Source: an optimization exercise on an open RTL-to-GDS flow (aim: small area). Production flows keep margins and buffers that such runs may drop.
Where RTL was checked, it was by simulation tests only, not by an equivalence proof against the original.
Not every run is shown, and edits may drop behaviour that the tests do not exercise.
For run 4, only the layout was checked, not whether the RTL still works.

==> run_1/zoom.png <==
Window x 161 to 186, y 45 to 70 um. Cells in grey, sequential cells in the stronger grey; small squares are vias.
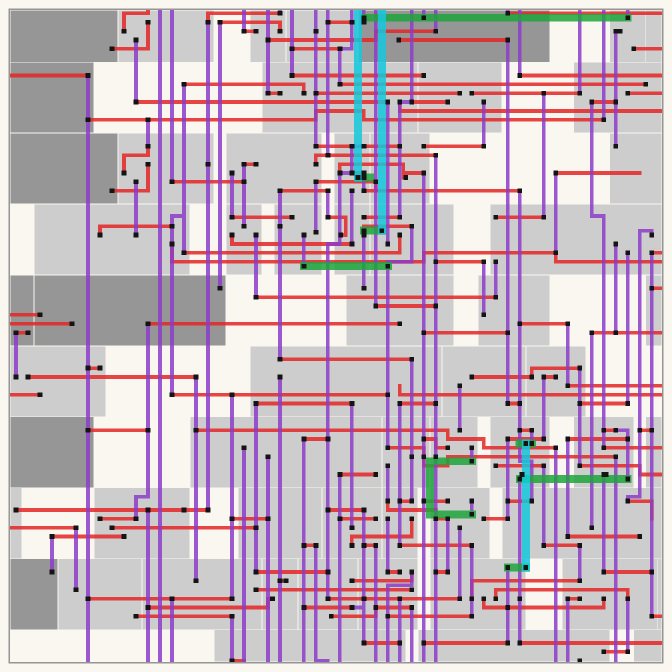
==> run_1/final_routing.png <==
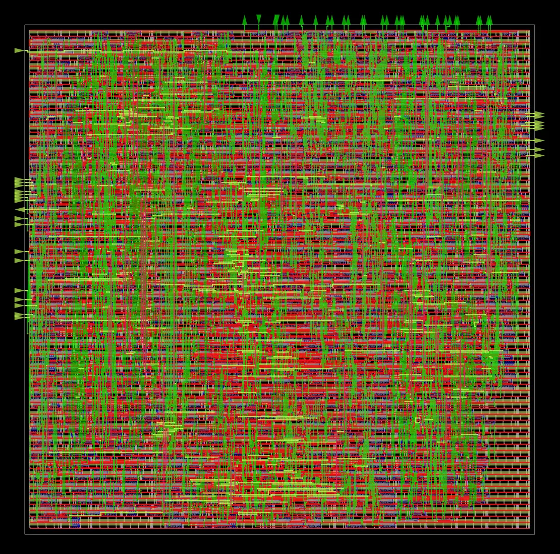
==> run_1/clock_map.png <==
Drawn at 2 px/um.
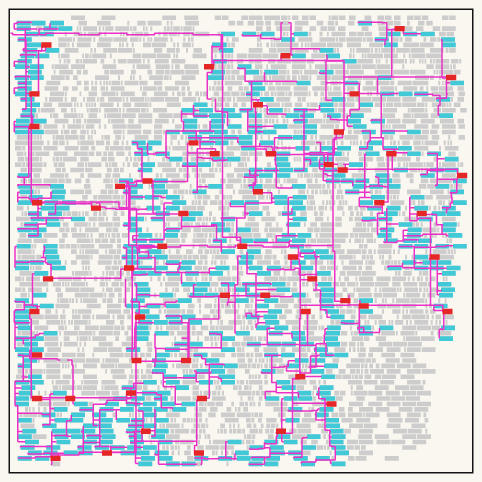
==> run_1/metal_stack.png <==
Drawn at 2 px/um.
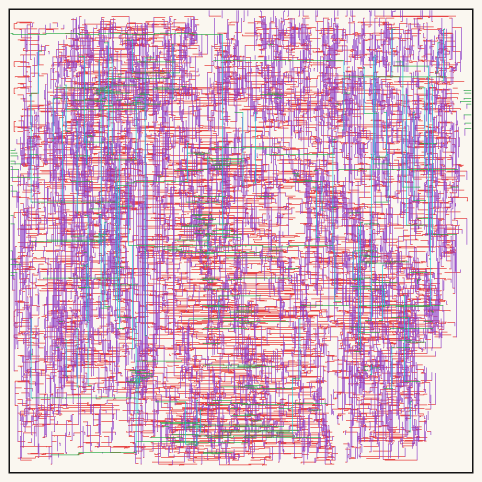
--- flow/design.v: outline only ---
// module fft: 1630 lines
// module fft_rca: 12 lines
// module fft_rcah: 16 lines
// module fft_fa: 6 lines
module fft(clk,rst,fir_data,fir_valid,fft_data,fft_valid,freq,fft_fin);
  // ...
==> flow/run.sh <==
#!/bin/bash
# synth_recipe.tcl (not shown) runs the flow's synth.tcl, then flattens the netlist and writes it again
# the make line also repeats each setting of config.mk as NAME=value (left out here)
make -C /OpenROAD-flow-scripts/flow DESIGN_CONFIG=/design/flow/config.mk WORK_HOME=/design/flow/orfs CLKGATE_MAP_FILE= SYNTH_SCRIPT=/design/flow/synth_recipe.tcl finish
==> flow/config.mk <==
export PLATFORM = sky130hd
export DESIGN_NAME = fft
export DESIGN_NICKNAME = fft
export VERILOG_FILES = /design/flow/design.v
export SDC_FILE = /design/flow/constraint.sdc
export NUM_CORES = 4
export LEC_CHECK = 0
export CAP_MARGIN = 20
export CORE_MARGIN = 2
export CORE_UTILIZATION = 65
export CTS_BUF_LIST = sky130_fd_sc_hd__clkbuf_8
export CTS_CLUSTER_DIAMETER = 50
export CTS_CLUSTER_SIZE = 16
export PLACE_DENSITY = 0.75
export SLEW_MARGIN = 20
export SYNTH_HIERARCHICAL = 1
export SYNTH_MINIMUM_KEEP_SIZE = 0
==> flow/constraint.sdc <==
create_clock -name core_clock -period 12.0 [get_ports {clk}]
set_input_delay 2.4000 -clock core_clock [delete_from_list [all_inputs] [get_ports {clk}]]
set_output_delay 2.4000 -clock core_clock [all_outputs]
set_load 0.01 [all_outputs]
==> results.py, run 1 <==
metrics = {
    "run_status": {
        "outcome": "timing/DRC/antenna clean",
    },
    "logic_synthesis": {
        "syn_avg_cell_area_um2": 11.39,
        "synthAdderAreaFrac_pct": 35.06,
        "synth_mux_area_share_pct": 7.943,
        "async_flop_share_pct": 0,
        "yosysSeqAreaShare_pct": 35.15,
        "synth_top_family_by_area": "adder cells",
        "ys_ff_latch": 588,
        "yosysUniqueCellTypes": 59,
        "netlist.area_leader.share_pct": 35.15,
        "yosysTopAreaCell": "dfxtp_1",
        "postSynthCellCount": 2940,
        "synth-simple-area-share_pct": 7.779,
        "synth_ff_type": "dfxtp_1",
    },
    "final_layout": {
        "nets": 3620,
        "area_growth_pct": 7.846,
        "drive_gt1_share_pct": 11.13,
        "final_util_pct": 70.69,
        "nFillCells": 3790,
    },
    "timing": {
        "slew_viol_final": 0,
        "setup_viol": 0,
        "finalSetupTns_ns": 0,
        "tightest_slew_ns": 1.069,
        "relSlewSlack_pct": 28.20,
        "final-hold-violation-count": 0,
        "fmax_ghz": 0.08517,
    },
    "routing": {
        "met3_length_mm": 3.117,
        "drc": 0,
        "vias_per_cell": 5.555,
        "dr.pass1.iters": 5,
    },
    "clocking": {
        "cts_buffer_depth": 3,
        "htree_levels": 2,
        "clkSinkCount": 588,
        "clk_transition_reported_paths_ns": 0.10,
    },
    "critical_path": {
        "worst_path_dominant_cell_family": "adder cells",
        "worst-path-buf-inv": 3,
        "cp_slowest_cell": "fa_2",
        "critical_path_class": "flop to primary output",
        "cp.required_ns": 9.60,
        "end_kind": "primary output",
        "critical_path_depth": 25,
        "max_stage_delay_ns": 0.56,
    },
    "worst_hold_path": {
        "hold_depth": 0,
    },
    "floorplanning": {
        "die-area_um2": 53350,
        "ios": 57,
        "core-area_um2": 51090,
        "die_height_um": 231.0,
        "initial_utilization_pct": 65.55,
        "fp-row-count": 83,
        "die_width_um": 231.0,
    },
    "global_routing": {
        "grt_pass1_wl_mm": 120.8,
        "antenna_found_initial": 0,
    },
}
-- zoom.png (at the start) --
layer	colour
met3	green
met1	red
met2	purple
met4	cyan
sequential cells in the window	4
cells with their middle in the window	45
most frequent	mux2i_1 (5)

-- final_routing.png (at the start) --
routed wl met2: 37.77 mm
Max Used Layer: met4
vias: 20550

-- clock_map.png (at the start) --
[cells driving clock nets] red | count: 54
[clock wires] magenta | length: 6280 um
[flip-flops] cyan | count: 588
flops lie	spread over the die
routed clock nets	55
clock skew: 0.05812 ns
Clock Latency Late Sink: 0.69 ns

-- metal_stack.png (at the start) --
layer	colour	wire length
met2	purple	37.8 mm
met3	green	3120 um
met1	red	30.6 mm
met4	cyan	2830 um
Post-Route WL: 74.32 mm
GRT Util Overall: 29.32%
post-DR wirelength/cell: 20.09 um

[run 1: final cells by class]
| cell class | instances | area [um2] | area share, % |
|---|---|---|---|
| well taps | 680 | 850.8 | 2.356 |
| clock buffers | 61 | 839.6 | 2.325 |
| inverters | 280 | 1059 | 2.931 |
| multi-input cells | 1960 | 20370 | 56.40 |
| flip-flops and latches | 588 | 11790 | 32.63 |
| clock inverters | 27 | 282.8 | 0.7829 |
| repair buffers | 104 | 930.9 | 2.577 |
[run 1: worst register-to-register path, delay by kind of cell, from the launching register on]
family	cells	cell delay, ns
adder cells (fa/ha/maj)	25	9.91
multiplexers	1	0.26
AND/OR/NAND/NOR	2	0.21
buffers and inverters	1	0.12
AO/OA/AOI/OAI	4	0.39
flip-flops	1	0.49
[run 1: layout by cell type, fill, tap and decap left out, drive strengths merged, types with 2 or more instances in the layout]
cell / synthesis / routed
dfxtp: 588 / 588
o21ai: 143 / 143
clkinvlp: 0 / 6
buf: 32 / 48
nor3: 5 / 5
nor2: 214 / 214
inv: 280 / 292
o31a: 9 / 9
nor2b: 36 / 36
and2: 70 / 70
clkdlybuf4s50: 0 / 54
or2: 7 / 7
a221oi: 2 / 2
fa: 537 / 537
xor2: 40 / 40
a31oi: 2 / 2
o211ai: 2 / 2
or3: 3 / 3
and3: 9 / 9
clkinv: 0 / 8
nor4: 3 / 3
o22ai: 32 / 32
ha: 76 / 76
mux2: 131 / 131
or4: 2 / 2
maj3: 4 / 4
a21oi: 118 / 118
nand3: 10 / 10
mux2i: 118 / 118
nand2: 204 / 204
nand4: 9 / 9
a22o: 10 / 10
a22oi: 25 / 25
nand2b: 7 / 7
clkbuf: 103 / 61
conb: 2 / 25
xnor2: 47 / 47
and4: 3 / 3
a211oi: 49 / 49
[run 1: metal layers]
layer / up-vias / global-route usage, %
met1: 10320 / 38.09
met3: 167 / 3.533
met5: - / 0
met2: 588 / 50.84
met4: 0 / 10.73
li1: 9478 / -
[run 1: timing repair]
item,CTS,global route
gates resized for setup,16,34
hold buffers,0,0
endpoints found under the setup margin,3,4
setup buffers,0,6
pin swaps,0,3
--- run 2 (diff from run 1) ---
--- a/flow/design.v
+++ b/flow/design.v
@@ -425,18 +425,9 @@
 wire tac_225;
 wire tac_226;
 fft_fa u_tac_225 (.a(tac_78), .b(tac_89), .c(tac_224), .s(tac_225), .co(tac_226));
-assign pAC[8] = tac_211;
-assign pAC[9] = tac_213;
-assign pAC[10] = tac_215;
-assign pAC[11] = tac_217;
-assign pAC[12] = tac_219;
-assign pAC[13] = tac_221;
-assign pAC[14] = tac_223;
-assign pAC[15] = tac_225;
 wire tac_227;
 wire tac_228;
-assign tac_227 = tac_90 ^ tac_101 ^ 1'b0;
-assign tac_228 = (tac_90 & tac_101) | (tac_90 & 1'b0) | (tac_101 & 1'b0);
+fft_fa u_tac_227 (.a(tac_90), .b(tac_101), .c(tac_226), .s(tac_227), .co(tac_228));
 wire tac_229;
 wire tac_230;
 fft_fa u_tac_229 (.a(tac_102), .b(tac_111), .c(tac_228), .s(tac_229), .co(tac_230));
@@ -463,10 +454,26 @@
 wire tac_241;
 wire tac_242;
 fft_fa u_tac_241 (.a(tac_162), .b(tac_169), .c(tac_240), .s(tac_241), .co(tac_242));
+assign pAC[8] = tac_211;
+assign pAC[9] = tac_213;
+assign pAC[10] = tac_215;
+assign pAC[11] = tac_217;
+assign pAC[12] = tac_219;
+assign pAC[13] = tac_221;
+assign pAC[14] = tac_223;
+assign pAC[15] = tac_225;
+assign pAC[16] = tac_227;
+assign pAC[17] = tac_229;
+assign pAC[18] = tac_231;
+assign pAC[19] = tac_233;
+assign pAC[20] = tac_235;
+assign pAC[21] = tac_237;
+assign pAC[22] = tac_239;
+assign pAC[23] = tac_241;
 wire tac_243;
-assign tac_243 = tac_177 ^ tac_242;
+assign tac_243 = tac_177 ^ 1'b0;
 wire tac_244;
-assign tac_244 = tac_177 & tac_242;
+assign tac_244 = tac_177 & 1'b0;
 wire tac_245;
 wire tac_246;
 fft_fa u_tac_245 (.a(tac_178), .b(tac_183), .c(tac_244), .s(tac_245), .co(tac_246));
@@ -491,80 +498,42 @@
 wire tac_257;
 assign tac_257 = ~ac1[15] ^ tac_202 ^ tac_256;
 wire tac_258;
+assign tac_258 = tac_177 ^ 1'b1;
 wire tac_259;
-assign tac_258 = tac_90 ^ tac_101 ^ 1'b1;
-assign tac_259 = (tac_90 & tac_101) | (tac_90 & 1'b1) | (tac_101 & 1'b1);
+assign tac_259 = tac_177 & 1'b1;
 wire tac_260;
 wire tac_261;
-fft_fa u_tac_260 (.a(tac_102), .b(tac_111), .c(tac_259), .s(tac_260), .co(tac_261));
+fft_fa u_tac_260 (.a(tac_178), .b(tac_183), .c(tac_259), .s(tac_260), .co(tac_261));
 wire tac_262;
-assign tac_262 = tac_121 ^ tac_261;
+assign tac_262 = tac_189 ^ tac_261;
 wire tac_263;
-assign tac_263 = tac_121 & tac_261;
+assign tac_263 = tac_189 & tac_261;
 wire tac_264;
-assign tac_264 = tac_131 ^ tac_263;
 wire tac_265;
-assign tac_265 = tac_131 & tac_263;
+fft_fa u_tac_264 (.a(tac_190), .b(tac_193), .c(tac_263), .s(tac_264), .co(tac_265));
 wire tac_266;
-assign tac_266 = tac_141 ^ tac_265;
+assign tac_266 = tac_197 ^ tac_265;
 wire tac_267;
-assign tac_267 = tac_141 & tac_265;
+assign tac_267 = tac_197 & tac_265;
 wire tac_268;
-assign tac_268 = tac_151 ^ tac_267;
 wire tac_269;
-assign tac_269 = tac_151 & tac_267;
+fft_fa u_tac_268 (.a(tac_198), .b(tac_199), .c(tac_267), .s(tac_268), .co(tac_269));
 wire tac_270;
-assign tac_270 = tac_161 ^ tac_269;
+assign tac_270 = tac_201 ^ tac_269;
 wire tac_271;
-assign tac_271 = tac_161 & tac_269;
+assign tac_271 = tac_201 & tac_269;
 wire tac_272;
+assign tac_272 = ~ac1[15] ^ tac_202 ^ tac_271;
+assign pAC[24] = tac_242 ? tac_258 : tac_243;
+assign pAC[25] = tac_242 ? tac_260 : tac_245;
+assign pAC[26] = tac_242 ? tac_262 : tac_247;
+assign pAC[27] = tac_242 ? tac_264 : tac_249;
+assign pAC[28] = tac_242 ? tac_266 : tac_251;
+assign pAC[29] = tac_242 ? tac_268 : tac_253;
+assign pAC[30] = tac_242 ? tac_270 : tac_255;
+assign pAC[31] = tac_242 ? tac_272 : tac_257;
 wire tac_273;
-fft_fa u_tac_272 (.a(tac_162), .b(tac_169), .c(tac_271), .s(tac_272), .co(tac_273));
-wire tac_274;
-assign tac_274 = tac_177 ^ tac_273;
-wire tac_275;
-assign tac_275 = tac_177 & tac_273;
-wire tac_276;
-wire tac_277;
-fft_fa u_tac_276 (.a(tac_178), .b(tac_183), .c(tac_275), .s(tac_276), .co(tac_277));
-wire tac_278;
-assign tac_278 = tac_189 ^ tac_277;
-wire tac_279;
-assign tac_279 = tac_189 & tac_277;
-wire tac_280;
-wire tac_281;
-fft_fa u_tac_280 (.a(tac_190), .b(tac_193), .c(tac_279), .s(tac_280), .co(tac_281));
-wire tac_282;
-assign tac_282 = tac_197 ^ tac_281;
-wire tac_283;
-assign tac_283 = tac_197 & tac_281;
-wire tac_284;
-wire tac_285;
-fft_fa u_tac_284 (.a(tac_198), .b(tac_199), .c(tac_283), .s(tac_284), .co(tac_285));
-wire tac_286;
-assign tac_286 = tac_201 ^ tac_285;
-wire tac_287;
-assign tac_287 = tac_201 & tac_285;
-wire tac_288;
-assign tac_288 = ~ac1[15] ^ tac_202 ^ tac_287;
-assign pAC[16] = tac_226 ? tac_258 : tac_227;
-assign pAC[17] = tac_226 ? tac_260 : tac_229;
-assign pAC[18] = tac_226 ? tac_262 : tac_231;
-assign pAC[19] = tac_226 ? tac_264 : tac_233;
-assign pAC[20] = tac_226 ? tac_266 : tac_235;
-assign pAC[21] = tac_226 ? tac_268 : tac_237;
-assign pAC[22] = tac_226 ? tac_270 : tac_239;
-assign pAC[23] = tac_226 ? tac_272 : tac_241;
-assign pAC[24] = tac_226 ? tac_274 : tac_243;
-assign pAC[25] = tac_226 ? tac_276 : tac_245;
-assign pAC[26] = tac_226 ? tac_278 : tac_247;
-assign pAC[27] = tac_226 ? tac_280 : tac_249;
-assign pAC[28] = tac_226 ? tac_282 : tac_251;
-assign pAC[29] = tac_226 ? tac_284 : tac_253;
-assign pAC[30] = tac_226 ? tac_286 : tac_255;
-assign pAC[31] = tac_226 ? tac_288 : tac_257;
-wire tac_289;
-assign tac_289 = tac_226 ? tac_287 : tac_256;
+assign tac_273 = tac_242 ? tac_271 : tac_256;
 wire tbc_1;
 wire tbc_2;
 assign tbc_1 = bc5[0] ^ 1'b1 ^ kbc[0];
@@ -828,18 +797,10 @@
 wire tbc_161;
 wire tbc_162;
 fft_fa u_tbc_161 (.a(tbc_58), .b(tbc_65), .c(tbc_160), .s(tbc_161), .co(tbc_162));
-assign pBC[8] = tbc_147;
-assign pBC[9] = tbc_149;
-assign pBC[10] = tbc_151;
-assign pBC[11] = tbc_153;
-assign pBC[12] = tbc_155;
-assign pBC[13] = tbc_157;
-assign pBC[14] = tbc_159;
-assign pBC[15] = tbc_161;
 wire tbc_163;
-assign tbc_163 = tbc_73 ^ 1'b0;
+assign tbc_163 = tbc_73 ^ tbc_162;
 wire tbc_164;
-assign tbc_164 = tbc_73 & 1'b0;
+assign tbc_164 = tbc_73 & tbc_162;
 wire tbc_165;
 assign tbc_165 = tbc_81 ^ tbc_164;
 wire tbc_166;
@@ -867,9 +828,26 @@
 assign tbc_177 = tbc_117 ^ tbc_176;
 wire tbc_178;
 assign tbc_178 = tbc_117 & tbc_176;
+assign pBC[8] = tbc_147;
+assign pBC[9] = tbc_149;
+assign pBC[10] = tbc_151;
+assign pBC[11] = tbc_153;
+assign pBC[12] = tbc_155;
+assign pBC[13] = tbc_157;
+assign pBC[14] = tbc_159;
+assign pBC[15] = tbc_161;
+assign pBC[16] = tbc_163;
+assign pBC[17] = tbc_165;
+assign pBC[18] = tbc_167;
+assign pBC[19] = tbc_169;
+assign pBC[20] = tbc_171;
+assign pBC[21] = tbc_173;
+assign pBC[22] = tbc_175;
+assign pBC[23] = tbc_177;
 wire tbc_179;
 wire tbc_180;
-fft_fa u_tbc_179 (.a(tbc_118), .b(tbc_121), .c(tbc_178), .s(tbc_179), .co(tbc_180));
+assign tbc_179 = tbc_118 ^ tbc_121 ^ 1'b0;
+assign tbc_180 = (tbc_118 & tbc_121) | (tbc_118 & 1'b0) | (tbc_121 & 1'b0);
 wire tbc_181;
 assign tbc_181 = tbc_125 ^ tbc_180;
 wire tbc_182;
@@ -895,81 +873,43 @@
 wire tbc_193;
 assign tbc_193 = 1'b1 ^ tbc_192;
 wire tbc_194;
-assign tbc_194 = tbc_73 ^ 1'b1;
 wire tbc_195;
-assign tbc_195 = tbc_73 & 1'b1;
+assign tbc_194 = tbc_118 ^ tbc_121 ^ 1'b1;
+assign tbc_195 = (tbc_118 & tbc_121) | (tbc_118 & 1'b1) | (tbc_121 & 1'b1);
 wire tbc_196;
-assign tbc_196 = tbc_81 ^ tbc_195;
+assign tbc_196 = tbc_125 ^ tbc_195;
 wire tbc_197;
-assign tbc_197 = tbc_81 & tbc_195;
+assign tbc_197 = tbc_125 & tbc_195;
 wire tbc_198;
+assign tbc_198 = tbc_129 ^ tbc_197;
 wire tbc_199;
-fft_fa u_tbc_198 (.a(tbc_82), .b(tbc_87), .c(tbc_197), .s(tbc_198), .co(tbc_199));
+assign tbc_199 = tbc_129 & tbc_197;
 wire tbc_200;
-assign tbc_200 = tbc_93 ^ tbc_199;
+assign tbc_200 = tbc_133 ^ tbc_199;
 wire tbc_201;
-assign tbc_201 = tbc_93 & tbc_199;
+assign tbc_201 = tbc_133 & tbc_199;
 wire tbc_202;
-assign tbc_202 = tbc_99 ^ tbc_201;
 wire tbc_203;
-assign tbc_203 = tbc_99 & tbc_201;
+fft_fa u_tbc_202 (.a(tbc_134), .b(tbc_135), .c(tbc_201), .s(tbc_202), .co(tbc_203));
 wire tbc_204;
-assign tbc_204 = tbc_105 ^ tbc_203;
+assign tbc_204 = tbc_137 ^ tbc_203;
 wire tbc_205;
-assign tbc_205 = tbc_105 & tbc_203;
+assign tbc_205 = tbc_137 & tbc_203;
 wire tbc_206;
-assign tbc_206 = tbc_111 ^ tbc_205;
 wire tbc_207;
-assign tbc_207 = tbc_111 & tbc_205;
+fft_fa u_tbc_206 (.a(~bc1[15]), .b(tbc_138), .c(tbc_205), .s(tbc_206), .co(tbc_207));
 wire tbc_208;
-assign tbc_208 = tbc_117 ^ tbc_207;
+assign tbc_208 = 1'b1 ^ tbc_207;
+assign pBC[24] = tbc_178 ? tbc_194 : tbc_179;
+assign pBC[25] = tbc_178 ? tbc_196 : tbc_181;
+assign pBC[26] = tbc_178 ? tbc_198 : tbc_183;
+assign pBC[27] = tbc_178 ? tbc_200 : tbc_185;
+assign pBC[28] = tbc_178 ? tbc_202 : tbc_187;
+assign pBC[29] = tbc_178 ? tbc_204 : tbc_189;
+assign pBC[30] = tbc_178 ? tbc_206 : tbc_191;
+assign pBC[31] = tbc_178 ? tbc_208 : tbc_193;
 wire tbc_209;
-assign tbc_209 = tbc_117 & tbc_207;
-wire tbc_210;
-wire tbc_211;
-fft_fa u_tbc_210 (.a(tbc_118), .b(tbc_121), .c(tbc_209), .s(tbc_210), .co(tbc_211));
-wire tbc_212;
-assign tbc_212 = tbc_125 ^ tbc_211;
-wire tbc_213;
-assign tbc_213 = tbc_125 & tbc_211;
-wire tbc_214;
-assign tbc_214 = tbc_129 ^ tbc_213;
-wire tbc_215;
-assign tbc_215 = tbc_129 & tbc_213;
-wire tbc_216;
-assign tbc_216 = tbc_133 ^ tbc_215;
-wire tbc_217;
-assign tbc_217 = tbc_133 & tbc_215;
-wire tbc_218;
-wire tbc_219;
-fft_fa u_tbc_218 (.a(tbc_134), .b(tbc_135), .c(tbc_217), .s(tbc_218), .co(tbc_219));
-wire tbc_220;
-assign tbc_220 = tbc_137 ^ tbc_219;
-wire tbc_221;
-assign tbc_221 = tbc_137 & tbc_219;
-wire tbc_222;
-wire tbc_223;
-fft_fa u_tbc_222 (.a(~bc1[15]), .b(tbc_138), .c(tbc_221), .s(tbc_222), .co(tbc_223));
-wire tbc_224;
-assign tbc_224 = 1'b1 ^ tbc_223;
-assign pBC[16] = tbc_162 ? tbc_194 : tbc_163;
-assign pBC[17] = tbc_162 ? tbc_196 : tbc_165;
-assign pBC[18] = tbc_162 ? tbc_198 : tbc_167;
-assign pBC[19] = tbc_162 ? tbc_200 : tbc_169;
-assign pBC[20] = tbc_162 ? tbc_202 : tbc_171;
-assign pBC[21] = tbc_162 ? tbc_204 : tbc_173;
-assign pBC[22] = tbc_162 ? tbc_206 : tbc_175;
-assign pBC[23] = tbc_162 ? tbc_208 : tbc_177;
-assign pBC[24] = tbc_162 ? tbc_210 : tbc_179;
-assign pBC[25] = tbc_162 ? tbc_212 : tbc_181;
-assign pBC[26] = tbc_162 ? tbc_214 : tbc_183;
-assign pBC[27] = tbc_162 ? tbc_216 : tbc_185;
-assign pBC[28] = tbc_162 ? tbc_218 : tbc_187;
-assign pBC[29] = tbc_162 ? tbc_220 : tbc_189;
-assign pBC[30] = tbc_162 ? tbc_222 : tbc_191;
-assign pBC[31] = tbc_162 ? tbc_224 : tbc_193;
-wire tbc_225;
-assign tbc_225 = tbc_162 ? tbc_223 : tbc_192;
+assign tbc_209 = tbc_178 ? tbc_207 : tbc_192;
 wire q35 = ~q1[3] & q1[0] & (q1[2] ^ q1[1]);
 wire q4  = ~q1[3] & (q1[2:0] == 3'd4);
 wire q0P = q1[3] | (q1[2:0] == 3'd0);
@@ -1412,13 +1352,13 @@
 wire xcr_243;
 assign xcr_243 = xcr_17 & xcr_242;
 wire xcr_244;
-assign xcr_244 = xcr_25 & 1'b0;
+assign xcr_244 = xcr_25 & xcr_243;
 wire xcr_245;
 assign xcr_245 = (xcr_26 & xcr_33) | (xcr_26 & xcr_244) | (xcr_33 & xcr_244);
 wire xcr_246;
 assign xcr_246 = xcr_43 & xcr_245;
 wire xcr_247;
-assign xcr_247 = xcr_53 & xcr_246;
+assign xcr_247 = xcr_53 & 1'b0;
 wire xcr_248;
 assign xcr_248 = xcr_63 & xcr_247;
 wire xcr_249;
@@ -1441,152 +1381,146 @@
 wire xcr_258;
 fft_fa u_xcr_257 (.a(xcr_134), .b(xcr_143), .c(xcr_256), .s(xcr_257), .co(xcr_258));
 wire xcr_259;
-assign xcr_259 = xcr_25 & 1'b1;
+assign xcr_259 = xcr_153 ^ xcr_258;
 wire xcr_260;
-assign xcr_260 = (xcr_26 & xcr_33) | (xcr_26 & xcr_259) | (xcr_33 & xcr_259);
+assign xcr_260 = xcr_153 & xcr_258;
 wire xcr_261;
-assign xcr_261 = xcr_43 & xcr_260;
+assign xcr_261 = xcr_163 ^ xcr_260;
 wire xcr_262;
-assign xcr_262 = xcr_53 & xcr_261;
+assign xcr_262 = xcr_163 & xcr_260;
 wire xcr_263;
-assign xcr_263 = xcr_63 & xcr_262;
+assign xcr_263 = xcr_53 & 1'b1;
 wire xcr_264;
-assign xcr_264 = xcr_73 & xcr_263;
+assign xcr_264 = xcr_63 & xcr_263;
 wire xcr_265;
-assign xcr_265 = xcr_83 & xcr_264;
+assign xcr_265 = xcr_73 & xcr_264;
 wire xcr_266;
-assign xcr_266 = xcr_93 & xcr_265;
+assign xcr_266 = xcr_83 & xcr_265;
 wire xcr_267;
-assign xcr_267 = xcr_103 & xcr_266;
+assign xcr_267 = xcr_93 & xcr_266;
 wire xcr_268;
-assign xcr_268 = xcr_113 & xcr_267;
+assign xcr_268 = xcr_103 & xcr_267;
 wire xcr_269;
-assign xcr_269 = xcr_123 & xcr_268;
+assign xcr_269 = xcr_113 & xcr_268;
 wire xcr_270;
-assign xcr_270 = xcr_133 ^ xcr_269;
+assign xcr_270 = xcr_123 & xcr_269;
 wire xcr_271;
-assign xcr_271 = xcr_133 & xcr_269;
+assign xcr_271 = xcr_133 ^ xcr_270;
 wire xcr_272;
+assign xcr_272 = xcr_133 & xcr_270;
 wire xcr_273;
-fft_fa u_xcr_272 (.a(xcr_134), .b(xcr_143), .c(xcr_271), .s(xcr_272), .co(xcr_273));
-assign Pr[24] = xcr_243 ? xcr_270 : xcr_255;
-assign Pr[25] = xcr_243 ? xcr_272 : xcr_257;
 wire xcr_274;
-assign xcr_274 = xcr_243 ? xcr_273 : xcr_258;
+fft_fa u_xcr_273 (.a(xcr_134), .b(xcr_143), .c(xcr_272), .s(xcr_273), .co(xcr_274));
 wire xcr_275;
-assign xcr_275 = xcr_153 ^ 1'b0;
+assign xcr_275 = xcr_153 ^ xcr_274;
 wire xcr_276;
-assign xcr_276 = xcr_153 & 1'b0;
+assign xcr_276 = xcr_153 & xcr_274;
 wire xcr_277;
 assign xcr_277 = xcr_163 ^ xcr_276;
 wire xcr_278;
 assign xcr_278 = xcr_163 & xcr_276;
+assign Pr[24] = xcr_246 ? xcr_271 : xcr_255;
+assign Pr[25] = xcr_246 ? xcr_273 : xcr_257;
+assign Pr[26] = xcr_246 ? xcr_275 : xcr_259;
+assign Pr[27] = xcr_246 ? xcr_277 : xcr_261;
 wire xcr_279;
-assign xcr_279 = xcr_173 ^ xcr_278;
+assign xcr_279 = xcr_246 ? xcr_278 : xcr_262;
 wire xcr_280;
-assign xcr_280 = xcr_173 & xcr_278;
+assign xcr_280 = xcr_173 ^ 1'b0;
 wire xcr_281;
-assign xcr_281 = xcr_183 ^ xcr_280;
+assign xcr_281 = xcr_173 & 1'b0;
 wire xcr_282;
-assign xcr_282 = xcr_183 & xcr_280;
+assign xcr_282 = xcr_183 ^ xcr_281;
 wire xcr_283;
-assign xcr_283 = xcr_193 ^ xcr_282;
+assign xcr_283 = xcr_183 & xcr_281;
 wire xcr_284;
-assign xcr_284 = xcr_193 & xcr_282;
+assign xcr_284 = xcr_193 ^ xcr_283;
 wire xcr_285;
+assign xcr_285 = xcr_193 & xcr_283;
 wire xcr_286;
-fft_fa u_xcr_285 (.a(xcr_194), .b(xcr_201), .c(xcr_284), .s(xcr_285), .co(xcr_286));
 wire xcr_287;
-assign xcr_287 = xcr_209 ^ xcr_286;
+fft_fa u_xcr_286 (.a(xcr_194), .b(xcr_201), .c(xcr_285), .s(xcr_286), .co(xcr_287));
 wire xcr_288;
-assign xcr_288 = xcr_209 & xcr_286;
+assign xcr_288 = xcr_209 ^ xcr_287;
 wire xcr_289;
+assign xcr_289 = xcr_209 & xcr_287;
 wire xcr_290;
-fft_fa u_xcr_289 (.a(xcr_210), .b(xcr_215), .c(xcr_288), .s(xcr_289), .co(xcr_290));
 wire xcr_291;
-assign xcr_291 = xcr_221 ^ xcr_290;
+fft_fa u_xcr_290 (.a(xcr_210), .b(xcr_215), .c(xcr_289), .s(xcr_290), .co(xcr_291));
 wire xcr_292;
-assign xcr_292 = xcr_221 & xcr_290;
+assign xcr_292 = xcr_221 ^ xcr_291;
 wire xcr_293;
+assign xcr_293 = xcr_221 & xcr_291;
 wire xcr_294;
-fft_fa u_xcr_293 (.a(xcr_222), .b(xcr_225), .c(xcr_292), .s(xcr_293), .co(xcr_294));
 wire xcr_295;
+fft_fa u_xcr_294 (.a(xcr_222), .b(xcr_225), .c(xcr_293), .s(xcr_294), .co(xcr_295));
 wire xcr_296;
-fft_fa u_xcr_295 (.a(xcr_226), .b(xcr_227), .c(xcr_294), .s(xcr_295), .co(xcr_296));
 wire xcr_297;
-assign xcr_297 = xcr_229 ^ xcr_296;
+fft_fa u_xcr_296 (.a(xcr_226), .b(xcr_227), .c(xcr_295), .s(xcr_296), .co(xcr_297));
 wire xcr_298;
-assign xcr_298 = xcr_229 & xcr_296;
+assign xcr_298 = xcr_229 ^ xcr_297;
 wire xcr_299;
+assign xcr_299 = xcr_229 & xcr_297;
 wire xcr_300;
-fft_fa u_xcr_299 (.a(~xvr[23]), .b(xcr_230), .c(xcr_298), .s(xcr_299), .co(xcr_300));
 wire xcr_301;
-assign xcr_301 = 1'b1 ^ xcr_300;
+fft_fa u_xcr_300 (.a(~xvr[23]), .b(xcr_230), .c(xcr_299), .s(xcr_300), .co(xcr_301));
 wire xcr_302;
-assign xcr_302 = xcr_153 ^ 1'b1;
+assign xcr_302 = 1'b1 ^ xcr_301;
 wire xcr_303;
-assign xcr_303 = xcr_153 & 1'b1;
+assign xcr_303 = xcr_173 ^ 1'b1;
 wire xcr_304;
-assign xcr_304 = xcr_163 ^ xcr_303;
+assign xcr_304 = xcr_173 & 1'b1;
 wire xcr_305;
-assign xcr_305 = xcr_163 & xcr_303;
+assign xcr_305 = xcr_183 ^ xcr_304;
 wire xcr_306;
-assign xcr_306 = xcr_173 ^ xcr_305;
+assign xcr_306 = xcr_183 & xcr_304;
 wire xcr_307;
-assign xcr_307 = xcr_173 & xcr_305;
+assign xcr_307 = xcr_193 ^ xcr_306;
 wire xcr_308;
-assign xcr_308 = xcr_183 ^ xcr_307;
+assign xcr_308 = xcr_193 & xcr_306;
 wire xcr_309;
-assign xcr_309 = xcr_183 & xcr_307;
 wire xcr_310;
-assign xcr_310 = xcr_193 ^ xcr_309;
+fft_fa u_xcr_309 (.a(xcr_194), .b(xcr_201), .c(xcr_308), .s(xcr_309), .co(xcr_310));
 wire xcr_311;
-assign xcr_311 = xcr_193 & xcr_309;
+assign xcr_311 = xcr_209 ^ xcr_310;
 wire xcr_312;
+assign xcr_312 = xcr_209 & xcr_310;
 wire xcr_313;
-fft_fa u_xcr_312 (.a(xcr_194), .b(xcr_201), .c(xcr_311), .s(xcr_312), .co(xcr_313));
 wire xcr_314;
-assign xcr_314 = xcr_209 ^ xcr_313;
+fft_fa u_xcr_313 (.a(xcr_210), .b(xcr_215), .c(xcr_312), .s(xcr_313), .co(xcr_314));
 wire xcr_315;
-assign xcr_315 = xcr_209 & xcr_313;
+assign xcr_315 = xcr_221 ^ xcr_314;
 wire xcr_316;
+assign xcr_316 = xcr_221 & xcr_314;
 wire xcr_317;
-fft_fa u_xcr_316 (.a(xcr_210), .b(xcr_215), .c(xcr_315), .s(xcr_316), .co(xcr_317));
 wire xcr_318;
-assign xcr_318 = xcr_221 ^ xcr_317;
+fft_fa u_xcr_317 (.a(xcr_222), .b(xcr_225), .c(xcr_316), .s(xcr_317), .co(xcr_318));
 wire xcr_319;
-assign xcr_319 = xcr_221 & xcr_317;
 wire xcr_320;
+fft_fa u_xcr_319 (.a(xcr_226), .b(xcr_227), .c(xcr_318), .s(xcr_319), .co(xcr_320));
 wire xcr_321;
-fft_fa u_xcr_320 (.a(xcr_222), .b(xcr_225), .c(xcr_319), .s(xcr_320), .co(xcr_321));
+assign xcr_321 = xcr_229 ^ xcr_320;
 wire xcr_322;
+assign xcr_322 = xcr_229 & xcr_320;
 wire xcr_323;
-fft_fa u_xcr_322 (.a(xcr_226), .b(xcr_227), .c(xcr_321), .s(xcr_322), .co(xcr_323));
 wire xcr_324;
-assign xcr_324 = xcr_229 ^ xcr_323;
+fft_fa u_xcr_323 (.a(~xvr[23]), .b(xcr_230), .c(xcr_322), .s(xcr_323), .co(xcr_324));
 wire xcr_325;
-assign xcr_325 = xcr_229 & xcr_323;
+assign xcr_325 = 1'b1 ^ xcr_324;
+assign Pr[28] = xcr_279 ? xcr_303 : xcr_280;
+assign Pr[29] = xcr_279 ? xcr_305 : xcr_282;
+assign Pr[30] = xcr_279 ? xcr_307 : xcr_284;
+assign Pr[31] = xcr_279 ? xcr_309 : xcr_286;
+assign Pr[32] = xcr_279 ? xcr_311 : xcr_288;
+assign Pr[33] = xcr_279 ? xcr_313 : xcr_290;
+assign Pr[34] = xcr_279 ? xcr_315 : xcr_292;
+assign Pr[35] = xcr_279 ? xcr_317 : xcr_294;
+assign Pr[36] = xcr_279 ? xcr_319 : xcr_296;
+assign Pr[37] = xcr_279 ? xcr_321 : xcr_298;
+assign Pr[38] = xcr_279 ? xcr_323 : xcr_300;
+assign Pr[39] = xcr_279 ? xcr_325 : xcr_302;
 wire xcr_326;
-wire xcr_327;
-fft_fa u_xcr_326 (.a(~xvr[23]), .b(xcr_230), .c(xcr_325), .s(xcr_326), .co(xcr_327));
-wire xcr_328;
-assign xcr_328 = 1'b1 ^ xcr_327;
-assign Pr[26] = xcr_274 ? xcr_302 : xcr_275;
-assign Pr[27] = xcr_274 ? xcr_304 : xcr_277;
-assign Pr[28] = xcr_274 ? xcr_306 : xcr_279;
-assign Pr[29] = xcr_274 ? xcr_308 : xcr_281;
-assign Pr[30] = xcr_274 ? xcr_310 : xcr_283;
-assign Pr[31] = xcr_274 ? xcr_312 : xcr_285;
-assign Pr[32] = xcr_274 ? xcr_314 : xcr_287;
-assign Pr[33] = xcr_274 ? xcr_316 : xcr_289;
-assign Pr[34] = xcr_274 ? xcr_318 : xcr_291;
-assign Pr[35] = xcr_274 ? xcr_320 : xcr_293;
-assign Pr[36] = xcr_274 ? xcr_322 : xcr_295;
-assign Pr[37] = xcr_274 ? xcr_324 : xcr_297;
-assign Pr[38] = xcr_274 ? xcr_326 : xcr_299;
-assign Pr[39] = xcr_274 ? xcr_328 : xcr_301;
-wire xcr_329;
-assign xcr_329 = xcr_274 ? xcr_327 : xcr_300;
+assign xcr_326 = xcr_279 ? xcr_324 : xcr_301;
 reg [15:0] s2r, s2i, h;
 always @(posedge clk) begin
   h   <= Pr[39:24];
==> flow/config.mk (replaced) <==
export PLATFORM = sky130hd
export DESIGN_NAME = fft
export DESIGN_NICKNAME = fft
export VERILOG_FILES = /design/flow/design.v
export SDC_FILE = /design/flow/constraint.sdc
export NUM_CORES = 4
export LEC_CHECK = 0
export ABC_AREA = 1
export CAP_MARGIN = 20
export CORE_MARGIN = 2
export CORE_UTILIZATION = 80
export CTS_BUF_LIST = sky130_fd_sc_hd__clkbuf_8
export CTS_CLUSTER_DIAMETER = 50
export CTS_CLUSTER_SIZE = 16
export PLACE_DENSITY = 0.88
export SLEW_MARGIN = 20
export SYNTH_HIERARCHICAL = 1
export SYNTH_MINIMUM_KEEP_SIZE = 0
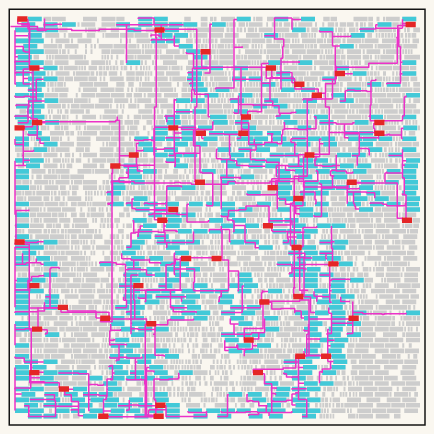
(run_2/clock_map.png)
Drawn at 2 px/um.
[clock wires] magenta | length: 6000 um
[flip-flops] cyan | count: 588
[cells driving clock nets] red | count: 51
flops lie	spread over the die
clock skew: 0.05983 ns
Clock Latency Late Sink: 0.70 ns

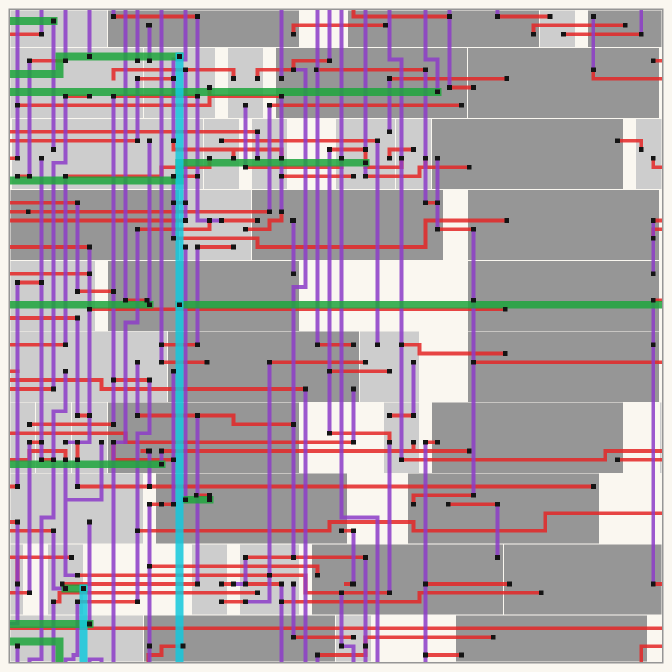
(run_2/zoom.png)
Window x 143 to 168, y 39 to 64 um. Cells in grey, sequential cells in the stronger grey; small squares are vias.
layer	colour
met1	red
met2	purple
met4	cyan
met3	green
most frequent	dfxtp_1 (20), nand2_1 (5), fa_1 (5)
cells with their middle in the window	43
sequential cells in the window	20

==> run 2 against run 1 <==
  * Sequential share of layout area grew 0.85 points
  * Synthesized cell count is 11% higher
  * Still clean
  * Core utilization grew 16 points
  * Sequential cell count did not move
  * Cell count is 3.7% higher
  * Critical path depth stayed put
  * Critical path type unchanged
  * Final area shrank 2.6%
  * Global-route usage rose by 10 points
  * Fmax is 0.20% lower
==> results.py, run 2 <==
metrics = {
    "critical_path": {
        "critical_path_class": "flop to primary output",
        "end_kind": "primary output",
        "max_stage_delay_ns": 0.53,
        "cp_slowest_cell": "fa_1",
    },
    "clocking": {
        "htree_levels": 2,
        "cts_buffer_depth": 3,
        "cts_hold_buffers": 0,
        "clk_transition_reported_paths_ns": 0.10,
    },
    "logic_synthesis": {
        "synth_ff_type": "dfxtp_1",
        "yosysSeqAreaShare_pct": 35.65,
        "syn_avg_cell_area_um2": 10.16,
        "yosysTopAreaCell": "dfxtp_1",
        "async_flop_share_pct": 0,
        "yosysUniqueCellTypes": 44,
        "ys_ff_latch": 588,
        "netlist.area_leader.share_pct": 35.65,
    },
    "global_routing": {
        "grt_pass1_wl_mm": 130.8,
        "antenna_found_initial": 0,
        "grt_usage_pct": 39.27,
    },
    "final_layout": {
        "seq_area_um2": 11780,
        "nets": 3919,
        "drive_gt1_share_pct": 5.145,
        "nFillCells": 2134,
        "area_growth_pct": 6.582,
    },
    "routing": {
        "wire_per_inst_um": 21.16,
        "vias": 23080,
        "wirelength_mm": 81.18,
        "dr.pass1.iters": 7,
    },
    "floorplanning": {
        "die_height_um": 207.2,
        "fp-row-count": 74,
        "ios": 57,
        "initial_utilization_pct": 80.87,
    },
    "timing": {
        "fmax_ghz": 0.08500,
        "finalSetupTns_ns": 0,
        "tightest_slew_ns": 1.046,
        "final-hold-violation-count": 0,
        "setup_viol": 0,
    },
    "run_status": {
        "outcome": "timing/DRC/antenna clean",
    },
}
-- run 2: per-layer routing --
| metal | track usage (%) | vias to the layer above | wire length [um] |
|---|---|---|---|
| li1 | - | 10080 | - |
| met1 | 48.77 | 11360 | 29340 |
| met2 | 64.45 | 1283 | 39510 |
| met3 | 7.550 | 355 | 6709 |
| met4 | 23.89 | 0 | 5621 |
| met5 | 0 | - | 0 |
-- run 2: cell families (layout without fill, tap and decap cells) --
kind of cell / after synthesis / in the layout / share of synthesized area, %
simple gates: 826 / 826 / 9.749
buf+inv: 625 / 656 / 7.237
fa+ha+maj: 621 / 621 / 35.65
flops: 588 / 588 / 35.65
compound gates: 493 / 493 / 9.022
xor+xnor: 66 / 66 / 1.773
mux: 28 / 28 / 0.9018
other cells: 2 / 27 / 0.02274
-- run 2: worst max-delay path: cells and delay by family (launching register included) --
| kind | cells | cell delay, ns |
|---|---|---|
| buffers and inverters | 3 | 0.50 |
| DFF | 1 | 0.38 |
| adders and majority gates | 19 | 7.44 |
| and+or+nand+nor | 3 | 0.34 |
-- run 2: final cells by class --
type	count	share of cell area, %
well taps	532	1.891
clock inverters	27	0.9101
repair buffers	96	2.535
multi-input cells	2060	54.04
clock buffers	51	1.994
flip-flops and latches	588	33.48
diodes	1	0.007110
inverters	482	5.148
-- run 2: stage by stage --
stage               cell area [um2]  setup WS, ns
CTS                           35170      -0.02924
detailed placement            34080        0.1959
global placement              34080        0.5158
floorplan                     33110        0.2935
global route                  35190     -0.001572
finish                        35200        0.2356
-- run 2: what timing repair did --
action	CTS	global route
buffers inserted	0	1
pin swaps	0	3
gates cloned	1	0
gates resized for setup	10	16
endpoints found under the setup margin	4	3
--- run 3 (diff from run 2) ---
--- a/flow/config.mk
+++ b/flow/config.mk
@@ -8,11 +8,11 @@
 export ABC_AREA = 1
 export CAP_MARGIN = 20
 export CORE_MARGIN = 2
-export CORE_UTILIZATION = 80
+export CORE_UTILIZATION = 65
 export CTS_BUF_LIST = sky130_fd_sc_hd__clkbuf_8
 export CTS_CLUSTER_DIAMETER = 50
 export CTS_CLUSTER_SIZE = 16
-export PLACE_DENSITY = 0.88
+export PLACE_DENSITY = 0.75
 export SLEW_MARGIN = 20
 export SYNTH_HIERARCHICAL = 1
 export SYNTH_MINIMUM_KEEP_SIZE = 0
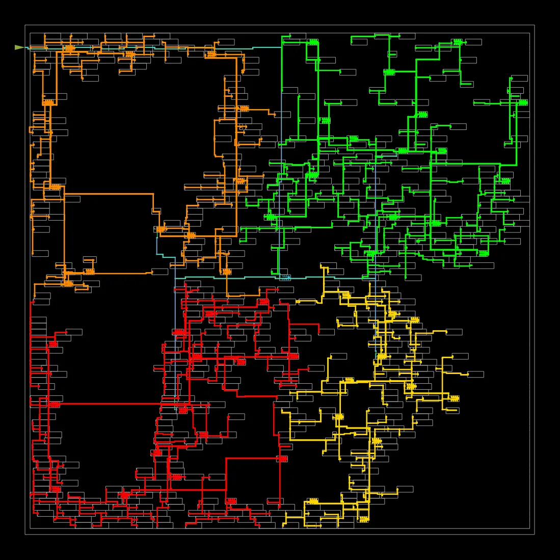
(run_3/cts_layout.png)
Seq cells: 588
clk root buf: clkbuf_8
CTS sink count: 588
H-tree Lvls: 2

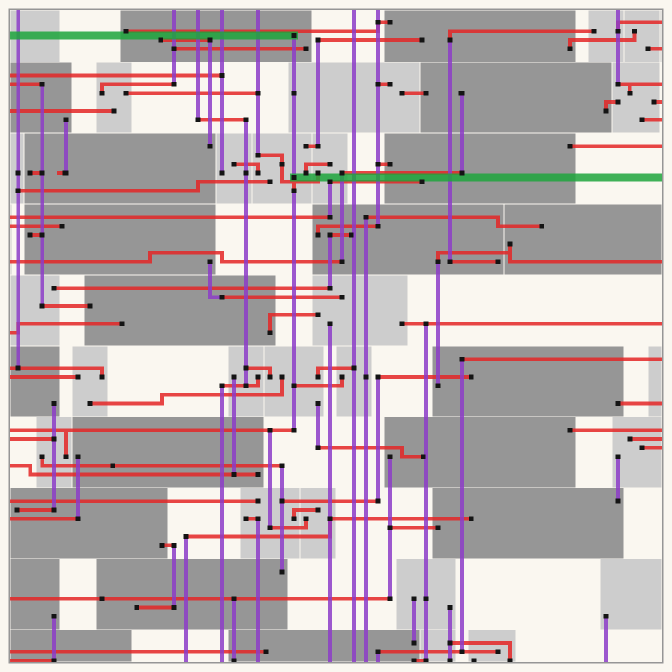
(run_3/zoom.png)
Window x 160 to 185, y 45 to 70 um. Cells in grey, sequential cells in the stronger grey; small squares are vias.
layer	colour
met2	purple
met3	green
met1	red
cells with their middle in the window	33
most frequent	dfxtp_1 (15), nand2_1 (6)
sequential cells in the window	15

==> run 3 against run 2 <==
  * Clock skew is 0.021 ns higher
  * Count of clock-buffer cells in the layout is 6 higher
  * Critical path type unchanged
  * Hold slack got worse by 0.022 ns
  * First-iteration DRC count decreased by 35%
  * Setup slack worse by 0.025 ns
  * Sequential share of layout area decreased by 0.34 points
  * Fmax is 0.22% lower
  * Critical path depth up 1
  * Sequential cell count stayed put
  * Wire length down 5.7%
==> results.py, run 3 <==
metrics = {
    "final_layout": {
        "diodes": 0,
        "largest_reg_flops": 128,
        "layout_commonest_cell": "dfxtp_1",
        "final_util_pct": 70.88,
        "area_growth_pct": 7.684,
        "nets": 3931,
        "stdcell_count": 3995,
        "drive_gt1_share_pct": 5.989,
        "layout_common_cells": "dfxtp_1, nand2_1, fa_1",
    },
    "logic_synthesis": {
        "yosysMostFrequentCell": "dfxtp_1",
        "ys_ff_latch": 588,
        "yosysUniqueCellTypes": 44,
        "yosysTopAreaCell": "dfxtp_1",
        "syn_avg_cell_area_um2": 10.16,
        "synthTopCellsByCount": "dfxtp_1, nand2_1, fa_1",
        "synth_ff_type": "dfxtp_1",
        "netlist.area_leader.share_pct": 35.65,
        "postSynthCellCount": 3249,
        "synth.area.top_cells": "dfxtp_1, fa_1, nand2_1",
        "async_flop_share_pct": 0,
        "yosysWarningCount": 12,
        "synth_area_um2": 33020,
        "yosysSeqAreaShare_pct": 35.65,
        "synth_edf_count": 0,
    },
    "global_routing": {
        "grt_pass1_vias": 23510,
        "antenna_found_initial": 1,
        "grt_max_degree": 74,
        "grt_overflow": 0,
        "grt_pass1_wl_mm": 125.2,
        "grt_usage_pct": 30.53,
    },
    "floorplanning": {
        "fp-row-count": 82,
        "ios": 57,
        "die-area_um2": 52620,
        "die_width_um": 229.4,
        "initial_utilization_pct": 65.82,
        "core-area_um2": 50170,
        "die_height_um": 229.4,
    },
    "critical_path": {
        "critical_path_class": "flop to primary output",
        "r2r_setup_slack_ns": 0.56,
        "worst_path_dominant_cell_family": "adder cells",
        "cp_slowest_cell": "clkdlybuf4s50_1",
        "end_kind": "primary output",
        "worstSetupStartpointType": "flop",
        "cp_common_cell": "fa_1",
        "crit_fanout": 22,
        "reg2reg_depth": 32,
        "critPathArrivalTime_ns": 9.39,
        "critical_path_depth": 26,
        "max_stage_delay_ns": 0.53,
        "worst-path-buf-inv": 5,
        "cp.required_ns": 9.60,
    },
    "timing": {
        "setup_viol": 0,
        "fin_ws_ns": 0.2101,
        "final-hold-violation-count": 0,
        "relSlewSlack_pct": 31.08,
        "fmax_ghz": 0.08482,
        "tightest_slew_ns": 1.030,
        "worst_clock_skew_ns": 0.08072,
        "holdWs_ns": 0.2855,
        "slew_viol_final": 0,
        "min_period_ns": 11.79,
        "period_share_pct": 98.25,
    },
    "routing": {
        "dr.pass1.iters": 8,
        "drc": 0,
        "vias_per_cell": 5.492,
        "wirelength_mm": 76.59,
        "drt_iter0_drc": 1635,
        "wire_per_inst_um": 19.17,
        "ant_nets": 0,
        "vias": 21940,
    },
    "run": {
        "drv_cap": 0,
    },
    "clocking": {
        "clk_transition_reported_paths_ns": 0.10,
        "cts_tree": "yes",
        "cts_buffers": 56,
        "cts_hold_buffers": 0,
        "clk_latency_ns": 0.71,
        "cts_buffer_depth": 3,
    },
    "run_status": {
        "outcome": "timing/DRC/antenna clean",
    },
    "placed_design": {
        "place_congestion": 0.9829,
        "pre_cts_ws_ns": 0.1647,
        "place_inst": 3905,
        "io_buffers": 56,
        "dp_hpwl_mm": 59.90,
    },
    "worst_hold_path": {
        "hold_class": "flop to flop",
        "hold_depth": 0,
    },
}
-- run 3: cell types whose count changed in the layout (fill, tap and decap cells not counted), moves of 2 or more --
cell       before  now
inv_6           5    7
clkinv_8        3    9
clkbuf_8       51   57
fa_1          530  525
inv_2          12   16
inv_1         472  467
bufinv_16       4    2
fa_2            3    8
buf_4          38   45
-- run 3: layout make-up --
cell class	count	area, um2
multi-input combinational	2060	19030
fill	3749	14610
sequential	588	11780
inverter	482	1812
timing repair buffer	103	924.6
tap	672	840.8
clock buffer	57	784.5
clock inverter	33	384.1
-- run 3: cell families after synthesis --
| logic type | synth area share (%) |
|---|---|
| AND/OR/NAND/NOR | 9.749 |
| buffers and inverters | 7.237 |
| adder cells (fa/ha/maj) | 35.65 |
| flip-flops | 35.65 |
| AO/OA/AOI/OAI | 9.022 |
| XOR/XNOR | 1.773 |
| multiplexers | 0.9018 |
| other | 0.02274 |
-- run 3: what timing repair did --
item                                    CTS  global route
resized for setup                        16            23
buffers inserted                          0             0
pin swaps                                 1             3
endpoints found under the setup margin    4             3
-- run 3: routing by layer --
layer / global-route usage (%) / part of all wire (%)
met5: 0 / 0
met4: 11.63 / 3.9
met3: 4.519 / 6.0
met2: 52.28 / 50
met1: 39.49 / 40
-- run 3: stage by stage --
| step | instance area (um2) | setup TNS [ns] |
|---|---|---|
| 4_1_cts | 35520 | 0 |
| 3_5_place_dp | 34310 | 0 |
| 3_3_place_gp | 34310 | 0 |
| 6_report | 35560 | 0 |
| 2_1_floorplan | 33110 | 0 |
| 5_1_grt | 35560 | -0.06414 |
-- run 3: worst reg2reg max path: cells and delay by family (launching register included) --
family / cells / cell delay [ns]
adder cells (fa/ha/maj): 25 / 10.07
AO/OA/AOI/OAI: 3 / 0.33
flip-flops: 1 / 0.67
AND/OR/NAND/NOR: 2 / 0.12
buffers and inverters: 2 / 0.18
--- run 4 (diff from run 3) ---
--- a/flow/design.v
+++ b/flow/design.v
@@ -935,34 +935,32 @@
 end
 wire sel2 = qb[2];
 wire [1:0] r2 = qb[1:0];
-reg  [23:0] ar, br_, ai, bi_;
-reg  cr, ci;
-always @* begin
-  if (sel2) begin
-    ar = Fr; br_ = Brr; cr = 1'b0;
-    ai = Fi; bi_ = Bir; ci = 1'b0;
-  end else case (r2)
-    2'd0: begin ar = F2i; br_ = ~F2r; cr = 1'b1; ai = Fi;    bi_ = 24'd0; ci = 1'b0; end
-    2'd1: begin ar = Fr;  br_ = Fi;   cr = 1'b0; ai = Fi;    bi_ = ~Fr;   ci = 1'b1; end
-    2'd2: begin ar = F2i; br_ = F2r;  cr = 1'b0; ai = 24'd0; bi_ = ~Fr;   ci = 1'b1; end
-    default: begin ar = Fr; br_ = ~Fi; cr = 1'b1; ai = Fi;   bi_ = Fr;    ci = 1'b0; end
-  endcase
-end
+wire tb = ~sel2;
+wire [23:0] ar  = (tb & (r2 == 2'd2)) ? Fi : Fr;
+wire [23:0] br_ = sel2 ? Brr : ({24{r2[0]}} & (Fi ^ {24{r2[1]}}));
+wire        cr  = tb & (r2 == 2'd3);
+wire [23:0] ai  = {24{~(tb & r2[1])}} & Fi;
+wire [23:0] bi_ = sel2 ? Bir : ({24{r2[1]}} & ~Fr);
+wire        ci  = tb & r2[1];
+wire [23:0] adi = tb ? F2i : Fi;
+wire [23:0] bdi = sel2 ? ~Bir : (F2r ^ {24{~r2[1]}});
+wire        cdi = ~(tb & r2[1]);
 wire [23:0] vr, Dr, Di;
 wire [23:8] vi;
 fft_rca #(24) u_vr (.a(ar), .b(br_), .ci(cr), .s(vr));
 fft_rcah #(24, 8) u_vi (.a(ai), .b(bi_), .ci(ci), .s(vi[23:8]));
 fft_rca #(24) u_dr (.a(t2 ? {23'd0, z2r} : Fr), .b(~Brr), .ci(1'b1), .s(Dr));
-fft_rca #(24) u_di (.a(Fi), .b(~Bir), .ci(1'b1), .s(Di));
+fft_rca #(24) u_di (.a(adi), .b(bdi), .ci(cdi), .s(Di));
 reg [23:0] vrr, wx;
 reg [23:8] vir;
+wire [15:0] Xo;
 always @(posedge clk) begin
   f2r[0] <= sel2 ? Dr : Brr;
   f2i[0] <= sel2 ? Di : (t2 ? Dr : Bir);
   for (i = 1; i < 4; i = i + 1) begin f2r[i] <= f2r[i-1]; f2i[i] <= f2i[i-1]; end
-  vrr <= (~sel2 & ~r2[0]) ? (r2[1] ? Fi : Fr) : vr;
+  vrr <= vr;
   vir <= vi;
-  wx  <= vr;
+  wx  <= (tb & r2[0]) ? {8'd0, Xo} : Di;
 end
 wire tph  = ~qv[2];
 wire mulC = tph & qv[0];
@@ -1521,11 +1519,11 @@
 assign Pr[39] = xcr_279 ? xcr_325 : xcr_302;
 wire xcr_326;
 assign xcr_326 = xcr_279 ? xcr_324 : xcr_301;
-reg [15:0] s2r, s2i, h;
+assign Xo = Pr[39:24];
+reg [15:0] s2r, s2i;
 always @(posedge clk) begin
-  h   <= Pr[39:24];
   s2r <= mulC ? Pr[39:24] : vrr[23:8];
-  s2i <= mulC ? h : vir[23:8];
+  s2i <= mulC ? wx[15:0] : vir[23:8];
 end
 reg  [15:0] f3r [0:1];
 reg  [15:0] f3i [0:1];
--- a/flow/config.mk
+++ b/flow/config.mk
@@ -8,11 +8,11 @@
 export ABC_AREA = 1
 export CAP_MARGIN = 20
 export CORE_MARGIN = 2
-export CORE_UTILIZATION = 65
+export CORE_UTILIZATION = 88
 export CTS_BUF_LIST = sky130_fd_sc_hd__clkbuf_8
 export CTS_CLUSTER_DIAMETER = 50
 export CTS_CLUSTER_SIZE = 16
-export PLACE_DENSITY = 0.75
+export PLACE_DENSITY = 0.93
 export SLEW_MARGIN = 20
 export SYNTH_HIERARCHICAL = 1
 export SYNTH_MINIMUM_KEEP_SIZE = 0
==> run 4 against run 3 <==
  * The flow now stops in global routing
  * Synthesized cell count is 1.9% lower
  * Synthesized area is 1.9% lower
==> results.py, run 4 <==
metrics = {
    "logic_synthesis": {
        "ys_ff_latch": 572,
        "synth_compound_area_share_pct": 7.825,
        "synth-simple-area-share_pct": 9.332,
        "synth_edf_count": 0,
        "synth_area_um2": 32380,
        "yosysUniqueCellTypes": 42,
        "synth-xor-area-share_pct": 3.029,
        "yosysWarningCount": 12,
        "synth_top_family_by_area": "adder cells",
        "netlist.area_leader.share_pct": 35.36,
        "synthTopCellsByCount": "dfxtp_1, nand2_1, fa_1",
        "async_flop_share_pct": 0,
        "synth_ff_type": "dfxtp_1",
        "synth.area.top_cells": "dfxtp_1, fa_1, nand2_1",
        "syn_avg_cell_area_um2": 10.16,
        "synthAdderAreaFrac_pct": 36.20,
        "yosysMostFrequentCell": "dfxtp_1",
        "synth_mux_area_share_pct": 0.8733,
        "yosysSeqAreaShare_pct": 35.36,
        "yosysTopAreaCell": "dfxtp_1",
        "postSynthCellCount": 3186,
    },
    "clocking": {
        "clkSinkCount": 572,
        "cts_hold_buffers": 0,
        "htree_levels": 2,
        "cts_buffers": 50,
        "cts_buffer_depth": 3,
        "post_cts_buffers": 0,
        "root_buffer": "clkbuf_8",
    },
    "placed_design": {
        "io_buffers": 56,
        "place_inst": 3636,
        "dp_hpwl_mm": 68.54,
        "place_congestion": 0.9997,
    },
    "global_routing": {
        "grt_overflow": 151,
        "grt_max_degree": 72,
        "antenna_found_initial": 26,
        "grt_usage_pct": 81.94,
    },
    "floorplanning": {
        "die_width_um": 195.8,
        "die_height_um": 195.8,
        "fp-row-count": 70,
        "ios": 57,
        "initial_utilization_pct": 88.87,
    },
    "run_status": {
        "firstError": "[ERROR GRT-0232] Routing congestion too high. Check the congestion heatmap in the GUI.",
        "outcome": "stopped before the end",
        "haltStage": "global routing",
    },
    "timing": {
        "worstEpCategory": "primary output",
    },
}
==> run 4: cell families after synthesis <==
| logic type | after synthesis |
|---|---|
| other | 2 |
| buffers and inverters | 626 |
| XOR/XNOR | 112 |
| flip-flops | 572 |
| AO/OA/AOI/OAI | 454 |
| AND/OR/NAND/NOR | 776 |
| adder cells (fa/ha/maj) | 617 |
| multiplexers | 27 |
==> run 4: through the flow <==
stage / instance area [um2] / setup WS (ns)
floorplan: 32470 / 0.3728
detailed placement: 33370 / 0.3033
CTS: 34360 / 0.01072
global placement: 33370 / 0.6580
==> run 4: layer usage <==
| layer | overflow | track usage, % |
|---|---|---|
| met1 | 0 | 81.57 |
| met2 | 76 | 95.08 |
| met3 | 7 | 70.69 |
| met4 | 65 | 82.44 |
| met5 | 3 | 39.72 |
==> run 4: timing repair <==
action	in CTS
endpoints found under the setup margin	3
pin swaps	1
gates resized for setup	15
--- run 5: outline of the changes from run 4 ---
flow/design.v: 1596 -> 1485 lines; modules unchanged: 3
  fft: edited, 1562 -> 1451 lines
--- a/flow/config.mk
+++ b/flow/config.mk
@@ -9,9 +9,9 @@
 export CAP_MARGIN = 20
 export CORE_MARGIN = 2
-export CORE_UTILIZATION = 88
+export CORE_UTILIZATION = 80
 export CTS_BUF_LIST = sky130_fd_sc_hd__clkbuf_8
 export CTS_CLUSTER_DIAMETER = 50
 export CTS_CLUSTER_SIZE = 16
-export PLACE_DENSITY = 0.93
+export PLACE_DENSITY = 0.88
 export SLEW_MARGIN = 20
 export SYNTH_HIERARCHICAL = 1
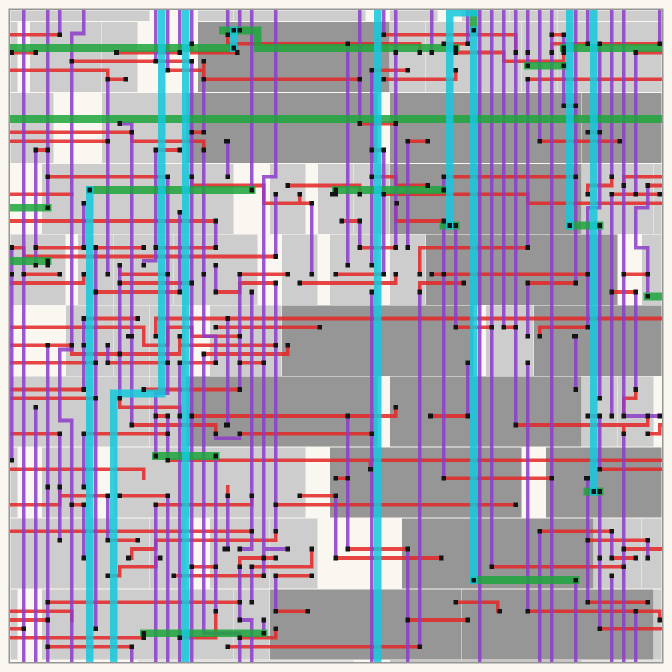
(run_5/zoom.png)
Window x 140 to 165, y 38 to 63 um. Cells in grey, sequential cells in the stronger grey; small squares are vias.
layer	colour
met4	cyan
met3	green
met2	purple
met1	red
most frequent	dfxtp_1 (14), nand2_1 (12)
cells with their middle in the window	54
sequential cells in the window	14

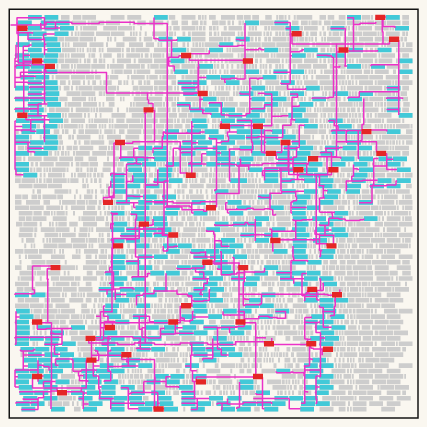
(run_5/clock_map.png)
Drawn at 2 px/um.
[clock wires] magenta | length: 5840 um
[cells driving clock nets] red | count: 51
[flip-flops] cyan | count: 572
routed clock nets	52
Clock Latency Late Sink: 0.69 ns
clock skew: 0.06126 ns

==> run 5 against run 4 <==
  * Now clean on timing, DRC and antenna
  * Synthesized cell count decreased by 1.4%
  * Synthesized area decreased by 1.5%
==> results.py, run 5 <==
metrics = {
    "global_routing": {
        "grt_pass1_wl_mm": 124.7,
        "antenna_found_initial": 0,
        "grt_max_degree": 72,
    },
    "logic_synthesis": {
        "yosysTopAreaCell": "dfxtp_1",
        "yosysSeqAreaShare_pct": 35.92,
        "yosysMostFrequentCell": "dfxtp_1",
        "synth_ff_type": "dfxtp_1",
        "postSynthCellCount": 3142,
        "yosysWarningCount": 12,
        "netlist.area_leader.share_pct": 35.92,
        "async_flop_share_pct": 0,
    },
    "final_layout": {
        "post-route-cell-area_um2": 34040,
        "nFillCells": 1966,
        "diodes": 0,
        "area_growth_pct": 6.794,
    },
    "clocking": {
        "cts_buffer_depth": 3,
        "clk_transition_reported_paths_ns": 0.10,
    },
    "run_status": {
        "outcome": "timing/DRC/antenna clean",
    },
    "floorplanning": {
        "die_width_um": 203.6,
        "initial_utilization_pct": 80.60,
    },
    "timing": {
        "finalSetupTns_ns": 0,
        "setup_viol": 0,
        "fin_ws_ns": 0.3542,
        "fmax_ghz": 0.08587,
    },
    "routing": {
        "met3_length_mm": 6.322,
        "top_layer_used": "met4",
        "met2_length_mm": 39.23,
        "wirelength_mm": 79.46,
        "ant_nets": 0,
        "wire_per_inst_um": 21.30,
    },
    "placed_design": {
        "pre_cts_ws_ns": 0.3843,
        "place_congestion": 0.9828,
        "dp_hpwl_mm": 61.39,
        "dpl_cell_area_um2": 32930,
    },
    "critical_path": {
        "max_stage_delay_ns": 0.56,
        "worst_path_dominant_cell_family": "adder cells",
        "cp.required_ns": 9.60,
        "crit_fanout": 10,
        "cp_common_cell": "fa_1",
        "critPathArrivalTime_ns": 9.25,
        "reg2reg_depth": 40,
        "critical_path_depth": 26,
    },
    "worst_hold_path": {
        "hold_class": "flop to flop",
    },
}
==> run 5: cell types whose count changed after synthesis, sizes merged, moves of 6 or more <==
cell,change
o221ai,-6
o22ai,-10
nor2,+13
a31oi,+15
buf,+6
nand2,-22
o32ai,+8
fa,-25
ha,+13
nand3,+6
o311ai,-9
==> run 5: area by class of cell <==
type	instances	area [um2]	area share, %
clock inverters	24	236.5	0.6946
repair buffers	108	963.4	2.830
well taps	525	656.9	1.930
clock buffers	56	770.7	2.264
inverters	488	1843	5.414
multi-input cells	1957	18110	53.20
flip-flops and latches	572	11460	33.67
==> run 5: cell families after synthesis <==
kind of cell	synth area share [%]
compound gates	7.685
xor+xnor	2.912
fa+ha+maj	35.71
buf+inv	7.571
flops	35.92
mux	0.7222
other cells	0.02356
simple gates	9.455
==> run 5: timing repair <==
action	4_1_cts	5_1_grt
endpoints found under the setup margin	2	3
gates resized for setup	6	19
buffers inserted	0	4
gates cloned	0	0
pin swaps	0	2
==> run 5: routing by layer <==
layer	vias up	global-route usage [%]
met2	1314	66.73
met1	11020	48.26
met4	0	24.14
li1	9670	-
met5	-	0
met3	360	6.695
==> run 5: through the flow <==
step / hold WS (ns) / instances
floorplan: 0.3096 / 3152
global placement: 0.3095 / 3646
detailed placement: 0.3121 / 3646
CTS: 0.3003 / 3726
global route: 0.3095 / 3730
finish: 0.3033 / 3730
--- run 6 (diff from run 5) ---
--- a/flow/design.v
+++ b/flow/design.v
@@ -809,10 +809,12 @@
 wire [23:0] Br = cnt[3] ? {a1, 8'd0} : (q35 ? pBC[31:8] : (q4 ? 24'd0 : pAC[31:8]));
 wire q17 = ~q1[3] & q1[0] & ~(q1[2] ^ q1[1]);
 wire [23:0] Bi = q17 ? pBC[31:8] : (q0P ? 24'd0 : pAC[31:8]);
-reg  [23:0] Brr, Bir;
+reg  [23:0] nBr, nBi;         
+wire [23:0] Brr = ~nBr;
+wire [23:0] Bir = ~nBi;
 reg         z2r;
 always @(posedge clk) begin
-  Brr <= Br; Bir <= Bi; z2r <= z2;
+  nBr <= ~Br; nBi <= ~Bi; z2r <= z2;
 end
 reg  [23:0] f2r [0:3];
 reg  [23:0] f2i [0:3];
@@ -1409,10 +1411,12 @@
 wire xcr_324;
 assign xcr_324 = xcr_285 ? xcr_322 : xcr_303;
 assign Xo = Pr[39:24];
-reg [15:0] s2r, s2i;
+reg [15:0] n2r, n2i;
+wire [15:0] s2r = ~n2r;
+wire [15:0] s2i = ~n2i;
 always @(posedge clk) begin
-  s2r <= mulC ? Pr[39:24] : vrr[23:8];
-  s2i <= mulC ? wx[15:0] : vir[23:8];
+  n2r <= ~(mulC ? Pr[39:24] : vrr[23:8]);
+  n2i <= ~(mulC ? wx[15:0] : vir[23:8]);
 end
 reg  [15:0] f3r [0:1];
 reg  [15:0] f3i [0:1];
--- a/flow/config.mk
+++ b/flow/config.mk
@@ -8,11 +8,11 @@
 export ABC_AREA = 1
 export CAP_MARGIN = 20
 export CORE_MARGIN = 2
-export CORE_UTILIZATION = 80
+export CORE_UTILIZATION = 70
 export CTS_BUF_LIST = sky130_fd_sc_hd__clkbuf_8
 export CTS_CLUSTER_DIAMETER = 50
 export CTS_CLUSTER_SIZE = 16
-export PLACE_DENSITY = 0.88
+export PLACE_DENSITY = 0.8
 export SLEW_MARGIN = 20
 export SYNTH_HIERARCHICAL = 1
 export SYNTH_MINIMUM_KEEP_SIZE = 0
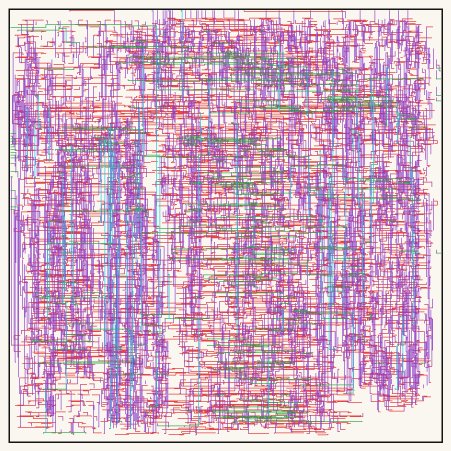
(run_6/metal_stack.png)
Drawn at 2 px/um.
post-DR wirelength/cell: 20.63 um
GRT Util Overall: 33.37%

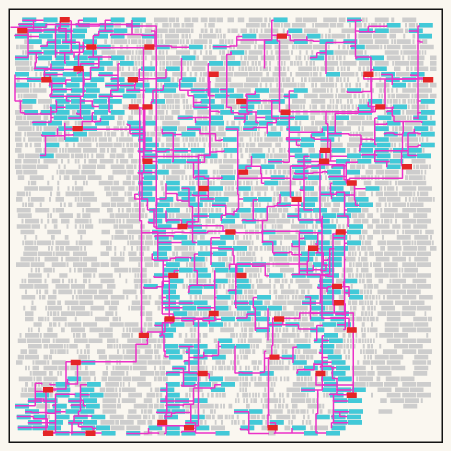
(run_6/clock_map.png)
Drawn at 2 px/um.
[flip-flops] cyan | count: 572
[clock wires] magenta | length: 5890 um
[cells driving clock nets] red | count: 49
flops lie	spread over the die

==> run 6 against run 5 <==
  * Still clean on timing, DRC and antenna
  * Final area shrank 1.3%
  * Fmax down 0.62%
  * Cell count decreased by 3.8%
  * Register-to-register slack improved by 0.39 ns
  * Critical endpoint is now fft_data[15]
  * Critical path depth is 1 higher
  * Core utilization shrank 10 points
  * Via count down 9.4%
  * Count of clock-buffer cells in the layout down 6
  * Sequential share of layout area increased by 0.45 points
  * Hold slack improved by 0.012 ns
  * First-iteration DRC count decreased by 19%
==> results.py, run 6 <==
metrics = {
    "critical_path": {
        "critical_path_class": "flop to primary output",
        "cp.required_ns": 9.60,
        "reg2reg_depth": 30,
        "worstSetupStartpointType": "flop",
        "r2r_setup_slack_ns": 0.81,
        "end_kind": "primary output",
        "critPathArrivalTime_ns": 9.32,
        "crit_fanout": 5,
    },
    "logic_synthesis": {
        "netlist.area_leader.share_pct": 36.50,
        "async_flop_share_pct": 0,
        "yosysMostFrequentCell": "dfxtp_1",
        "synth_ff_type": "dfxtp_1",
        "yosysTopAreaCell": "dfxtp_1",
        "synth_area_um2": 31380,
        "synthTopCellsByCount": "dfxtp_1, fa_1, nand2_1",
        "ys_ff_latch": 572,
        "postSynthCellCount": 2938,
        "yosysSeqAreaShare_pct": 36.50,
        "yosysUniqueCellTypes": 45,
        "syn_avg_cell_area_um2": 10.68,
        "synth.area.top_cells": "dfxtp_1, fa_1, o21ai_0",
        "yosysWarningCount": 12,
        "synth_edf_count": 0,
    },
    "timing": {
        "period_share_pct": 97.65,
        "relSlewSlack_pct": 32.36,
        "tightest_slew_ns": 1.011,
        "min_period_ns": 11.72,
        "slew_viol_final": 0,
        "fmax_ghz": 0.08534,
        "setup_viol": 0,
        "rsz0062_at_grt": "true",
        "worst_clock_skew_ns": 0.04494,
        "final-hold-violation-count": 0,
    },
    "floorplanning": {
        "initial_utilization_pct": 70.95,
        "ios": 57,
        "die_width_um": 215.7,
        "core-area_um2": 44220,
        "die_height_um": 215.7,
        "die-area_um2": 46530,
        "fp-row-count": 77,
    },
    "routing": {
        "drt_iter0_drc": 1777,
        "ant_nets": 0,
        "wirelength_mm": 74.01,
        "vias": 20270,
        "drc": 0,
        "dr.pass1.iters": 6,
        "vias_per_cell": 5.648,
    },
    "placed_design": {
        "io_buffers": 56,
        "dpl_cell_area_um2": 32550,
        "dp_hpwl_mm": 59.27,
        "place_congestion": 1.039,
        "place_inst": 3512,
    },
    "run_status": {
        "outcome": "timing/DRC/antenna clean",
    },
    "global_routing": {
        "grt_overflow": 0,
        "grt_use_met1_pct": 44.69,
        "grt_max_degree": 98,
        "grt_pass1_wl_mm": 118.7,
        "grtUsageMet3_pct": 4.919,
        "antenna_found_initial": 0,
        "top_usage_layer": "met2",
        "grt_pass1_vias": 21770,
        "grtUsageMet2_pct": 55.34,
    },
    "final_layout": {
        "largest_reg_flops": 128,
        "area_growth_pct": 7.046,
        "multiInputGateArea_um2": 18070,
        "layout_commonest_cell": "dfxtp_1",
        "stdcell_count": 3588,
        "layout_common_cells": "dfxtp_1, fa_1, nand2_1",
        "final_util_pct": 75.95,
        "post-route-cell-area_um2": 33590,
        "drive_gt1_share_pct": 6.242,
        "nets": 3598,
        "seq_area_um2": 11460,
        "nFillCells": 2933,
        "diodes": 0,
    },
    "worst_hold_path": {
        "hold_depth": 0,
        "hold_class": "flop to flop",
    },
    "clocking": {
        "cts_hold_buffers": 0,
        "cts_buffers": 49,
        "cts_tree": "yes",
        "clk_transition_reported_paths_ns": 0.10,
        "htree_levels": 2,
        "clkSinkCount": 572,
        "clk_latency_ns": 0.68,
        "root_buffer": "clkbuf_8",
        "cts_buffer_depth": 3,
    },
    "run": {
        "drv_cap": 0,
    },
}
run 6: worst max-delay path: stages (launching register included):
cell and delay, ns:
dfxtp_4 0.39, ha_1 0.18, inv_1 0.09, ha_4 0.30, nand3b_1 0.15, nor2_2 0.17
fa_1 0.45, inv_2 0.10, nor2_1 0.07, fa_1 0.42, fa_1 0.39, fa_1 0.40
fa_1 0.40, fa_1 0.40, fa_1 0.39, fa_1 0.38, fa_1 0.39, fa_1 0.41
fa_1 0.41, fa_2 0.37, fa_1 0.38, fa_1 0.40, fa_1 0.39, fa_1 0.38
fa_1 0.50, inv_1 0.05, o21ai_1 0.12, clkbuf_2 0.15
run 6: area by class of cell:
cell class | count | area share [%]
Tap cell | 592 | 2.205
Inverter | 360 | 4.053
Clock buffer | 50 | 2.049
Timing Repair Buffer | 111 | 2.947
Clock inverter | 23 | 0.8196
Sequential cell | 572 | 34.12
Multi-Input combinational cell | 1880 | 53.80
run 6: timing repair:
action	CTS	global route
cloned	0	0
endpoints found under the hold margin	0	0
gates resized for setup	12	12
setup endpoints to repair	2	3
pin swaps	1	1
buffers inserted	2	0
run 6: kinds of logic (layout without fill, tap and decap cells):
group / Yosys count / after routing / share of synthesized area, %
flip-flops: 572 / 572 / 36.50
multiplexers: 41 / 41 / 1.372
buffers and inverters: 496 / 544 / 6.149
AND/OR/NAND/NOR: 640 / 640 / 8.063
adder cells (fa/ha/maj): 605 / 605 / 36.28
AO/OA/AOI/OAI: 476 / 476 / 8.586
other: 2 / 12 / 0.02394
XOR/XNOR: 106 / 106 / 3.031
run 6: layer usage:
layer	routed length [um]	share of wire (%)
met1	30050	41
met2	36080	49
met3	4779	6.5
met4	3098	4.2
met5	0	0
run 6: metrics by stage:
step                      setup WS [ns]  hold slack, ns  setup TNS, ns
final                            0.2817          0.3157              0
after global routing           -0.02480          0.3117       -0.02480
after floorplan                  0.4596          0.3096              0
after global placement           0.6558          0.3095              0
after detailed placement         0.3883          0.3121              0
after CTS                       0.02336          0.3183              0
--- run 7 (diff from run 6) ---
--- a/flow/config.mk
+++ b/flow/config.mk
@@ -10,8 +10,8 @@
 export CORE_MARGIN = 2
 export CORE_UTILIZATION = 70
 export CTS_BUF_LIST = sky130_fd_sc_hd__clkbuf_8
-export CTS_CLUSTER_DIAMETER = 50
-export CTS_CLUSTER_SIZE = 16
+export CTS_CLUSTER_DIAMETER = 45
+export CTS_CLUSTER_SIZE = 22
 export PLACE_DENSITY = 0.8
 export SLEW_MARGIN = 20
 export SYNTH_HIERARCHICAL = 1
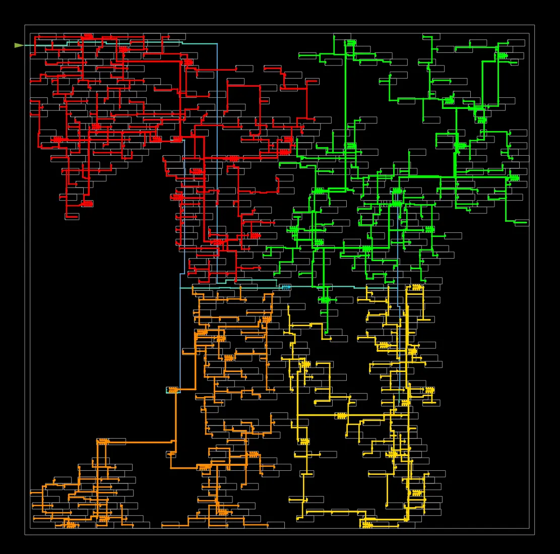
(run_7/cts_layout.png)
CTS sink count: 572
cts bufs inserted: 53
Seq cells: 572

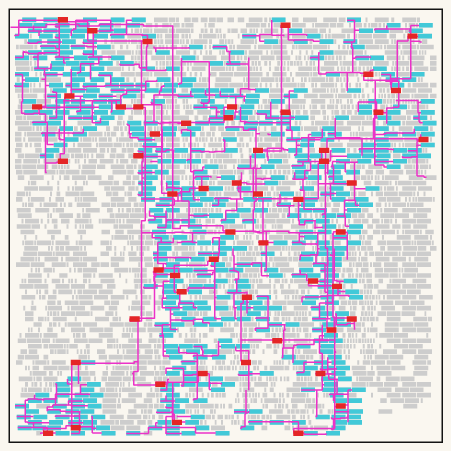
(run_7/clock_map.png)
Drawn at 2 px/um.
clock skew: 0.05021 ns

==> run 7 against run 6 <==
  * Hold slack gained 0.0044 ns
  * Register-to-register slack improved by 0.02 ns
  * First-iteration DRC count decreased by 6.9%
  * Wire length up 0.50%
  * Synthesized cell count unchanged
  * Count of clock-buffer cells in the layout increased by 5
  * Critical path depth unchanged
  * Largest cell class unchanged
==> results.py, run 7 <==
metrics = {
    "critical_path": {
        "r2r_setup_slack_ns": 0.83,
        "reg2reg_depth": 30,
        "cp.required_ns": 9.60,
        "critical_path_class": "flop to primary output",
        "critPathArrivalTime_ns": 9.34,
        "worstSetupStartpointType": "flop",
        "crit_fanout": 4,
        "end_kind": "primary output",
    },
    "global_routing": {
        "grt_pass1_vias": 21960,
        "antenna_found_initial": 0,
        "grt_max_degree": 98,
        "grt_overflow": 0,
    },
    "final_layout": {
        "post-route-cell-area_um2": 33900,
        "layout_common_cells": "dfxtp_1, fa_1, nand2_1",
        "stdcell_count": 3610,
        "area_growth_pct": 8.039,
        "final_util_pct": 76.66,
        "diodes": 0,
        "layout_commonest_cell": "dfxtp_1",
    },
    "run": {
        "drv_cap": 0,
    },
    "routing": {
        "drc": 0,
        "vias_per_cell": 5.639,
        "wirelength_mm": 74.39,
        "drt_iter0_drc": 1655,
        "dr.pass1.iters": 6,
        "ant_nets": 0,
        "vias": 20360,
    },
    "logic_synthesis": {
        "synth_edf_count": 0,
        "synthTopCellsByCount": "dfxtp_1, fa_1, nand2_1",
        "postSynthCellCount": 2938,
        "synth.area.top_cells": "dfxtp_1, fa_1, o21ai_0",
        "netlist.area_leader.share_pct": 36.50,
        "yosysWarningCount": 12,
        "yosysTopAreaCell": "dfxtp_1",
        "yosysUniqueCellTypes": 45,
        "ys_ff_latch": 572,
        "async_flop_share_pct": 0,
        "yosysSeqAreaShare_pct": 36.50,
    },
    "floorplanning": {
        "initial_utilization_pct": 70.95,
        "die_width_um": 215.7,
        "ios": 57,
        "die-area_um2": 46530,
        "fp-row-count": 77,
    },
    "clocking": {
        "root_buffer": "clkbuf_8",
        "cts_tree": "yes",
        "htree_levels": 2,
        "clk_latency_ns": 0.69,
        "cts_buffer_depth": 3,
    },
    "timing": {
        "slew_viol_final": 0,
        "tightest_slew_ns": 1.018,
        "period_share_pct": 97.82,
        "fin_ws_ns": 0.2619,
        "setup_viol": 0,
        "fmax_ghz": 0.08519,
        "min_period_ns": 11.74,
        "rsz0062_at_grt": "true",
    },
    "worst_hold_path": {
        "hold_class": "flop to flop",
        "hold_depth": 0,
    },
    "run_status": {
        "outcome": "timing/DRC/antenna clean",
    },
    "placed_design": {
        "place_inst": 3512,
        "place_congestion": 1.039,
        "pre_cts_ws_ns": 0.3883,
    },
}
[run 7: cell counts after synthesis]
No cell type changed its count.
[run 7: worst max-delay path, cell delays in order (launching register included)]
cell	delay, ns
dfxtp_2	0.37
buf_4	0.15
inv_4	0.06
ha_2	0.32
clkinv_1	0.14
nor2_1	0.22
fa_1	0.48
inv_2	0.11
nor2_1	0.07
fa_1	0.42
fa_1	0.39
fa_1	0.40
fa_1	0.40
fa_1	0.39
fa_1	0.39
fa_1	0.38
fa_1	0.39
fa_1	0.41
fa_1	0.41
fa_2	0.37
fa_1	0.38
fa_1	0.39
fa_1	0.39
fa_1	0.39
fa_1	0.50
inv_1	0.05
o21ai_1	0.12
clkbuf_2	0.15
[run 7: logic make-up after synthesis]
logic type               Yosys count  synth area share [%]
flip-flops                       572                 36.50
multiplexers                      41                 1.372
XOR/XNOR                         106                 3.031
adder cells (fa/ha/maj)          605                 36.28
other                              2               0.02394
AND/OR/NAND/NOR                  640                 8.063
AO/OA/AOI/OAI                    476                 8.586
buffers and inverters            496                 6.149
[run 7: layout make-up]
| cell class | instances | area, um2 |
|---|---|---|
| Clock buffer | 55 | 757.0 |
| Inverter | 360 | 1358 |
| Multi-Input combinational cell | 1880 | 18070 |
| Timing Repair Buffer | 110 | 985.9 |
| Fill cell | 2897 | 10320 |
| Tap cell | 592 | 740.7 |
| Sequential cell | 572 | 11460 |
| Clock inverter | 41 | 525.5 |
[run 7: what timing repair did]
action                                 CTS  global route
buffers inserted                         1             0
pin swaps                                1             1
cloned                                   0             0
setup endpoints to repair                2             3
endpoints found under the hold margin    0             0
resized for setup                       15            13
hold buffers                             0             0
[run 7: layer usage]
metal,global-route usage (%),vias to the layer above,part of all wire (%)
met2,55.65,736,49
met1,44.72,10180,41
met3,4.538,171,5.9
met5,0,-,0
li1,-,9267,-
met4,14.14,0,4.3
--- run 8 (diff from run 7) ---
--- a/flow/design.v
+++ b/flow/design.v
@@ -855,7 +855,7 @@
   for (i = 1; i < 4; i = i + 1) begin f2r[i] <= f2r[i-1]; f2i[i] <= f2i[i-1]; end
   vrr <= vr;
   vir <= vi;
-  wx  <= (tb & r2[0]) ? {8'd0, Xo} : Di;
+  wx  <= {Di[23:16], (tb & r2[0]) ? Xo : Di[15:0]};
 end
 wire tph  = ~qv[2];
 wire mulC = tph & qv[0];
--- a/flow/config.mk
+++ b/flow/config.mk
@@ -10,8 +10,9 @@
 export CORE_MARGIN = 2
 export CORE_UTILIZATION = 70
 export CTS_BUF_LIST = sky130_fd_sc_hd__clkbuf_8
-export CTS_CLUSTER_DIAMETER = 45
-export CTS_CLUSTER_SIZE = 22
+export CTS_CLUSTER_DIAMETER = 50
+export CTS_CLUSTER_SIZE = 16
+export GPL_TIMING_DRIVEN = 0
 export PLACE_DENSITY = 0.8
 export SLEW_MARGIN = 20
 export SYNTH_HIERARCHICAL = 1
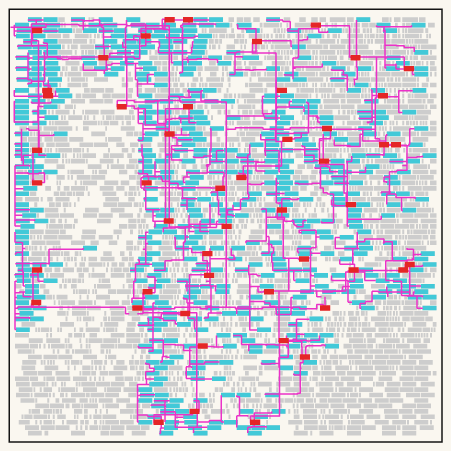
(run_8/clock_map.png)
Drawn at 2 px/um.
[cells driving clock nets] red | count: 49
[flip-flops] cyan | count: 572
[clock wires] magenta | length: 5900 um
flops lie	spread over the die

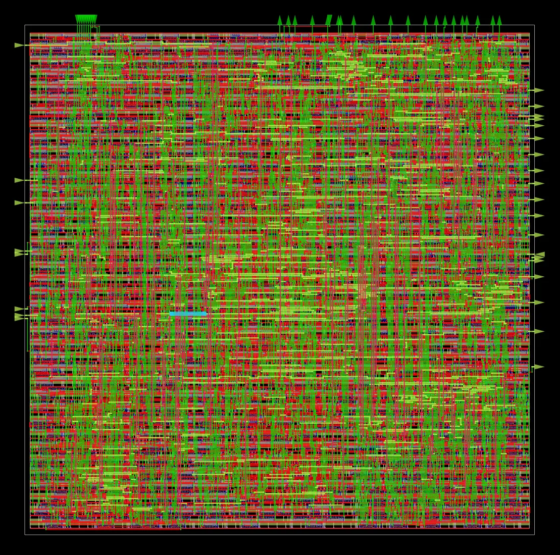
(run_8/final_routing.png)
M1 WL: 31.72 mm
vias: 21390
post-DR wirelength/cell: 23.08 um
GRT Util Overall: 38.02%
routed wl met2: 42.64 mm

==> run 8 against run 7 <==
  * Setup slack got worse by 0.16 ns
  * Via count rose by 5.1%
  * First-iteration DRC count rose by 24%
  * Final area rose by 0.66%
  * Register-to-register slack got worse by 0.65 ns
  * Wire length rose by 14%
  * Clock skew fell by 0.0022 ns
  * Global-route usage rose by 4.5 points
  * Synthesized area barely moved
  * Fmax fell by 1.3%
  * Critical path type unchanged
  * Critical endpoint unchanged
  * Largest cell class unchanged
  * Highest routed layer is now met5
==> results.py, run 8 <==
metrics = {
    "logic_synthesis": {
        "yosysWarningCount": 12,
        "synthTopCellsByCount": "dfxtp_1, fa_1, nand2_1",
        "ys_ff_latch": 572,
        "yosysTopAreaCell": "dfxtp_1",
        "synth_edf_count": 0,
        "synth_ff_type": "dfxtp_1",
        "postSynthCellCount": 2914,
        "netlist.area_leader.share_pct": 36.52,
        "syn_avg_cell_area_um2": 10.76,
        "yosysSeqAreaShare_pct": 36.52,
    },
    "clocking": {
        "clk_latency_ns": 0.69,
        "cts_hold_buffers": 0,
        "root_buffer": "clkbuf_8",
        "cts_tree": "yes",
        "htree_levels": 2,
        "clkSinkCount": 572,
        "cts_buffer_depth": 3,
    },
    "timing": {
        "tightest_slew_ns": 1.078,
        "setup_viol": 0,
        "holdWs_ns": 0.3142,
        "min_period_ns": 11.90,
        "worst_clock_skew_ns": 0.04804,
        "period_share_pct": 99.13,
        "final-hold-violation-count": 0,
        "fmax_ghz": 0.08406,
        "relSlewSlack_pct": 28.13,
        "slew_viol_final": 0,
        "rsz0062_at_grt": "true",
    },
    "floorplanning": {
        "die_width_um": 215.6,
        "fp-row-count": 77,
        "die_height_um": 215.6,
        "die-area_um2": 46500,
        "initial_utilization_pct": 70.90,
        "ios": 57,
        "core-area_um2": 44220,
    },
    "run": {
        "drv_cap": 0,
    },
    "global_routing": {
        "grtUsageMet2_pct": 65.81,
        "antenna_found_initial": 1,
        "grtUsageMet3_pct": 5.680,
        "grt_use_met1_pct": 46.47,
        "top_usage_layer": "met2",
        "grt_max_degree": 20,
        "grt_overflow": 0,
        "grt_pass1_vias": 23450,
        "grt_pass1_wl_mm": 132.9,
    },
    "final_layout": {
        "layout_common_cells": "dfxtp_1, fa_1, nand2_1",
        "nets": 3670,
        "layout_commonest_cell": "dfxtp_1",
        "multiInputGateArea_um2": 18220,
        "drive_gt1_share_pct": 8.822,
        "seq_area_um2": 11460,
        "area_growth_pct": 8.835,
        "largest_reg_flops": 128,
        "nFillCells": 2821,
    },
    "critical_path": {
        "cp_common_cell": "fa_2",
        "worstSetupStartpointType": "flop",
        "end_kind": "primary output",
        "max_stage_delay_ns": 0.52,
        "critical_path_class": "flop to primary output",
        "cp_slowest_cell": "fa_1",
        "critPathArrivalTime_ns": 9.50,
        "cp.required_ns": 9.60,
        "reg2reg_depth": 30,
    },
    "routing": {
        "dr.pass1.iters": 5,
        "wirelength_mm": 84.59,
        "top_layer_used": "met5",
        "vias_per_cell": 5.837,
        "ant_nets": 0,
        "met3_length_mm": 5.259,
    },
    "run_status": {
        "outcome": "timing/DRC/antenna clean",
    },
    "placed_design": {
        "place_congestion": 1.022,
        "io_buffers": 56,
    },
    "worst_hold_path": {
        "hold_class": "flop to flop",
    },
}
[run 8: cell type report]
cell class | count | share of cell area (%)
Multi-Input combinational cell | 1864 | 53.40
Clock inverter | 24 | 0.6930
Antenna cell | 1 | 0.007333
Timing Repair Buffer | 72 | 1.991
Buffer | 135 | 2.068
Clock buffer | 53 | 2.138
Sequential cell | 572 | 33.58
Tap cell | 592 | 2.171
Inverter | 352 | 3.953
[run 8: timing repair]
item                       4_1_cts  5_1_grt
pin swaps                        4        6
setup endpoints to repair       20       13
gates resized for setup        113       43
setup buffers                   14        1
[run 8: cells by family (layout without fill, tap and decap cells)]
family / count (synthesis) / after routing / share of synthesized area (%)
AO/OA/AOI/OAI: 475 / 475 / 8.711
XOR/XNOR: 106 / 106 / 3.033
adder cells (fa/ha/maj): 605 / 605 / 36.31
buffers and inverters: 488 / 636 / 6.090
flip-flops: 572 / 572 / 36.52
multiplexers: 41 / 41 / 1.373
other: 2 / 13 / 0.02395
AND/OR/NAND/NOR: 625 / 625 / 7.941
[run 8: critical path: cells and delay by family (launching register included)]
| family | cells | cell delay, ns |
|---|---|---|
| DFF | 1 | 0.39 |
| adders and majority gates | 18 | 6.56 |
| buffers and inverters | 11 | 1.43 |
| AOI/OAI and AO/OA | 2 | 0.21 |
| and+or+nand+nor | 2 | 0.16 |
[run 8: through the flow]
| stage | setup slack (ns) | util [%] | TNS (ns) | cells | area (um2) |
|---|---|---|---|---|---|
| after detailed placement | -2.359 | 73.96 | -14.05 | 3573 | 32710 |
| after global placement | -2.198 | 73.93 | -11.85 | 3572 | 32690 |
| after floorplan | 0.3260 | - | 0 | 2924 | 31390 |
| after global routing | -0.07014 | 77.17 | -0.08125 | 3665 | 34120 |
| final | 0.1042 | 77.17 | 0 | 3665 | 34120 |
| after CTS | 0.003633 | 76.94 | 0 | 3663 | 34020 |
--- run 9 (diff from run 8) ---
--- a/flow/config.mk
+++ b/flow/config.mk
@@ -12,7 +12,6 @@
 export CTS_BUF_LIST = sky130_fd_sc_hd__clkbuf_8
 export CTS_CLUSTER_DIAMETER = 50
 export CTS_CLUSTER_SIZE = 16
-export GPL_TIMING_DRIVEN = 0
 export PLACE_DENSITY = 0.8
 export SLEW_MARGIN = 20
 export SYNTH_HIERARCHICAL = 1
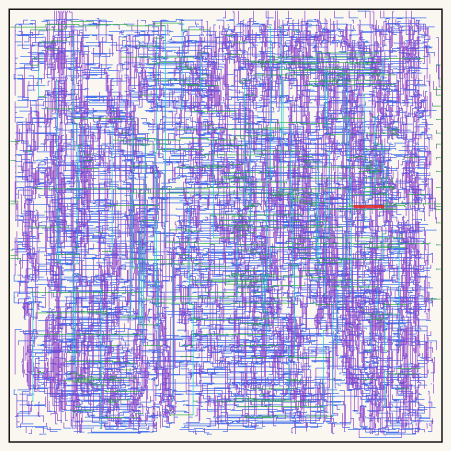
(run_9/metal_stack.png)
Drawn at 2 px/um.
layer	colour	wire length
met1	blue	30.0 mm
met4	cyan	3150 um
met3	green	4100 um
met2	purple	37.1 mm
met5	red	13.8 um

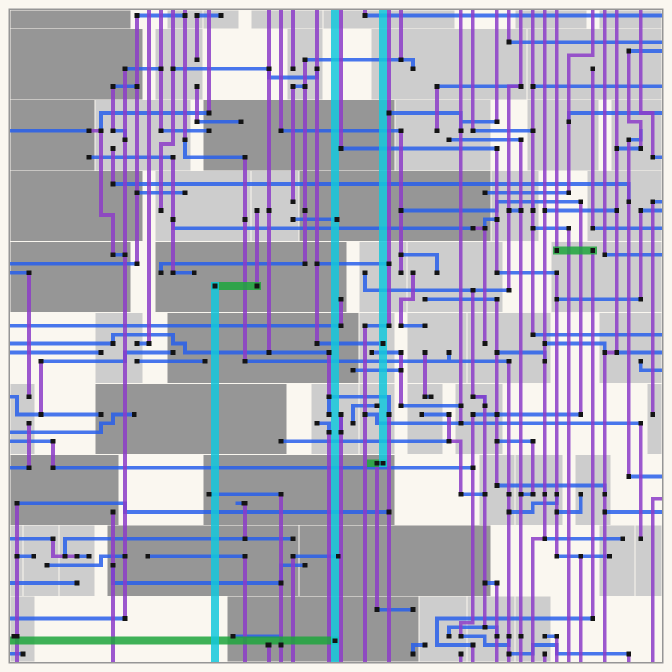
(run_9/zoom.png)
Window x 149 to 174, y 41 to 66 um. Cells in grey, sequential cells in the stronger grey; small squares are vias.
layer	colour
met1	blue
met3	green
met2	purple
met4	cyan
sequential cells in the window	13
most frequent	dfxtp_1 (13), nand2_1 (6), nand3_1 (6)
cells with their middle in the window	47

==> run 9 against run 8 <==
  * Highest routed layer unchanged
  * Fmax grew 1.6%
  * Non-clock buffer count shrank 96
  * Critical path type unchanged
  * Critical endpoint unchanged
  * Die area is the same
  * Largest cell class unchanged
  * Still clean
==> results.py, run 9 <==
metrics = {
    "clocking": {
        "root_buffer": "clkbuf_8",
        "cts_buffer_depth": 3,
        "cts_tree": "yes",
        "htree_levels": 2,
        "clk_latency_ns": 0.69,
        "clkSinkCount": 572,
        "cts_buffers": 52,
        "clk_transition_reported_paths_ns": 0.10,
    },
    "global_routing": {
        "grt_pass1_vias": 21870,
        "antenna_found_initial": 2,
        "grt_overflow": 0,
        "grt_pass1_wl_mm": 120.1,
        "grt_usage_pct": 33.66,
        "grt_max_degree": 107,
    },
    "logic_synthesis": {
        "async_flop_share_pct": 0,
        "synth_compound_area_share_pct": 8.711,
        "synth-xor-area-share_pct": 3.033,
        "yosysSeqAreaShare_pct": 36.52,
        "yosysMostFrequentCell": "dfxtp_1",
        "syn_avg_cell_area_um2": 10.76,
        "yosysWarningCount": 12,
        "synth_edf_count": 0,
        "netlist.area_leader.share_pct": 36.52,
        "yosysUniqueCellTypes": 45,
        "ys_ff_latch": 572,
        "synthTopCellsByCount": "dfxtp_1, fa_1, nand2_1",
        "synthAdderAreaFrac_pct": 36.31,
        "synth.area.top_cells": "dfxtp_1, fa_1, o21ai_0",
        "synth_mux_area_share_pct": 1.373,
        "synth_top_family_by_area": "adder cells",
        "synth_area_um2": 31350,
    },
    "critical_path": {
        "worst_path_dominant_cell_family": "adder cells",
        "max_stage_delay_ns": 0.49,
        "critical_path_depth": 27,
        "cp.required_ns": 9.60,
        "worst-path-buf-inv": 4,
        "critPathArrivalTime_ns": 9.31,
        "critical_path_class": "flop to primary output",
        "crit_fanout": 4,
        "reg2reg_depth": 29,
        "worstSetupStartpointType": "flop",
        "end_kind": "primary output",
        "cp_slowest_cell": "fa_1",
        "cp_common_cell": "fa_1",
    },
    "final_layout": {
        "drive_gt1_share_pct": 6.882,
        "largest_reg_flops": 128,
        "area_growth_pct": 7.303,
        "layout_commonest_cell": "dfxtp_1",
        "stdcell_count": 3572,
        "final_util_pct": 76.08,
    },
    "routing": {
        "wire_per_inst_um": 20.81,
        "drt_iter0_drc": 1820,
        "vias": 20210,
        "wirelength_mm": 74.35,
    },
    "timing": {
        "worst_clock_skew_ns": 0.04308,
        "period_share_pct": 97.54,
        "finalSetupTns_ns": 0,
        "slew_viol_final": 0,
        "final-hold-violation-count": 0,
        "tightest_slew_ns": 1.011,
        "fmax_ghz": 0.08543,
        "relSlewSlack_pct": 32.58,
        "setup_viol": 0,
    },
    "floorplanning": {
        "initial_utilization_pct": 70.90,
        "ios": 57,
        "die_width_um": 215.6,
        "core-area_um2": 44220,
        "die_height_um": 215.6,
    },
    "run_status": {
        "outcome": "timing/DRC/antenna clean",
    },
    "worst_hold_path": {
        "hold_class": "flop to flop",
        "hold_depth": 0,
    },
    "placed_design": {
        "io_buffers": 56,
        "place_congestion": 0.9246,
        "place_inst": 3489,
    },
    "run": {
        "drv_cap": 0,
    },
}
run 9: cell count changes in the layout (fill, tap and decap cells not counted), moves of 4 or more:
cell | previous run | this run
buf_1 | 8 | 0
buf_2 | 18 | 0
buf_4 | 20 | 55
buf_6 | 4 | 0
clkbuf_1 | 87 | 0
clkbuf_2 | 5 | 1
clkinvlp_4 | 8 | 2
fa_1 | 458 | 503
fa_2 | 50 | 5
inv_1 | 314 | 336
inv_2 | 34 | 10
o21ai_0 | 291 | 295
run 9: metrics by stage:
step,area [um2],setup WS (ns),hold WS [ns]
6_report,33640,0.2949,0.3138
5_1_grt,33640,-0.009669,0.3168
4_1_cts,33610,0.01954,0.3062
3_5_place_dp,32520,0.3568,0.3121
3_3_place_gp,32520,0.5645,0.3095
2_1_floorplan,31390,0.3260,0.3096
run 9: layout make-up:
| class | instances | area (um2) |
|---|---|---|
| tap | 592 | 740.7 |
| fill | 2947 | 10580 |
| clock inverter | 26 | 314.1 |
| sequential | 572 | 11460 |
| antenna | 1 | 2.502 |
| timing repair buffer | 111 | 972.2 |
| inverter | 352 | 1326 |
| clock buffer | 54 | 743.2 |
| multi-input combinational | 1864 | 18080 |
run 9: worst register-to-register path: cells and delay by family, from the launching register on:
kind / cells / cell delay, ns
compound gates: 1 / 0.12
simple gates: 3 / 0.75
buf+inv: 1 / 0.08
flops: 1 / 0.38
fa+ha+maj: 24 / 9.73
run 9: cells by family (layout without fill, tap and decap cells):
| group | count (synthesis) | after routing |
|---|---|---|
| adder cells (fa/ha/maj) | 605 | 605 |
| AO/OA/AOI/OAI | 475 | 475 |
| other | 2 | 13 |
| multiplexers | 41 | 41 |
| AND/OR/NAND/NOR | 625 | 625 |
| XOR/XNOR | 106 | 106 |
| buffers and inverters | 488 | 543 |
| flip-flops | 572 | 572 |
run 9: what timing repair did:
action	in CTS	in global routing
pin swaps	1	2
setup buffers	2	0
gates resized for setup	9	17
hold buffers	0	0
setup endpoints to repair	3	4
endpoints found under the hold margin	0	0
run 9: metal layers:
layer | track usage (%) | share of wire [%]
met1 | 43.31 | 40
met2 | 57.32 | 50
met3 | 5.539 | 5.5
met4 | 13.59 | 4.2
met5 | 0 | 0.017
--- run 10 (diff from run 9) ---
--- a/flow/config.mk
+++ b/flow/config.mk
@@ -8,11 +8,11 @@
 export ABC_AREA = 1
 export CAP_MARGIN = 20
 export CORE_MARGIN = 2
-export CORE_UTILIZATION = 70
+export CORE_UTILIZATION = 78
 export CTS_BUF_LIST = sky130_fd_sc_hd__clkbuf_8
 export CTS_CLUSTER_DIAMETER = 50
 export CTS_CLUSTER_SIZE = 16
-export PLACE_DENSITY = 0.8
+export PLACE_DENSITY = 0.86
 export SLEW_MARGIN = 20
 export SYNTH_HIERARCHICAL = 1
 export SYNTH_MINIMUM_KEEP_SIZE = 0
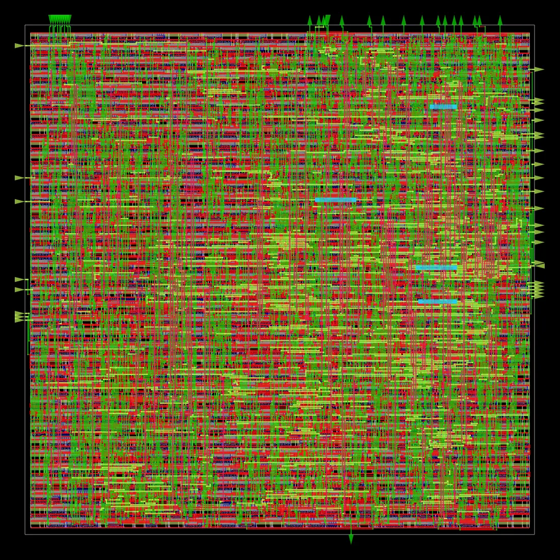
(run_10/final_routing.png)
Max Used Layer: met5
GRT Util Overall: 40.83%

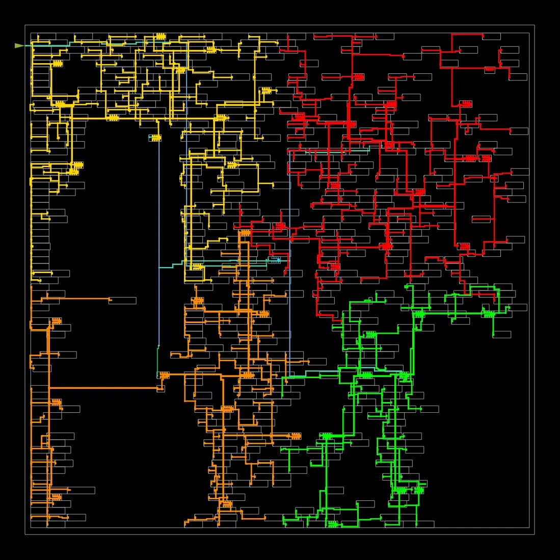
(run_10/cts_layout.png)
cts bufs inserted: 48

==> run 10 against run 9 <==
  * First-iteration DRC count grew 23%
  * Wire length grew 8.1%
  * Setup slack lost 0.069 ns
  * Still clean
  * Clock skew grew 0.011 ns
  * Final area shrank 0.48%
  * Register-to-register slack lost 0.18 ns
  * Critical path type unchanged
  * Cell count shrank 2.1%
==> results.py, run 10 <==
metrics = {
    "run_status": {
        "outcome": "timing/DRC/antenna clean",
    },
    "final_layout": {
        "largest_reg_flops": 128,
        "layout_commonest_cell": "dfxtp_1",
        "nFillCells": 2096,
    },
    "timing": {
        "fin_ws_ns": 0.2256,
        "period_share_pct": 98.12,
        "fmax_ghz": 0.08493,
        "slew_viol_final": 0,
        "tightest_slew_ns": 1.074,
    },
    "critical_path": {
        "r2r_setup_slack_ns": 0.66,
        "reg2reg_depth": 32,
        "cp_slowest_cell": "fa_1",
        "max_stage_delay_ns": 0.52,
        "worst_path_dominant_cell_family": "adder cells",
        "cp_common_cell": "fa_1",
        "worst-path-buf-inv": 5,
        "critical_path_depth": 25,
    },
    "global_routing": {
        "grt_use_met1_pct": 49.51,
        "antenna_found_initial": 5,
        "grt_pass1_wl_mm": 127.4,
        "grt_max_degree": 106,
        "grtUsageMet2_pct": 65.88,
    },
    "clocking": {
        "root_buffer": "clkbuf_8",
        "clk_latency_ns": 0.70,
        "clk_transition_reported_paths_ns": 0.10,
    },
    "placed_design": {
        "pre_cts_ws_ns": 0.3782,
        "place_congestion": 0.9425,
        "dpl_cell_area_um2": 32420,
    },
    "logic_synthesis": {
        "yosysTopAreaCell": "dfxtp_1",
        "syn_avg_cell_area_um2": 10.76,
        "yosysSeqAreaShare_pct": 36.52,
        "synthTopCellsByCount": "dfxtp_1, fa_1, nand2_1",
        "async_flop_share_pct": 0,
        "synth_edf_count": 0,
    },
    "floorplanning": {
        "ios": 57,
        "die_height_um": 204.5,
        "die-area_um2": 41820,
        "fp-row-count": 73,
        "initial_utilization_pct": 78.91,
    },
    "routing": {
        "drc": 0,
        "drt_iter0_drc": 2241,
        "wire_per_inst_um": 23.00,
        "vias": 21400,
        "vias_per_cell": 6.121,
    },
    "worst_hold_path": {
        "hold_depth": 0,
    },
    "run": {
        "drv_cap": 0,
    },
}
[run 10: kinds of logic (layout without fill, tap and decap cells)]
logic type / Yosys count / in the layout / synth area share (%)
buffers and inverters: 488 / 533 / 6.090
flip-flops: 572 / 572 / 36.52
adder cells (fa/ha/maj): 605 / 605 / 36.31
AO/OA/AOI/OAI: 475 / 475 / 8.711
multiplexers: 41 / 41 / 1.373
AND/OR/NAND/NOR: 625 / 625 / 7.941
other: 2 / 14 / 0.02395
XOR/XNOR: 106 / 106 / 3.033
[run 10: layout make-up]
class,instances,share of cell area (%)
diodes,2,0.01495
clock buffers,51,2.096
clock inverters,21,0.7885
well taps,525,1.962
repair buffers,109,2.863
multi-input cells,1864,54.08
flip-flops and latches,572,34.23
inverters,352,3.965
[run 10: metal layers]
| metal | vias to the layer above | share of wire (%) |
|---|---|---|
| met4 | 8 | 7.7 |
| li1 | 9177 | - |
| met3 | 410 | 8.2 |
| met5 | - | 0.065 |
| met1 | 10560 | 36 |
| met2 | 1244 | 48 |
[run 10: worst reg2reg max path: cells and delay by family, from the launching register on]
| kind | cells | cell delay (ns) |
|---|---|---|
| fa+ha+maj | 21 | 8.11 |
| mux | 2 | 0.70 |
| simple gates | 4 | 0.68 |
| xor+xnor | 1 | 0.62 |
| buf+inv | 3 | 0.59 |
| flops | 1 | 0.43 |
| compound gates | 1 | 0.11 |
[run 10: stage by stage]
| step | std cells |
|---|---|
| 3_3_place_gp | 3420 |
| 5_1_grt | 3494 |
| 3_5_place_dp | 3420 |
| 4_1_cts | 3493 |
| 2_1_floorplan | 2924 |
| 6_report | 3496 |
[run 10: timing repair]
action | in CTS | in global routing
endpoints found under the setup margin | 3 | 5
buffers inserted | 1 | 1
pin swaps | 0 | 7
resized for setup | 10 | 26
--- run 11 (diff from run 10) ---
==> flow/flow/run.sh (new file) <==
#!/bin/bash
# The standard layout (standard.sh, unchanged synthesis and steps), with the
# port buffers that global placement adds made of the smallest buffer cell.
export BUFFER_PORTS_ARGS="-buffer_cell sky130_fd_sc_hd__buf_2"
bash standard.sh > standard.log 2>&1
==> flow/standard.sh (new file) <==
#!/bin/bash
# synth_recipe.tcl (not shown) runs the flow's synth.tcl, then flattens the netlist and writes it again
# the make line also repeats each setting of config.mk as NAME=value (left out here)
make -C /OpenROAD-flow-scripts/flow DESIGN_CONFIG=/design/flow/config.mk WORK_HOME=/design/flow/orfs CLKGATE_MAP_FILE= SYNTH_SCRIPT=/design/flow/synth_recipe.tcl "${@:-finish}"
removed: flow/run.sh
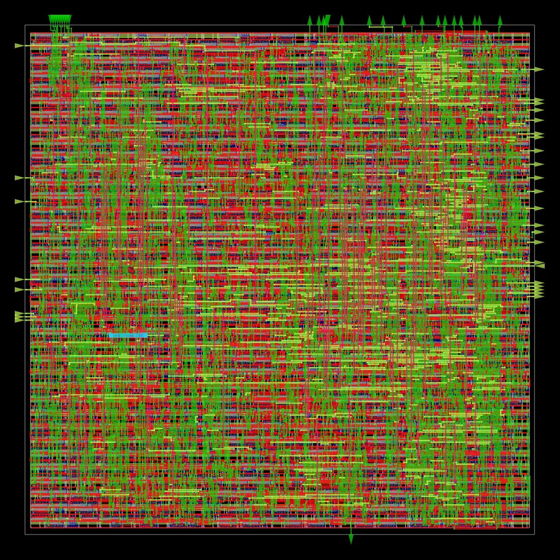
(run_11/final_routing.png)
routed wl met2: 37.32 mm
post-DR wirelength/cell: 21.86 um
vias: 20900
M1 WL: 28.76 mm

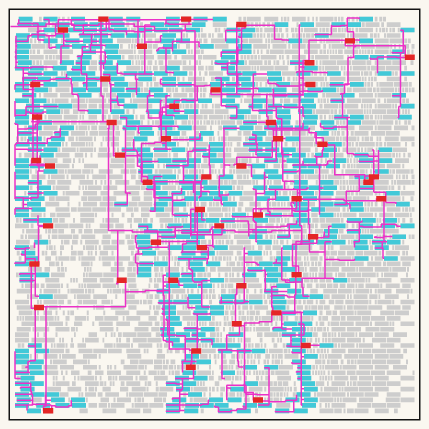
(run_11/clock_map.png)
Drawn at 2 px/um.
[flip-flops] cyan | count: 572
[cells driving clock nets] red | count: 49
[clock wires] magenta | length: 5890 um
flops lie	spread over the die

==> run 11 against run 10 <==
  * Wire length shrank 5.2%
  * First-iteration DRC count shrank 14%
  * Critical endpoint unchanged
  * Final area shrank 1.1%
  * Setup slack lost 0.072 ns
  * Hold slack gained 0.028 ns
  * Cell count shrank 0.23%
  * Global-route usage shrank 2.9 points
  * Still clean
  * Sequential cell count is the same
  * Die area is the same
  * Via count shrank 2.3%
==> results.py, run 11 <==
metrics = {
    "timing": {
        "holdWs_ns": 0.3259,
        "fmax_ghz": 0.08442,
        "relSlewSlack_pct": 29.31,
        "fin_ws_ns": 0.1538,
        "min_period_ns": 11.85,
        "final-hold-violation-count": 0,
        "setup_viol": 0,
        "period_share_pct": 98.72,
        "worst_clock_skew_ns": 0.02566,
    },
    "clocking": {
        "root_buffer": "clkbuf_8",
        "clkSinkCount": 572,
        "cts_buffers": 49,
        "htree_levels": 2,
    },
    "critical_path": {
        "cp.required_ns": 9.60,
        "end_kind": "primary output",
        "critical_path_class": "flop to primary output",
        "cp_common_cell": "fa_1",
        "critPathArrivalTime_ns": 9.45,
        "reg2reg_depth": 42,
    },
    "placed_design": {
        "dp_hpwl_mm": 58.56,
        "place_congestion": 0.9622,
        "dpl_cell_area_um2": 32060,
        "io_buffers": 56,
    },
    "global_routing": {
        "antenna_found_initial": 2,
        "grt_overflow": 0,
        "grt_pass1_wl_mm": 120.1,
        "grt_max_degree": 96,
    },
    "logic_synthesis": {
        "synth_ff_type": "dfxtp_1",
        "ys_ff_latch": 572,
        "synthTopCellsByCount": "dfxtp_1, fa_1, nand2_1",
        "yosysMostFrequentCell": "dfxtp_1",
        "synth_area_um2": 31350,
        "async_flop_share_pct": 0,
        "syn_avg_cell_area_um2": 10.76,
    },
    "run": {
        "drv_cap": 0,
    },
    "run_status": {
        "outcome": "timing/DRC/antenna clean",
    },
    "routing": {
        "wirelength_mm": 76.23,
        "vias_per_cell": 5.992,
    },
    "final_layout": {
        "post-route-cell-area_um2": 33110,
    },
    "floorplanning": {
        "ios": 57,
    },
    "worst_hold_path": {
        "hold_class": "flop to flop",
    },
}
[run 11: cell counts after synthesis]
No cell type changed its count.
[run 11: critical path, delay by kind of cell (launching register included)]
| family | cells | cell delay [ns] |
|---|---|---|
| AOI/OAI and AO/OA | 1 | 0.18 |
| and+or+nand+nor | 1 | 0.10 |
| buffers and inverters | 4 | 0.73 |
| DFF | 1 | 0.36 |
| adders and majority gates | 18 | 7.38 |
[run 11: cell families (layout without fill, tap and decap cells)]
| family | count (synthesis) | in the layout | synth area share, % |
|---|---|---|---|
| adders and majority gates | 605 | 605 | 36.31 |
| AOI/OAI and AO/OA | 475 | 475 | 8.711 |
| xor gates and xnor gates | 106 | 106 | 3.033 |
| DFF | 572 | 572 | 36.52 |
| muxes | 41 | 41 | 1.373 |
| buffers and inverters | 488 | 526 | 6.090 |
| other | 2 | 13 | 0.02395 |
| and+or+nand+nor | 625 | 625 | 7.941 |
[run 11: through the flow]
stage | util (%) | TNS (ns)
after detailed placement | 80.69 | 0
after global routing | 83.32 | -0.04541
final | 83.33 | 0
after global placement | 80.69 | 0
after CTS | 83.19 | 0
after floorplan | - | 0
[run 11: final cells by class]
type,count,area [um2]
Inverter,352,1333
Multi-Input combinational cell,1864,18070
Clock inverter,23,227.7
Antenna cell,1,2.502
Fill cell,2170,6624
Timing Repair Buffer,97,611.8
Clock buffer,54,743.2
Sequential cell,572,11460
Tap cell,525,656.9
[run 11: layer usage]
metal | vias to the layer above | track usage [%] | wire length [um]
li1 | 9159 | - | -
met1 | 10350 | 48.05 | 28760
met2 | 1103 | 62.66 | 37320
met3 | 289 | 6.188 | 5437
met4 | 2 | 21.79 | 4700
met5 | - | 0 | 13
[run 11: what timing repair did]
action	CTS	global route
gates resized for setup	8	16
pin swaps	0	1
buffers inserted	1	0
endpoints found under the setup margin	1	2
==> run 12: too many edits to list; what changed since run 11 <==
flow/design.v: 1489 -> 2834 lines; modules unchanged: 0
  fft: edited, 1455 -> 2821 lines
  fft_rca: edited, 12 -> 13 lines
  removed: fft_rcah, fft_fa
==> module fft_rca as of run 12 <==
module fft_rca #(parameter W = 16) (a, b, ci, s);
input  [W-1:0] a;
input  [W-1:0] b;
input          ci;
output [W-1:0] s;
wire [W:0] c;
assign c[0] = ci;
genvar k;
generate for (k = 0; k < W; k = k + 1) begin : g
  assign s[k]   = a[k] ^ b[k] ^ c[k];
  assign c[k+1] = (a[k] & b[k]) | (a[k] & c[k]) | (b[k] & c[k]);
end endgenerate
endmodule
==> flow/run.sh (new file) <==
#!/bin/bash
# synth_recipe.tcl (not shown) runs the flow's synth.tcl, then flattens the netlist and writes it again
# the make line also repeats each setting of config.mk as NAME=value (left out here)
make -C /OpenROAD-flow-scripts/flow DESIGN_CONFIG=/design/flow/config.mk WORK_HOME=/design/flow/orfs CLKGATE_MAP_FILE= SYNTH_SCRIPT=/design/flow/synth_recipe.tcl finish
==> flow/config.mk (replaced) <==
export PLATFORM = sky130hd
export DESIGN_NAME = fft
export DESIGN_NICKNAME = fft
export VERILOG_FILES = /design/flow/design.v
export SDC_FILE = /design/flow/constraint.sdc
export NUM_CORES = 4
export LEC_CHECK = 0
export CAP_MARGIN = 20
export CORE_MARGIN = 2
export CORE_UTILIZATION = 40
export SLEW_MARGIN = 20
removed: flow/flow/run.sh
removed: flow/standard.sh
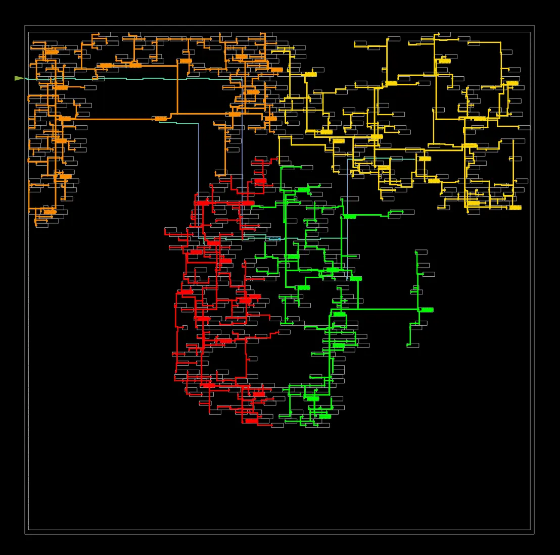
(run_12/cts_layout.png)
cts bufs inserted: 55
Seq cells: 567
CTS sink count: 567

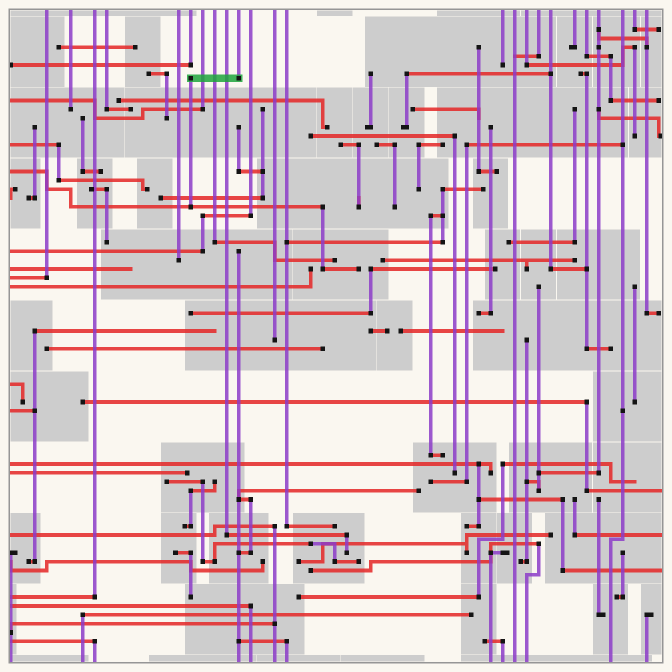
(run_12/zoom.png)
Window x 221 to 246, y 65 to 90 um. Cells in grey, sequential cells in the stronger grey; small squares are vias.

==> run 12 against run 11 <==
  * Register-to-register slack better by 0.03 ns
  * Still clean
  * Sequential share of layout area shrank 7.4 points
  * Largest cell class unchanged
  * Cell count grew 46%
  * Wire length rose by 14%
  * Core utilization shrank 39 points
==> results.py, run 12 <==
metrics = {
    "run_status": {
        "outcome": "timing/DRC/antenna clean",
    },
    "logic_synthesis": {
        "syn_avg_cell_area_um2": 9.856,
        "yosysMostFrequentCell": "inv_1",
        "yosysTopAreaCell": "dfxtp_1",
        "async_flop_share_pct": 0,
        "synth_area_um2": 37840,
        "synthTopCellsByCount": "inv_1, dfxtp_1, fa_1",
        "netlist.area_leader.share_pct": 30.00,
        "ys_ff_latch": 567,
        "synth.area.top_cells": "dfxtp_1, fa_1, inv_1",
        "postSynthCellCount": 3839,
        "yosysUniqueCellTypes": 73,
        "yosysSeqAreaShare_pct": 30.00,
        "synth_edf_count": 0,
        "synth_ff_type": "dfxtp_1",
        "yosysWarningCount": 6,
    },
    "timing": {
        "period_share_pct": 96.45,
        "tightest_slew_ns": 0.9805,
        "worst_clock_skew_ns": 0.02013,
        "slew_viol_final": 0,
        "setup_viol": 0,
        "final-hold-violation-count": 0,
        "relSlewSlack_pct": 34.17,
        "holdWs_ns": 0.3173,
        "fmax_ghz": 0.08640,
        "min_period_ns": 11.57,
    },
    "clocking": {
        "htree_levels": 2,
        "root_buffer": "clkbuf_16",
        "cts_hold_buffers": 0,
        "cts_tree": "yes",
        "cts_buffer_depth": 3,
        "clk_latency_ns": 0.61,
        "clk_transition_reported_paths_ns": 0.07,
    },
    "critical_path": {
        "end_kind": "primary output",
        "critical_path_class": "flop to primary output",
        "critPathArrivalTime_ns": 9.17,
        "r2r_setup_slack_ns": 0.72,
        "reg2reg_depth": 33,
        "cp.required_ns": 9.60,
        "worstSetupStartpointType": "flop",
        "crit_fanout": 3,
    },
    "floorplanning": {
        "die_height_um": 311.6,
        "die_width_um": 311.6,
        "ios": 57,
        "initial_utilization_pct": 40.48,
        "core-area_um2": 93470,
        "die-area_um2": 97070,
        "fp-row-count": 112,
    },
    "routing": {
        "ant_nets": 0,
        "wirelength_mm": 86.88,
        "vias_per_cell": 4.775,
        "wire_per_inst_um": 17.01,
        "drc": 0,
        "dr.pass1.iters": 5,
        "drt_iter0_drc": 1629,
        "vias": 24390,
    },
    "final_layout": {
        "layout_commonest_cell": "inv_1",
        "drive_gt1_share_pct": 5.323,
        "largest_reg_flops": 128,
        "area_growth_pct": 10.27,
        "layout_common_cells": "inv_1, dfxtp_1, fa_1",
        "post-route-cell-area_um2": 41720,
        "stdcell_count": 5107,
        "final_util_pct": 44.64,
        "nets": 4467,
    },
    "placed_design": {
        "dp_hpwl_mm": 68.18,
        "place_inst": 4999,
        "place_congestion": 0.8859,
        "dpl_cell_area_um2": 39600,
        "io_buffers": 56,
    },
    "global_routing": {
        "antenna_found_initial": 1,
        "grt_pass1_vias": 25080,
        "grt_usage_pct": 18.13,
        "grt_pass1_wl_mm": 140.1,
        "grt_overflow": 0,
        "grt_max_degree": 153,
    },
    "worst_hold_path": {
        "hold_class": "flop to flop",
        "hold_depth": 0,
    },
    "run": {
        "drv_cap": 0,
    },
}
run 12: changes by cell type after synthesis, moves of 21 or more:
cell / change
inv_1: +303
xnor2_1: +242
mux2i_1: +107
a21oi_1: +92
maj3_1: +63
buf_1: +40
xor2_1: +38
o22ai_1: -37
nor2_1: -34
a22oi_1: -29
clkbuf_1: +29
nand2b_1: +21
run 12: critical path: stages, from the launching register on:
cell	delay [ns]
dfxtp_1	0.39
nand3_1	0.16
fa_1	0.45
fa_1	0.41
fa_1	0.40
fa_1	0.39
fa_1	0.40
fa_1	0.40
fa_1	0.39
fa_1	0.44
nand2_1	0.07
o21ai_0	0.19
fa_2	0.42
fa_2	0.38
fa_1	0.42
fa_1	0.42
fa_1	0.42
fa_1	0.43
fa_1	0.43
fa_1	0.43
mux2i_1	0.18
xnor2_1	0.13
nand2_1	0.08
xnor2_1	0.14
clkdlybuf4s50_1	0.57
run 12: metal layers:
metal,global-route usage [%],vias to the layer above,wire length [um]
li1,-,11810,-
met1,25.45,11980,40540
met2,30.07,481,40960
met3,1.830,119,3395
met4,4.381,0,1987
met5,0,-,0
run 12: per-stage QoR:
step,setup TNS [ns],setup WS [ns]
2_1_floorplan,0,0.6436
3_3_place_gp,0,0.6210
3_5_place_dp,0,0.5393
4_1_cts,0,0.001877
5_1_grt,-0.01399,-0.01399
6_report,0,0.4259
run 12: repair_timing:
action                                  4_1_cts  5_1_grt
pin swaps                                     1        0
endpoints found under the setup margin        3        3
hold endpoints to repair                      0        0
setup buffers                                 3        0
gates resized for setup                       2       30
run 12: logic make-up (layout without fill, tap and decap cells):
group	after synthesis	after routing	synth area share [%]
XOR/XNOR	386	386	9.041
adder cells (fa/ha/maj)	706	706	33.36
flip-flops	567	567	30.00
AND/OR/NAND/NOR	673	673	7.583
other	0	2	0
multiplexers	138	138	3.681
buffers and inverters	836	848	8.373
AO/OA/AOI/OAI	533	533	7.960
run 12: area by class of cell:
cell class | instances | area [um2]
timing repair buffer | 100 | 919.6
tap | 1254 | 1569
multi-input combinational | 2436 | 23430
clock buffer | 70 | 1545
sequential | 567 | 11360
fill | 8888 | 51750
clock inverter | 32 | 470.5
antenna | 2 | 5.005
inverter | 646 | 2429

## port drivers added, routing unchanged
The flow's constraints put no driver on any port. The routed layouts listed below were extracted and timed again, unchanged, in two steps. Step 1 sets driving cells, clkbuf_16 on the clock port and buf_2 on the other inputs (assumed; they add their load-dependent delay and slew). Step 2 moves the port delays by t, midway between the first and last clock arrival at a register: inputs arrive t later, outputs are due t later. That takes back most of the time a late clock gives input paths. a / b / c = ideal ports / drivers / drivers and shift; a / b = the first two.
run | shift t [ns] | slack for setup (ns) | worst data-port slew with drivers (ns)
run 1 | 0.717 | 0.259 / 0.200 / 0.511 | 0.05
run 2 | 0.715 | 0.236 / 0.187 / 0.389 | 0.04
run 3 | 0.724 | 0.210 / 0.153 / 0.564 | 0.04
run 5 | 0.720 | 0.354 / 0.299 / 0.420 | 0.06
run 6 | 0.713 | 0.282 / 0.226 / 0.815 | 0.08
run 7 | 0.720 | 0.262 / 0.206 / 0.830 | 0.08
run 8 | 0.722 | 0.104 / 0.048 / 0.180 | 0.16
run 9 | 0.726 | 0.295 / 0.240 / 0.838 | 0.07
run 10 | 0.722 | 0.226 / 0.174 / 0.659 | 0.08
run 11 | 0.722 | 0.154 / 0.098 / 0.694 | 0.09
run 12 | 0.665 | 0.426 / 0.363 / 0.718 | 0.06
After both steps setup and hold are still met in every run listed.
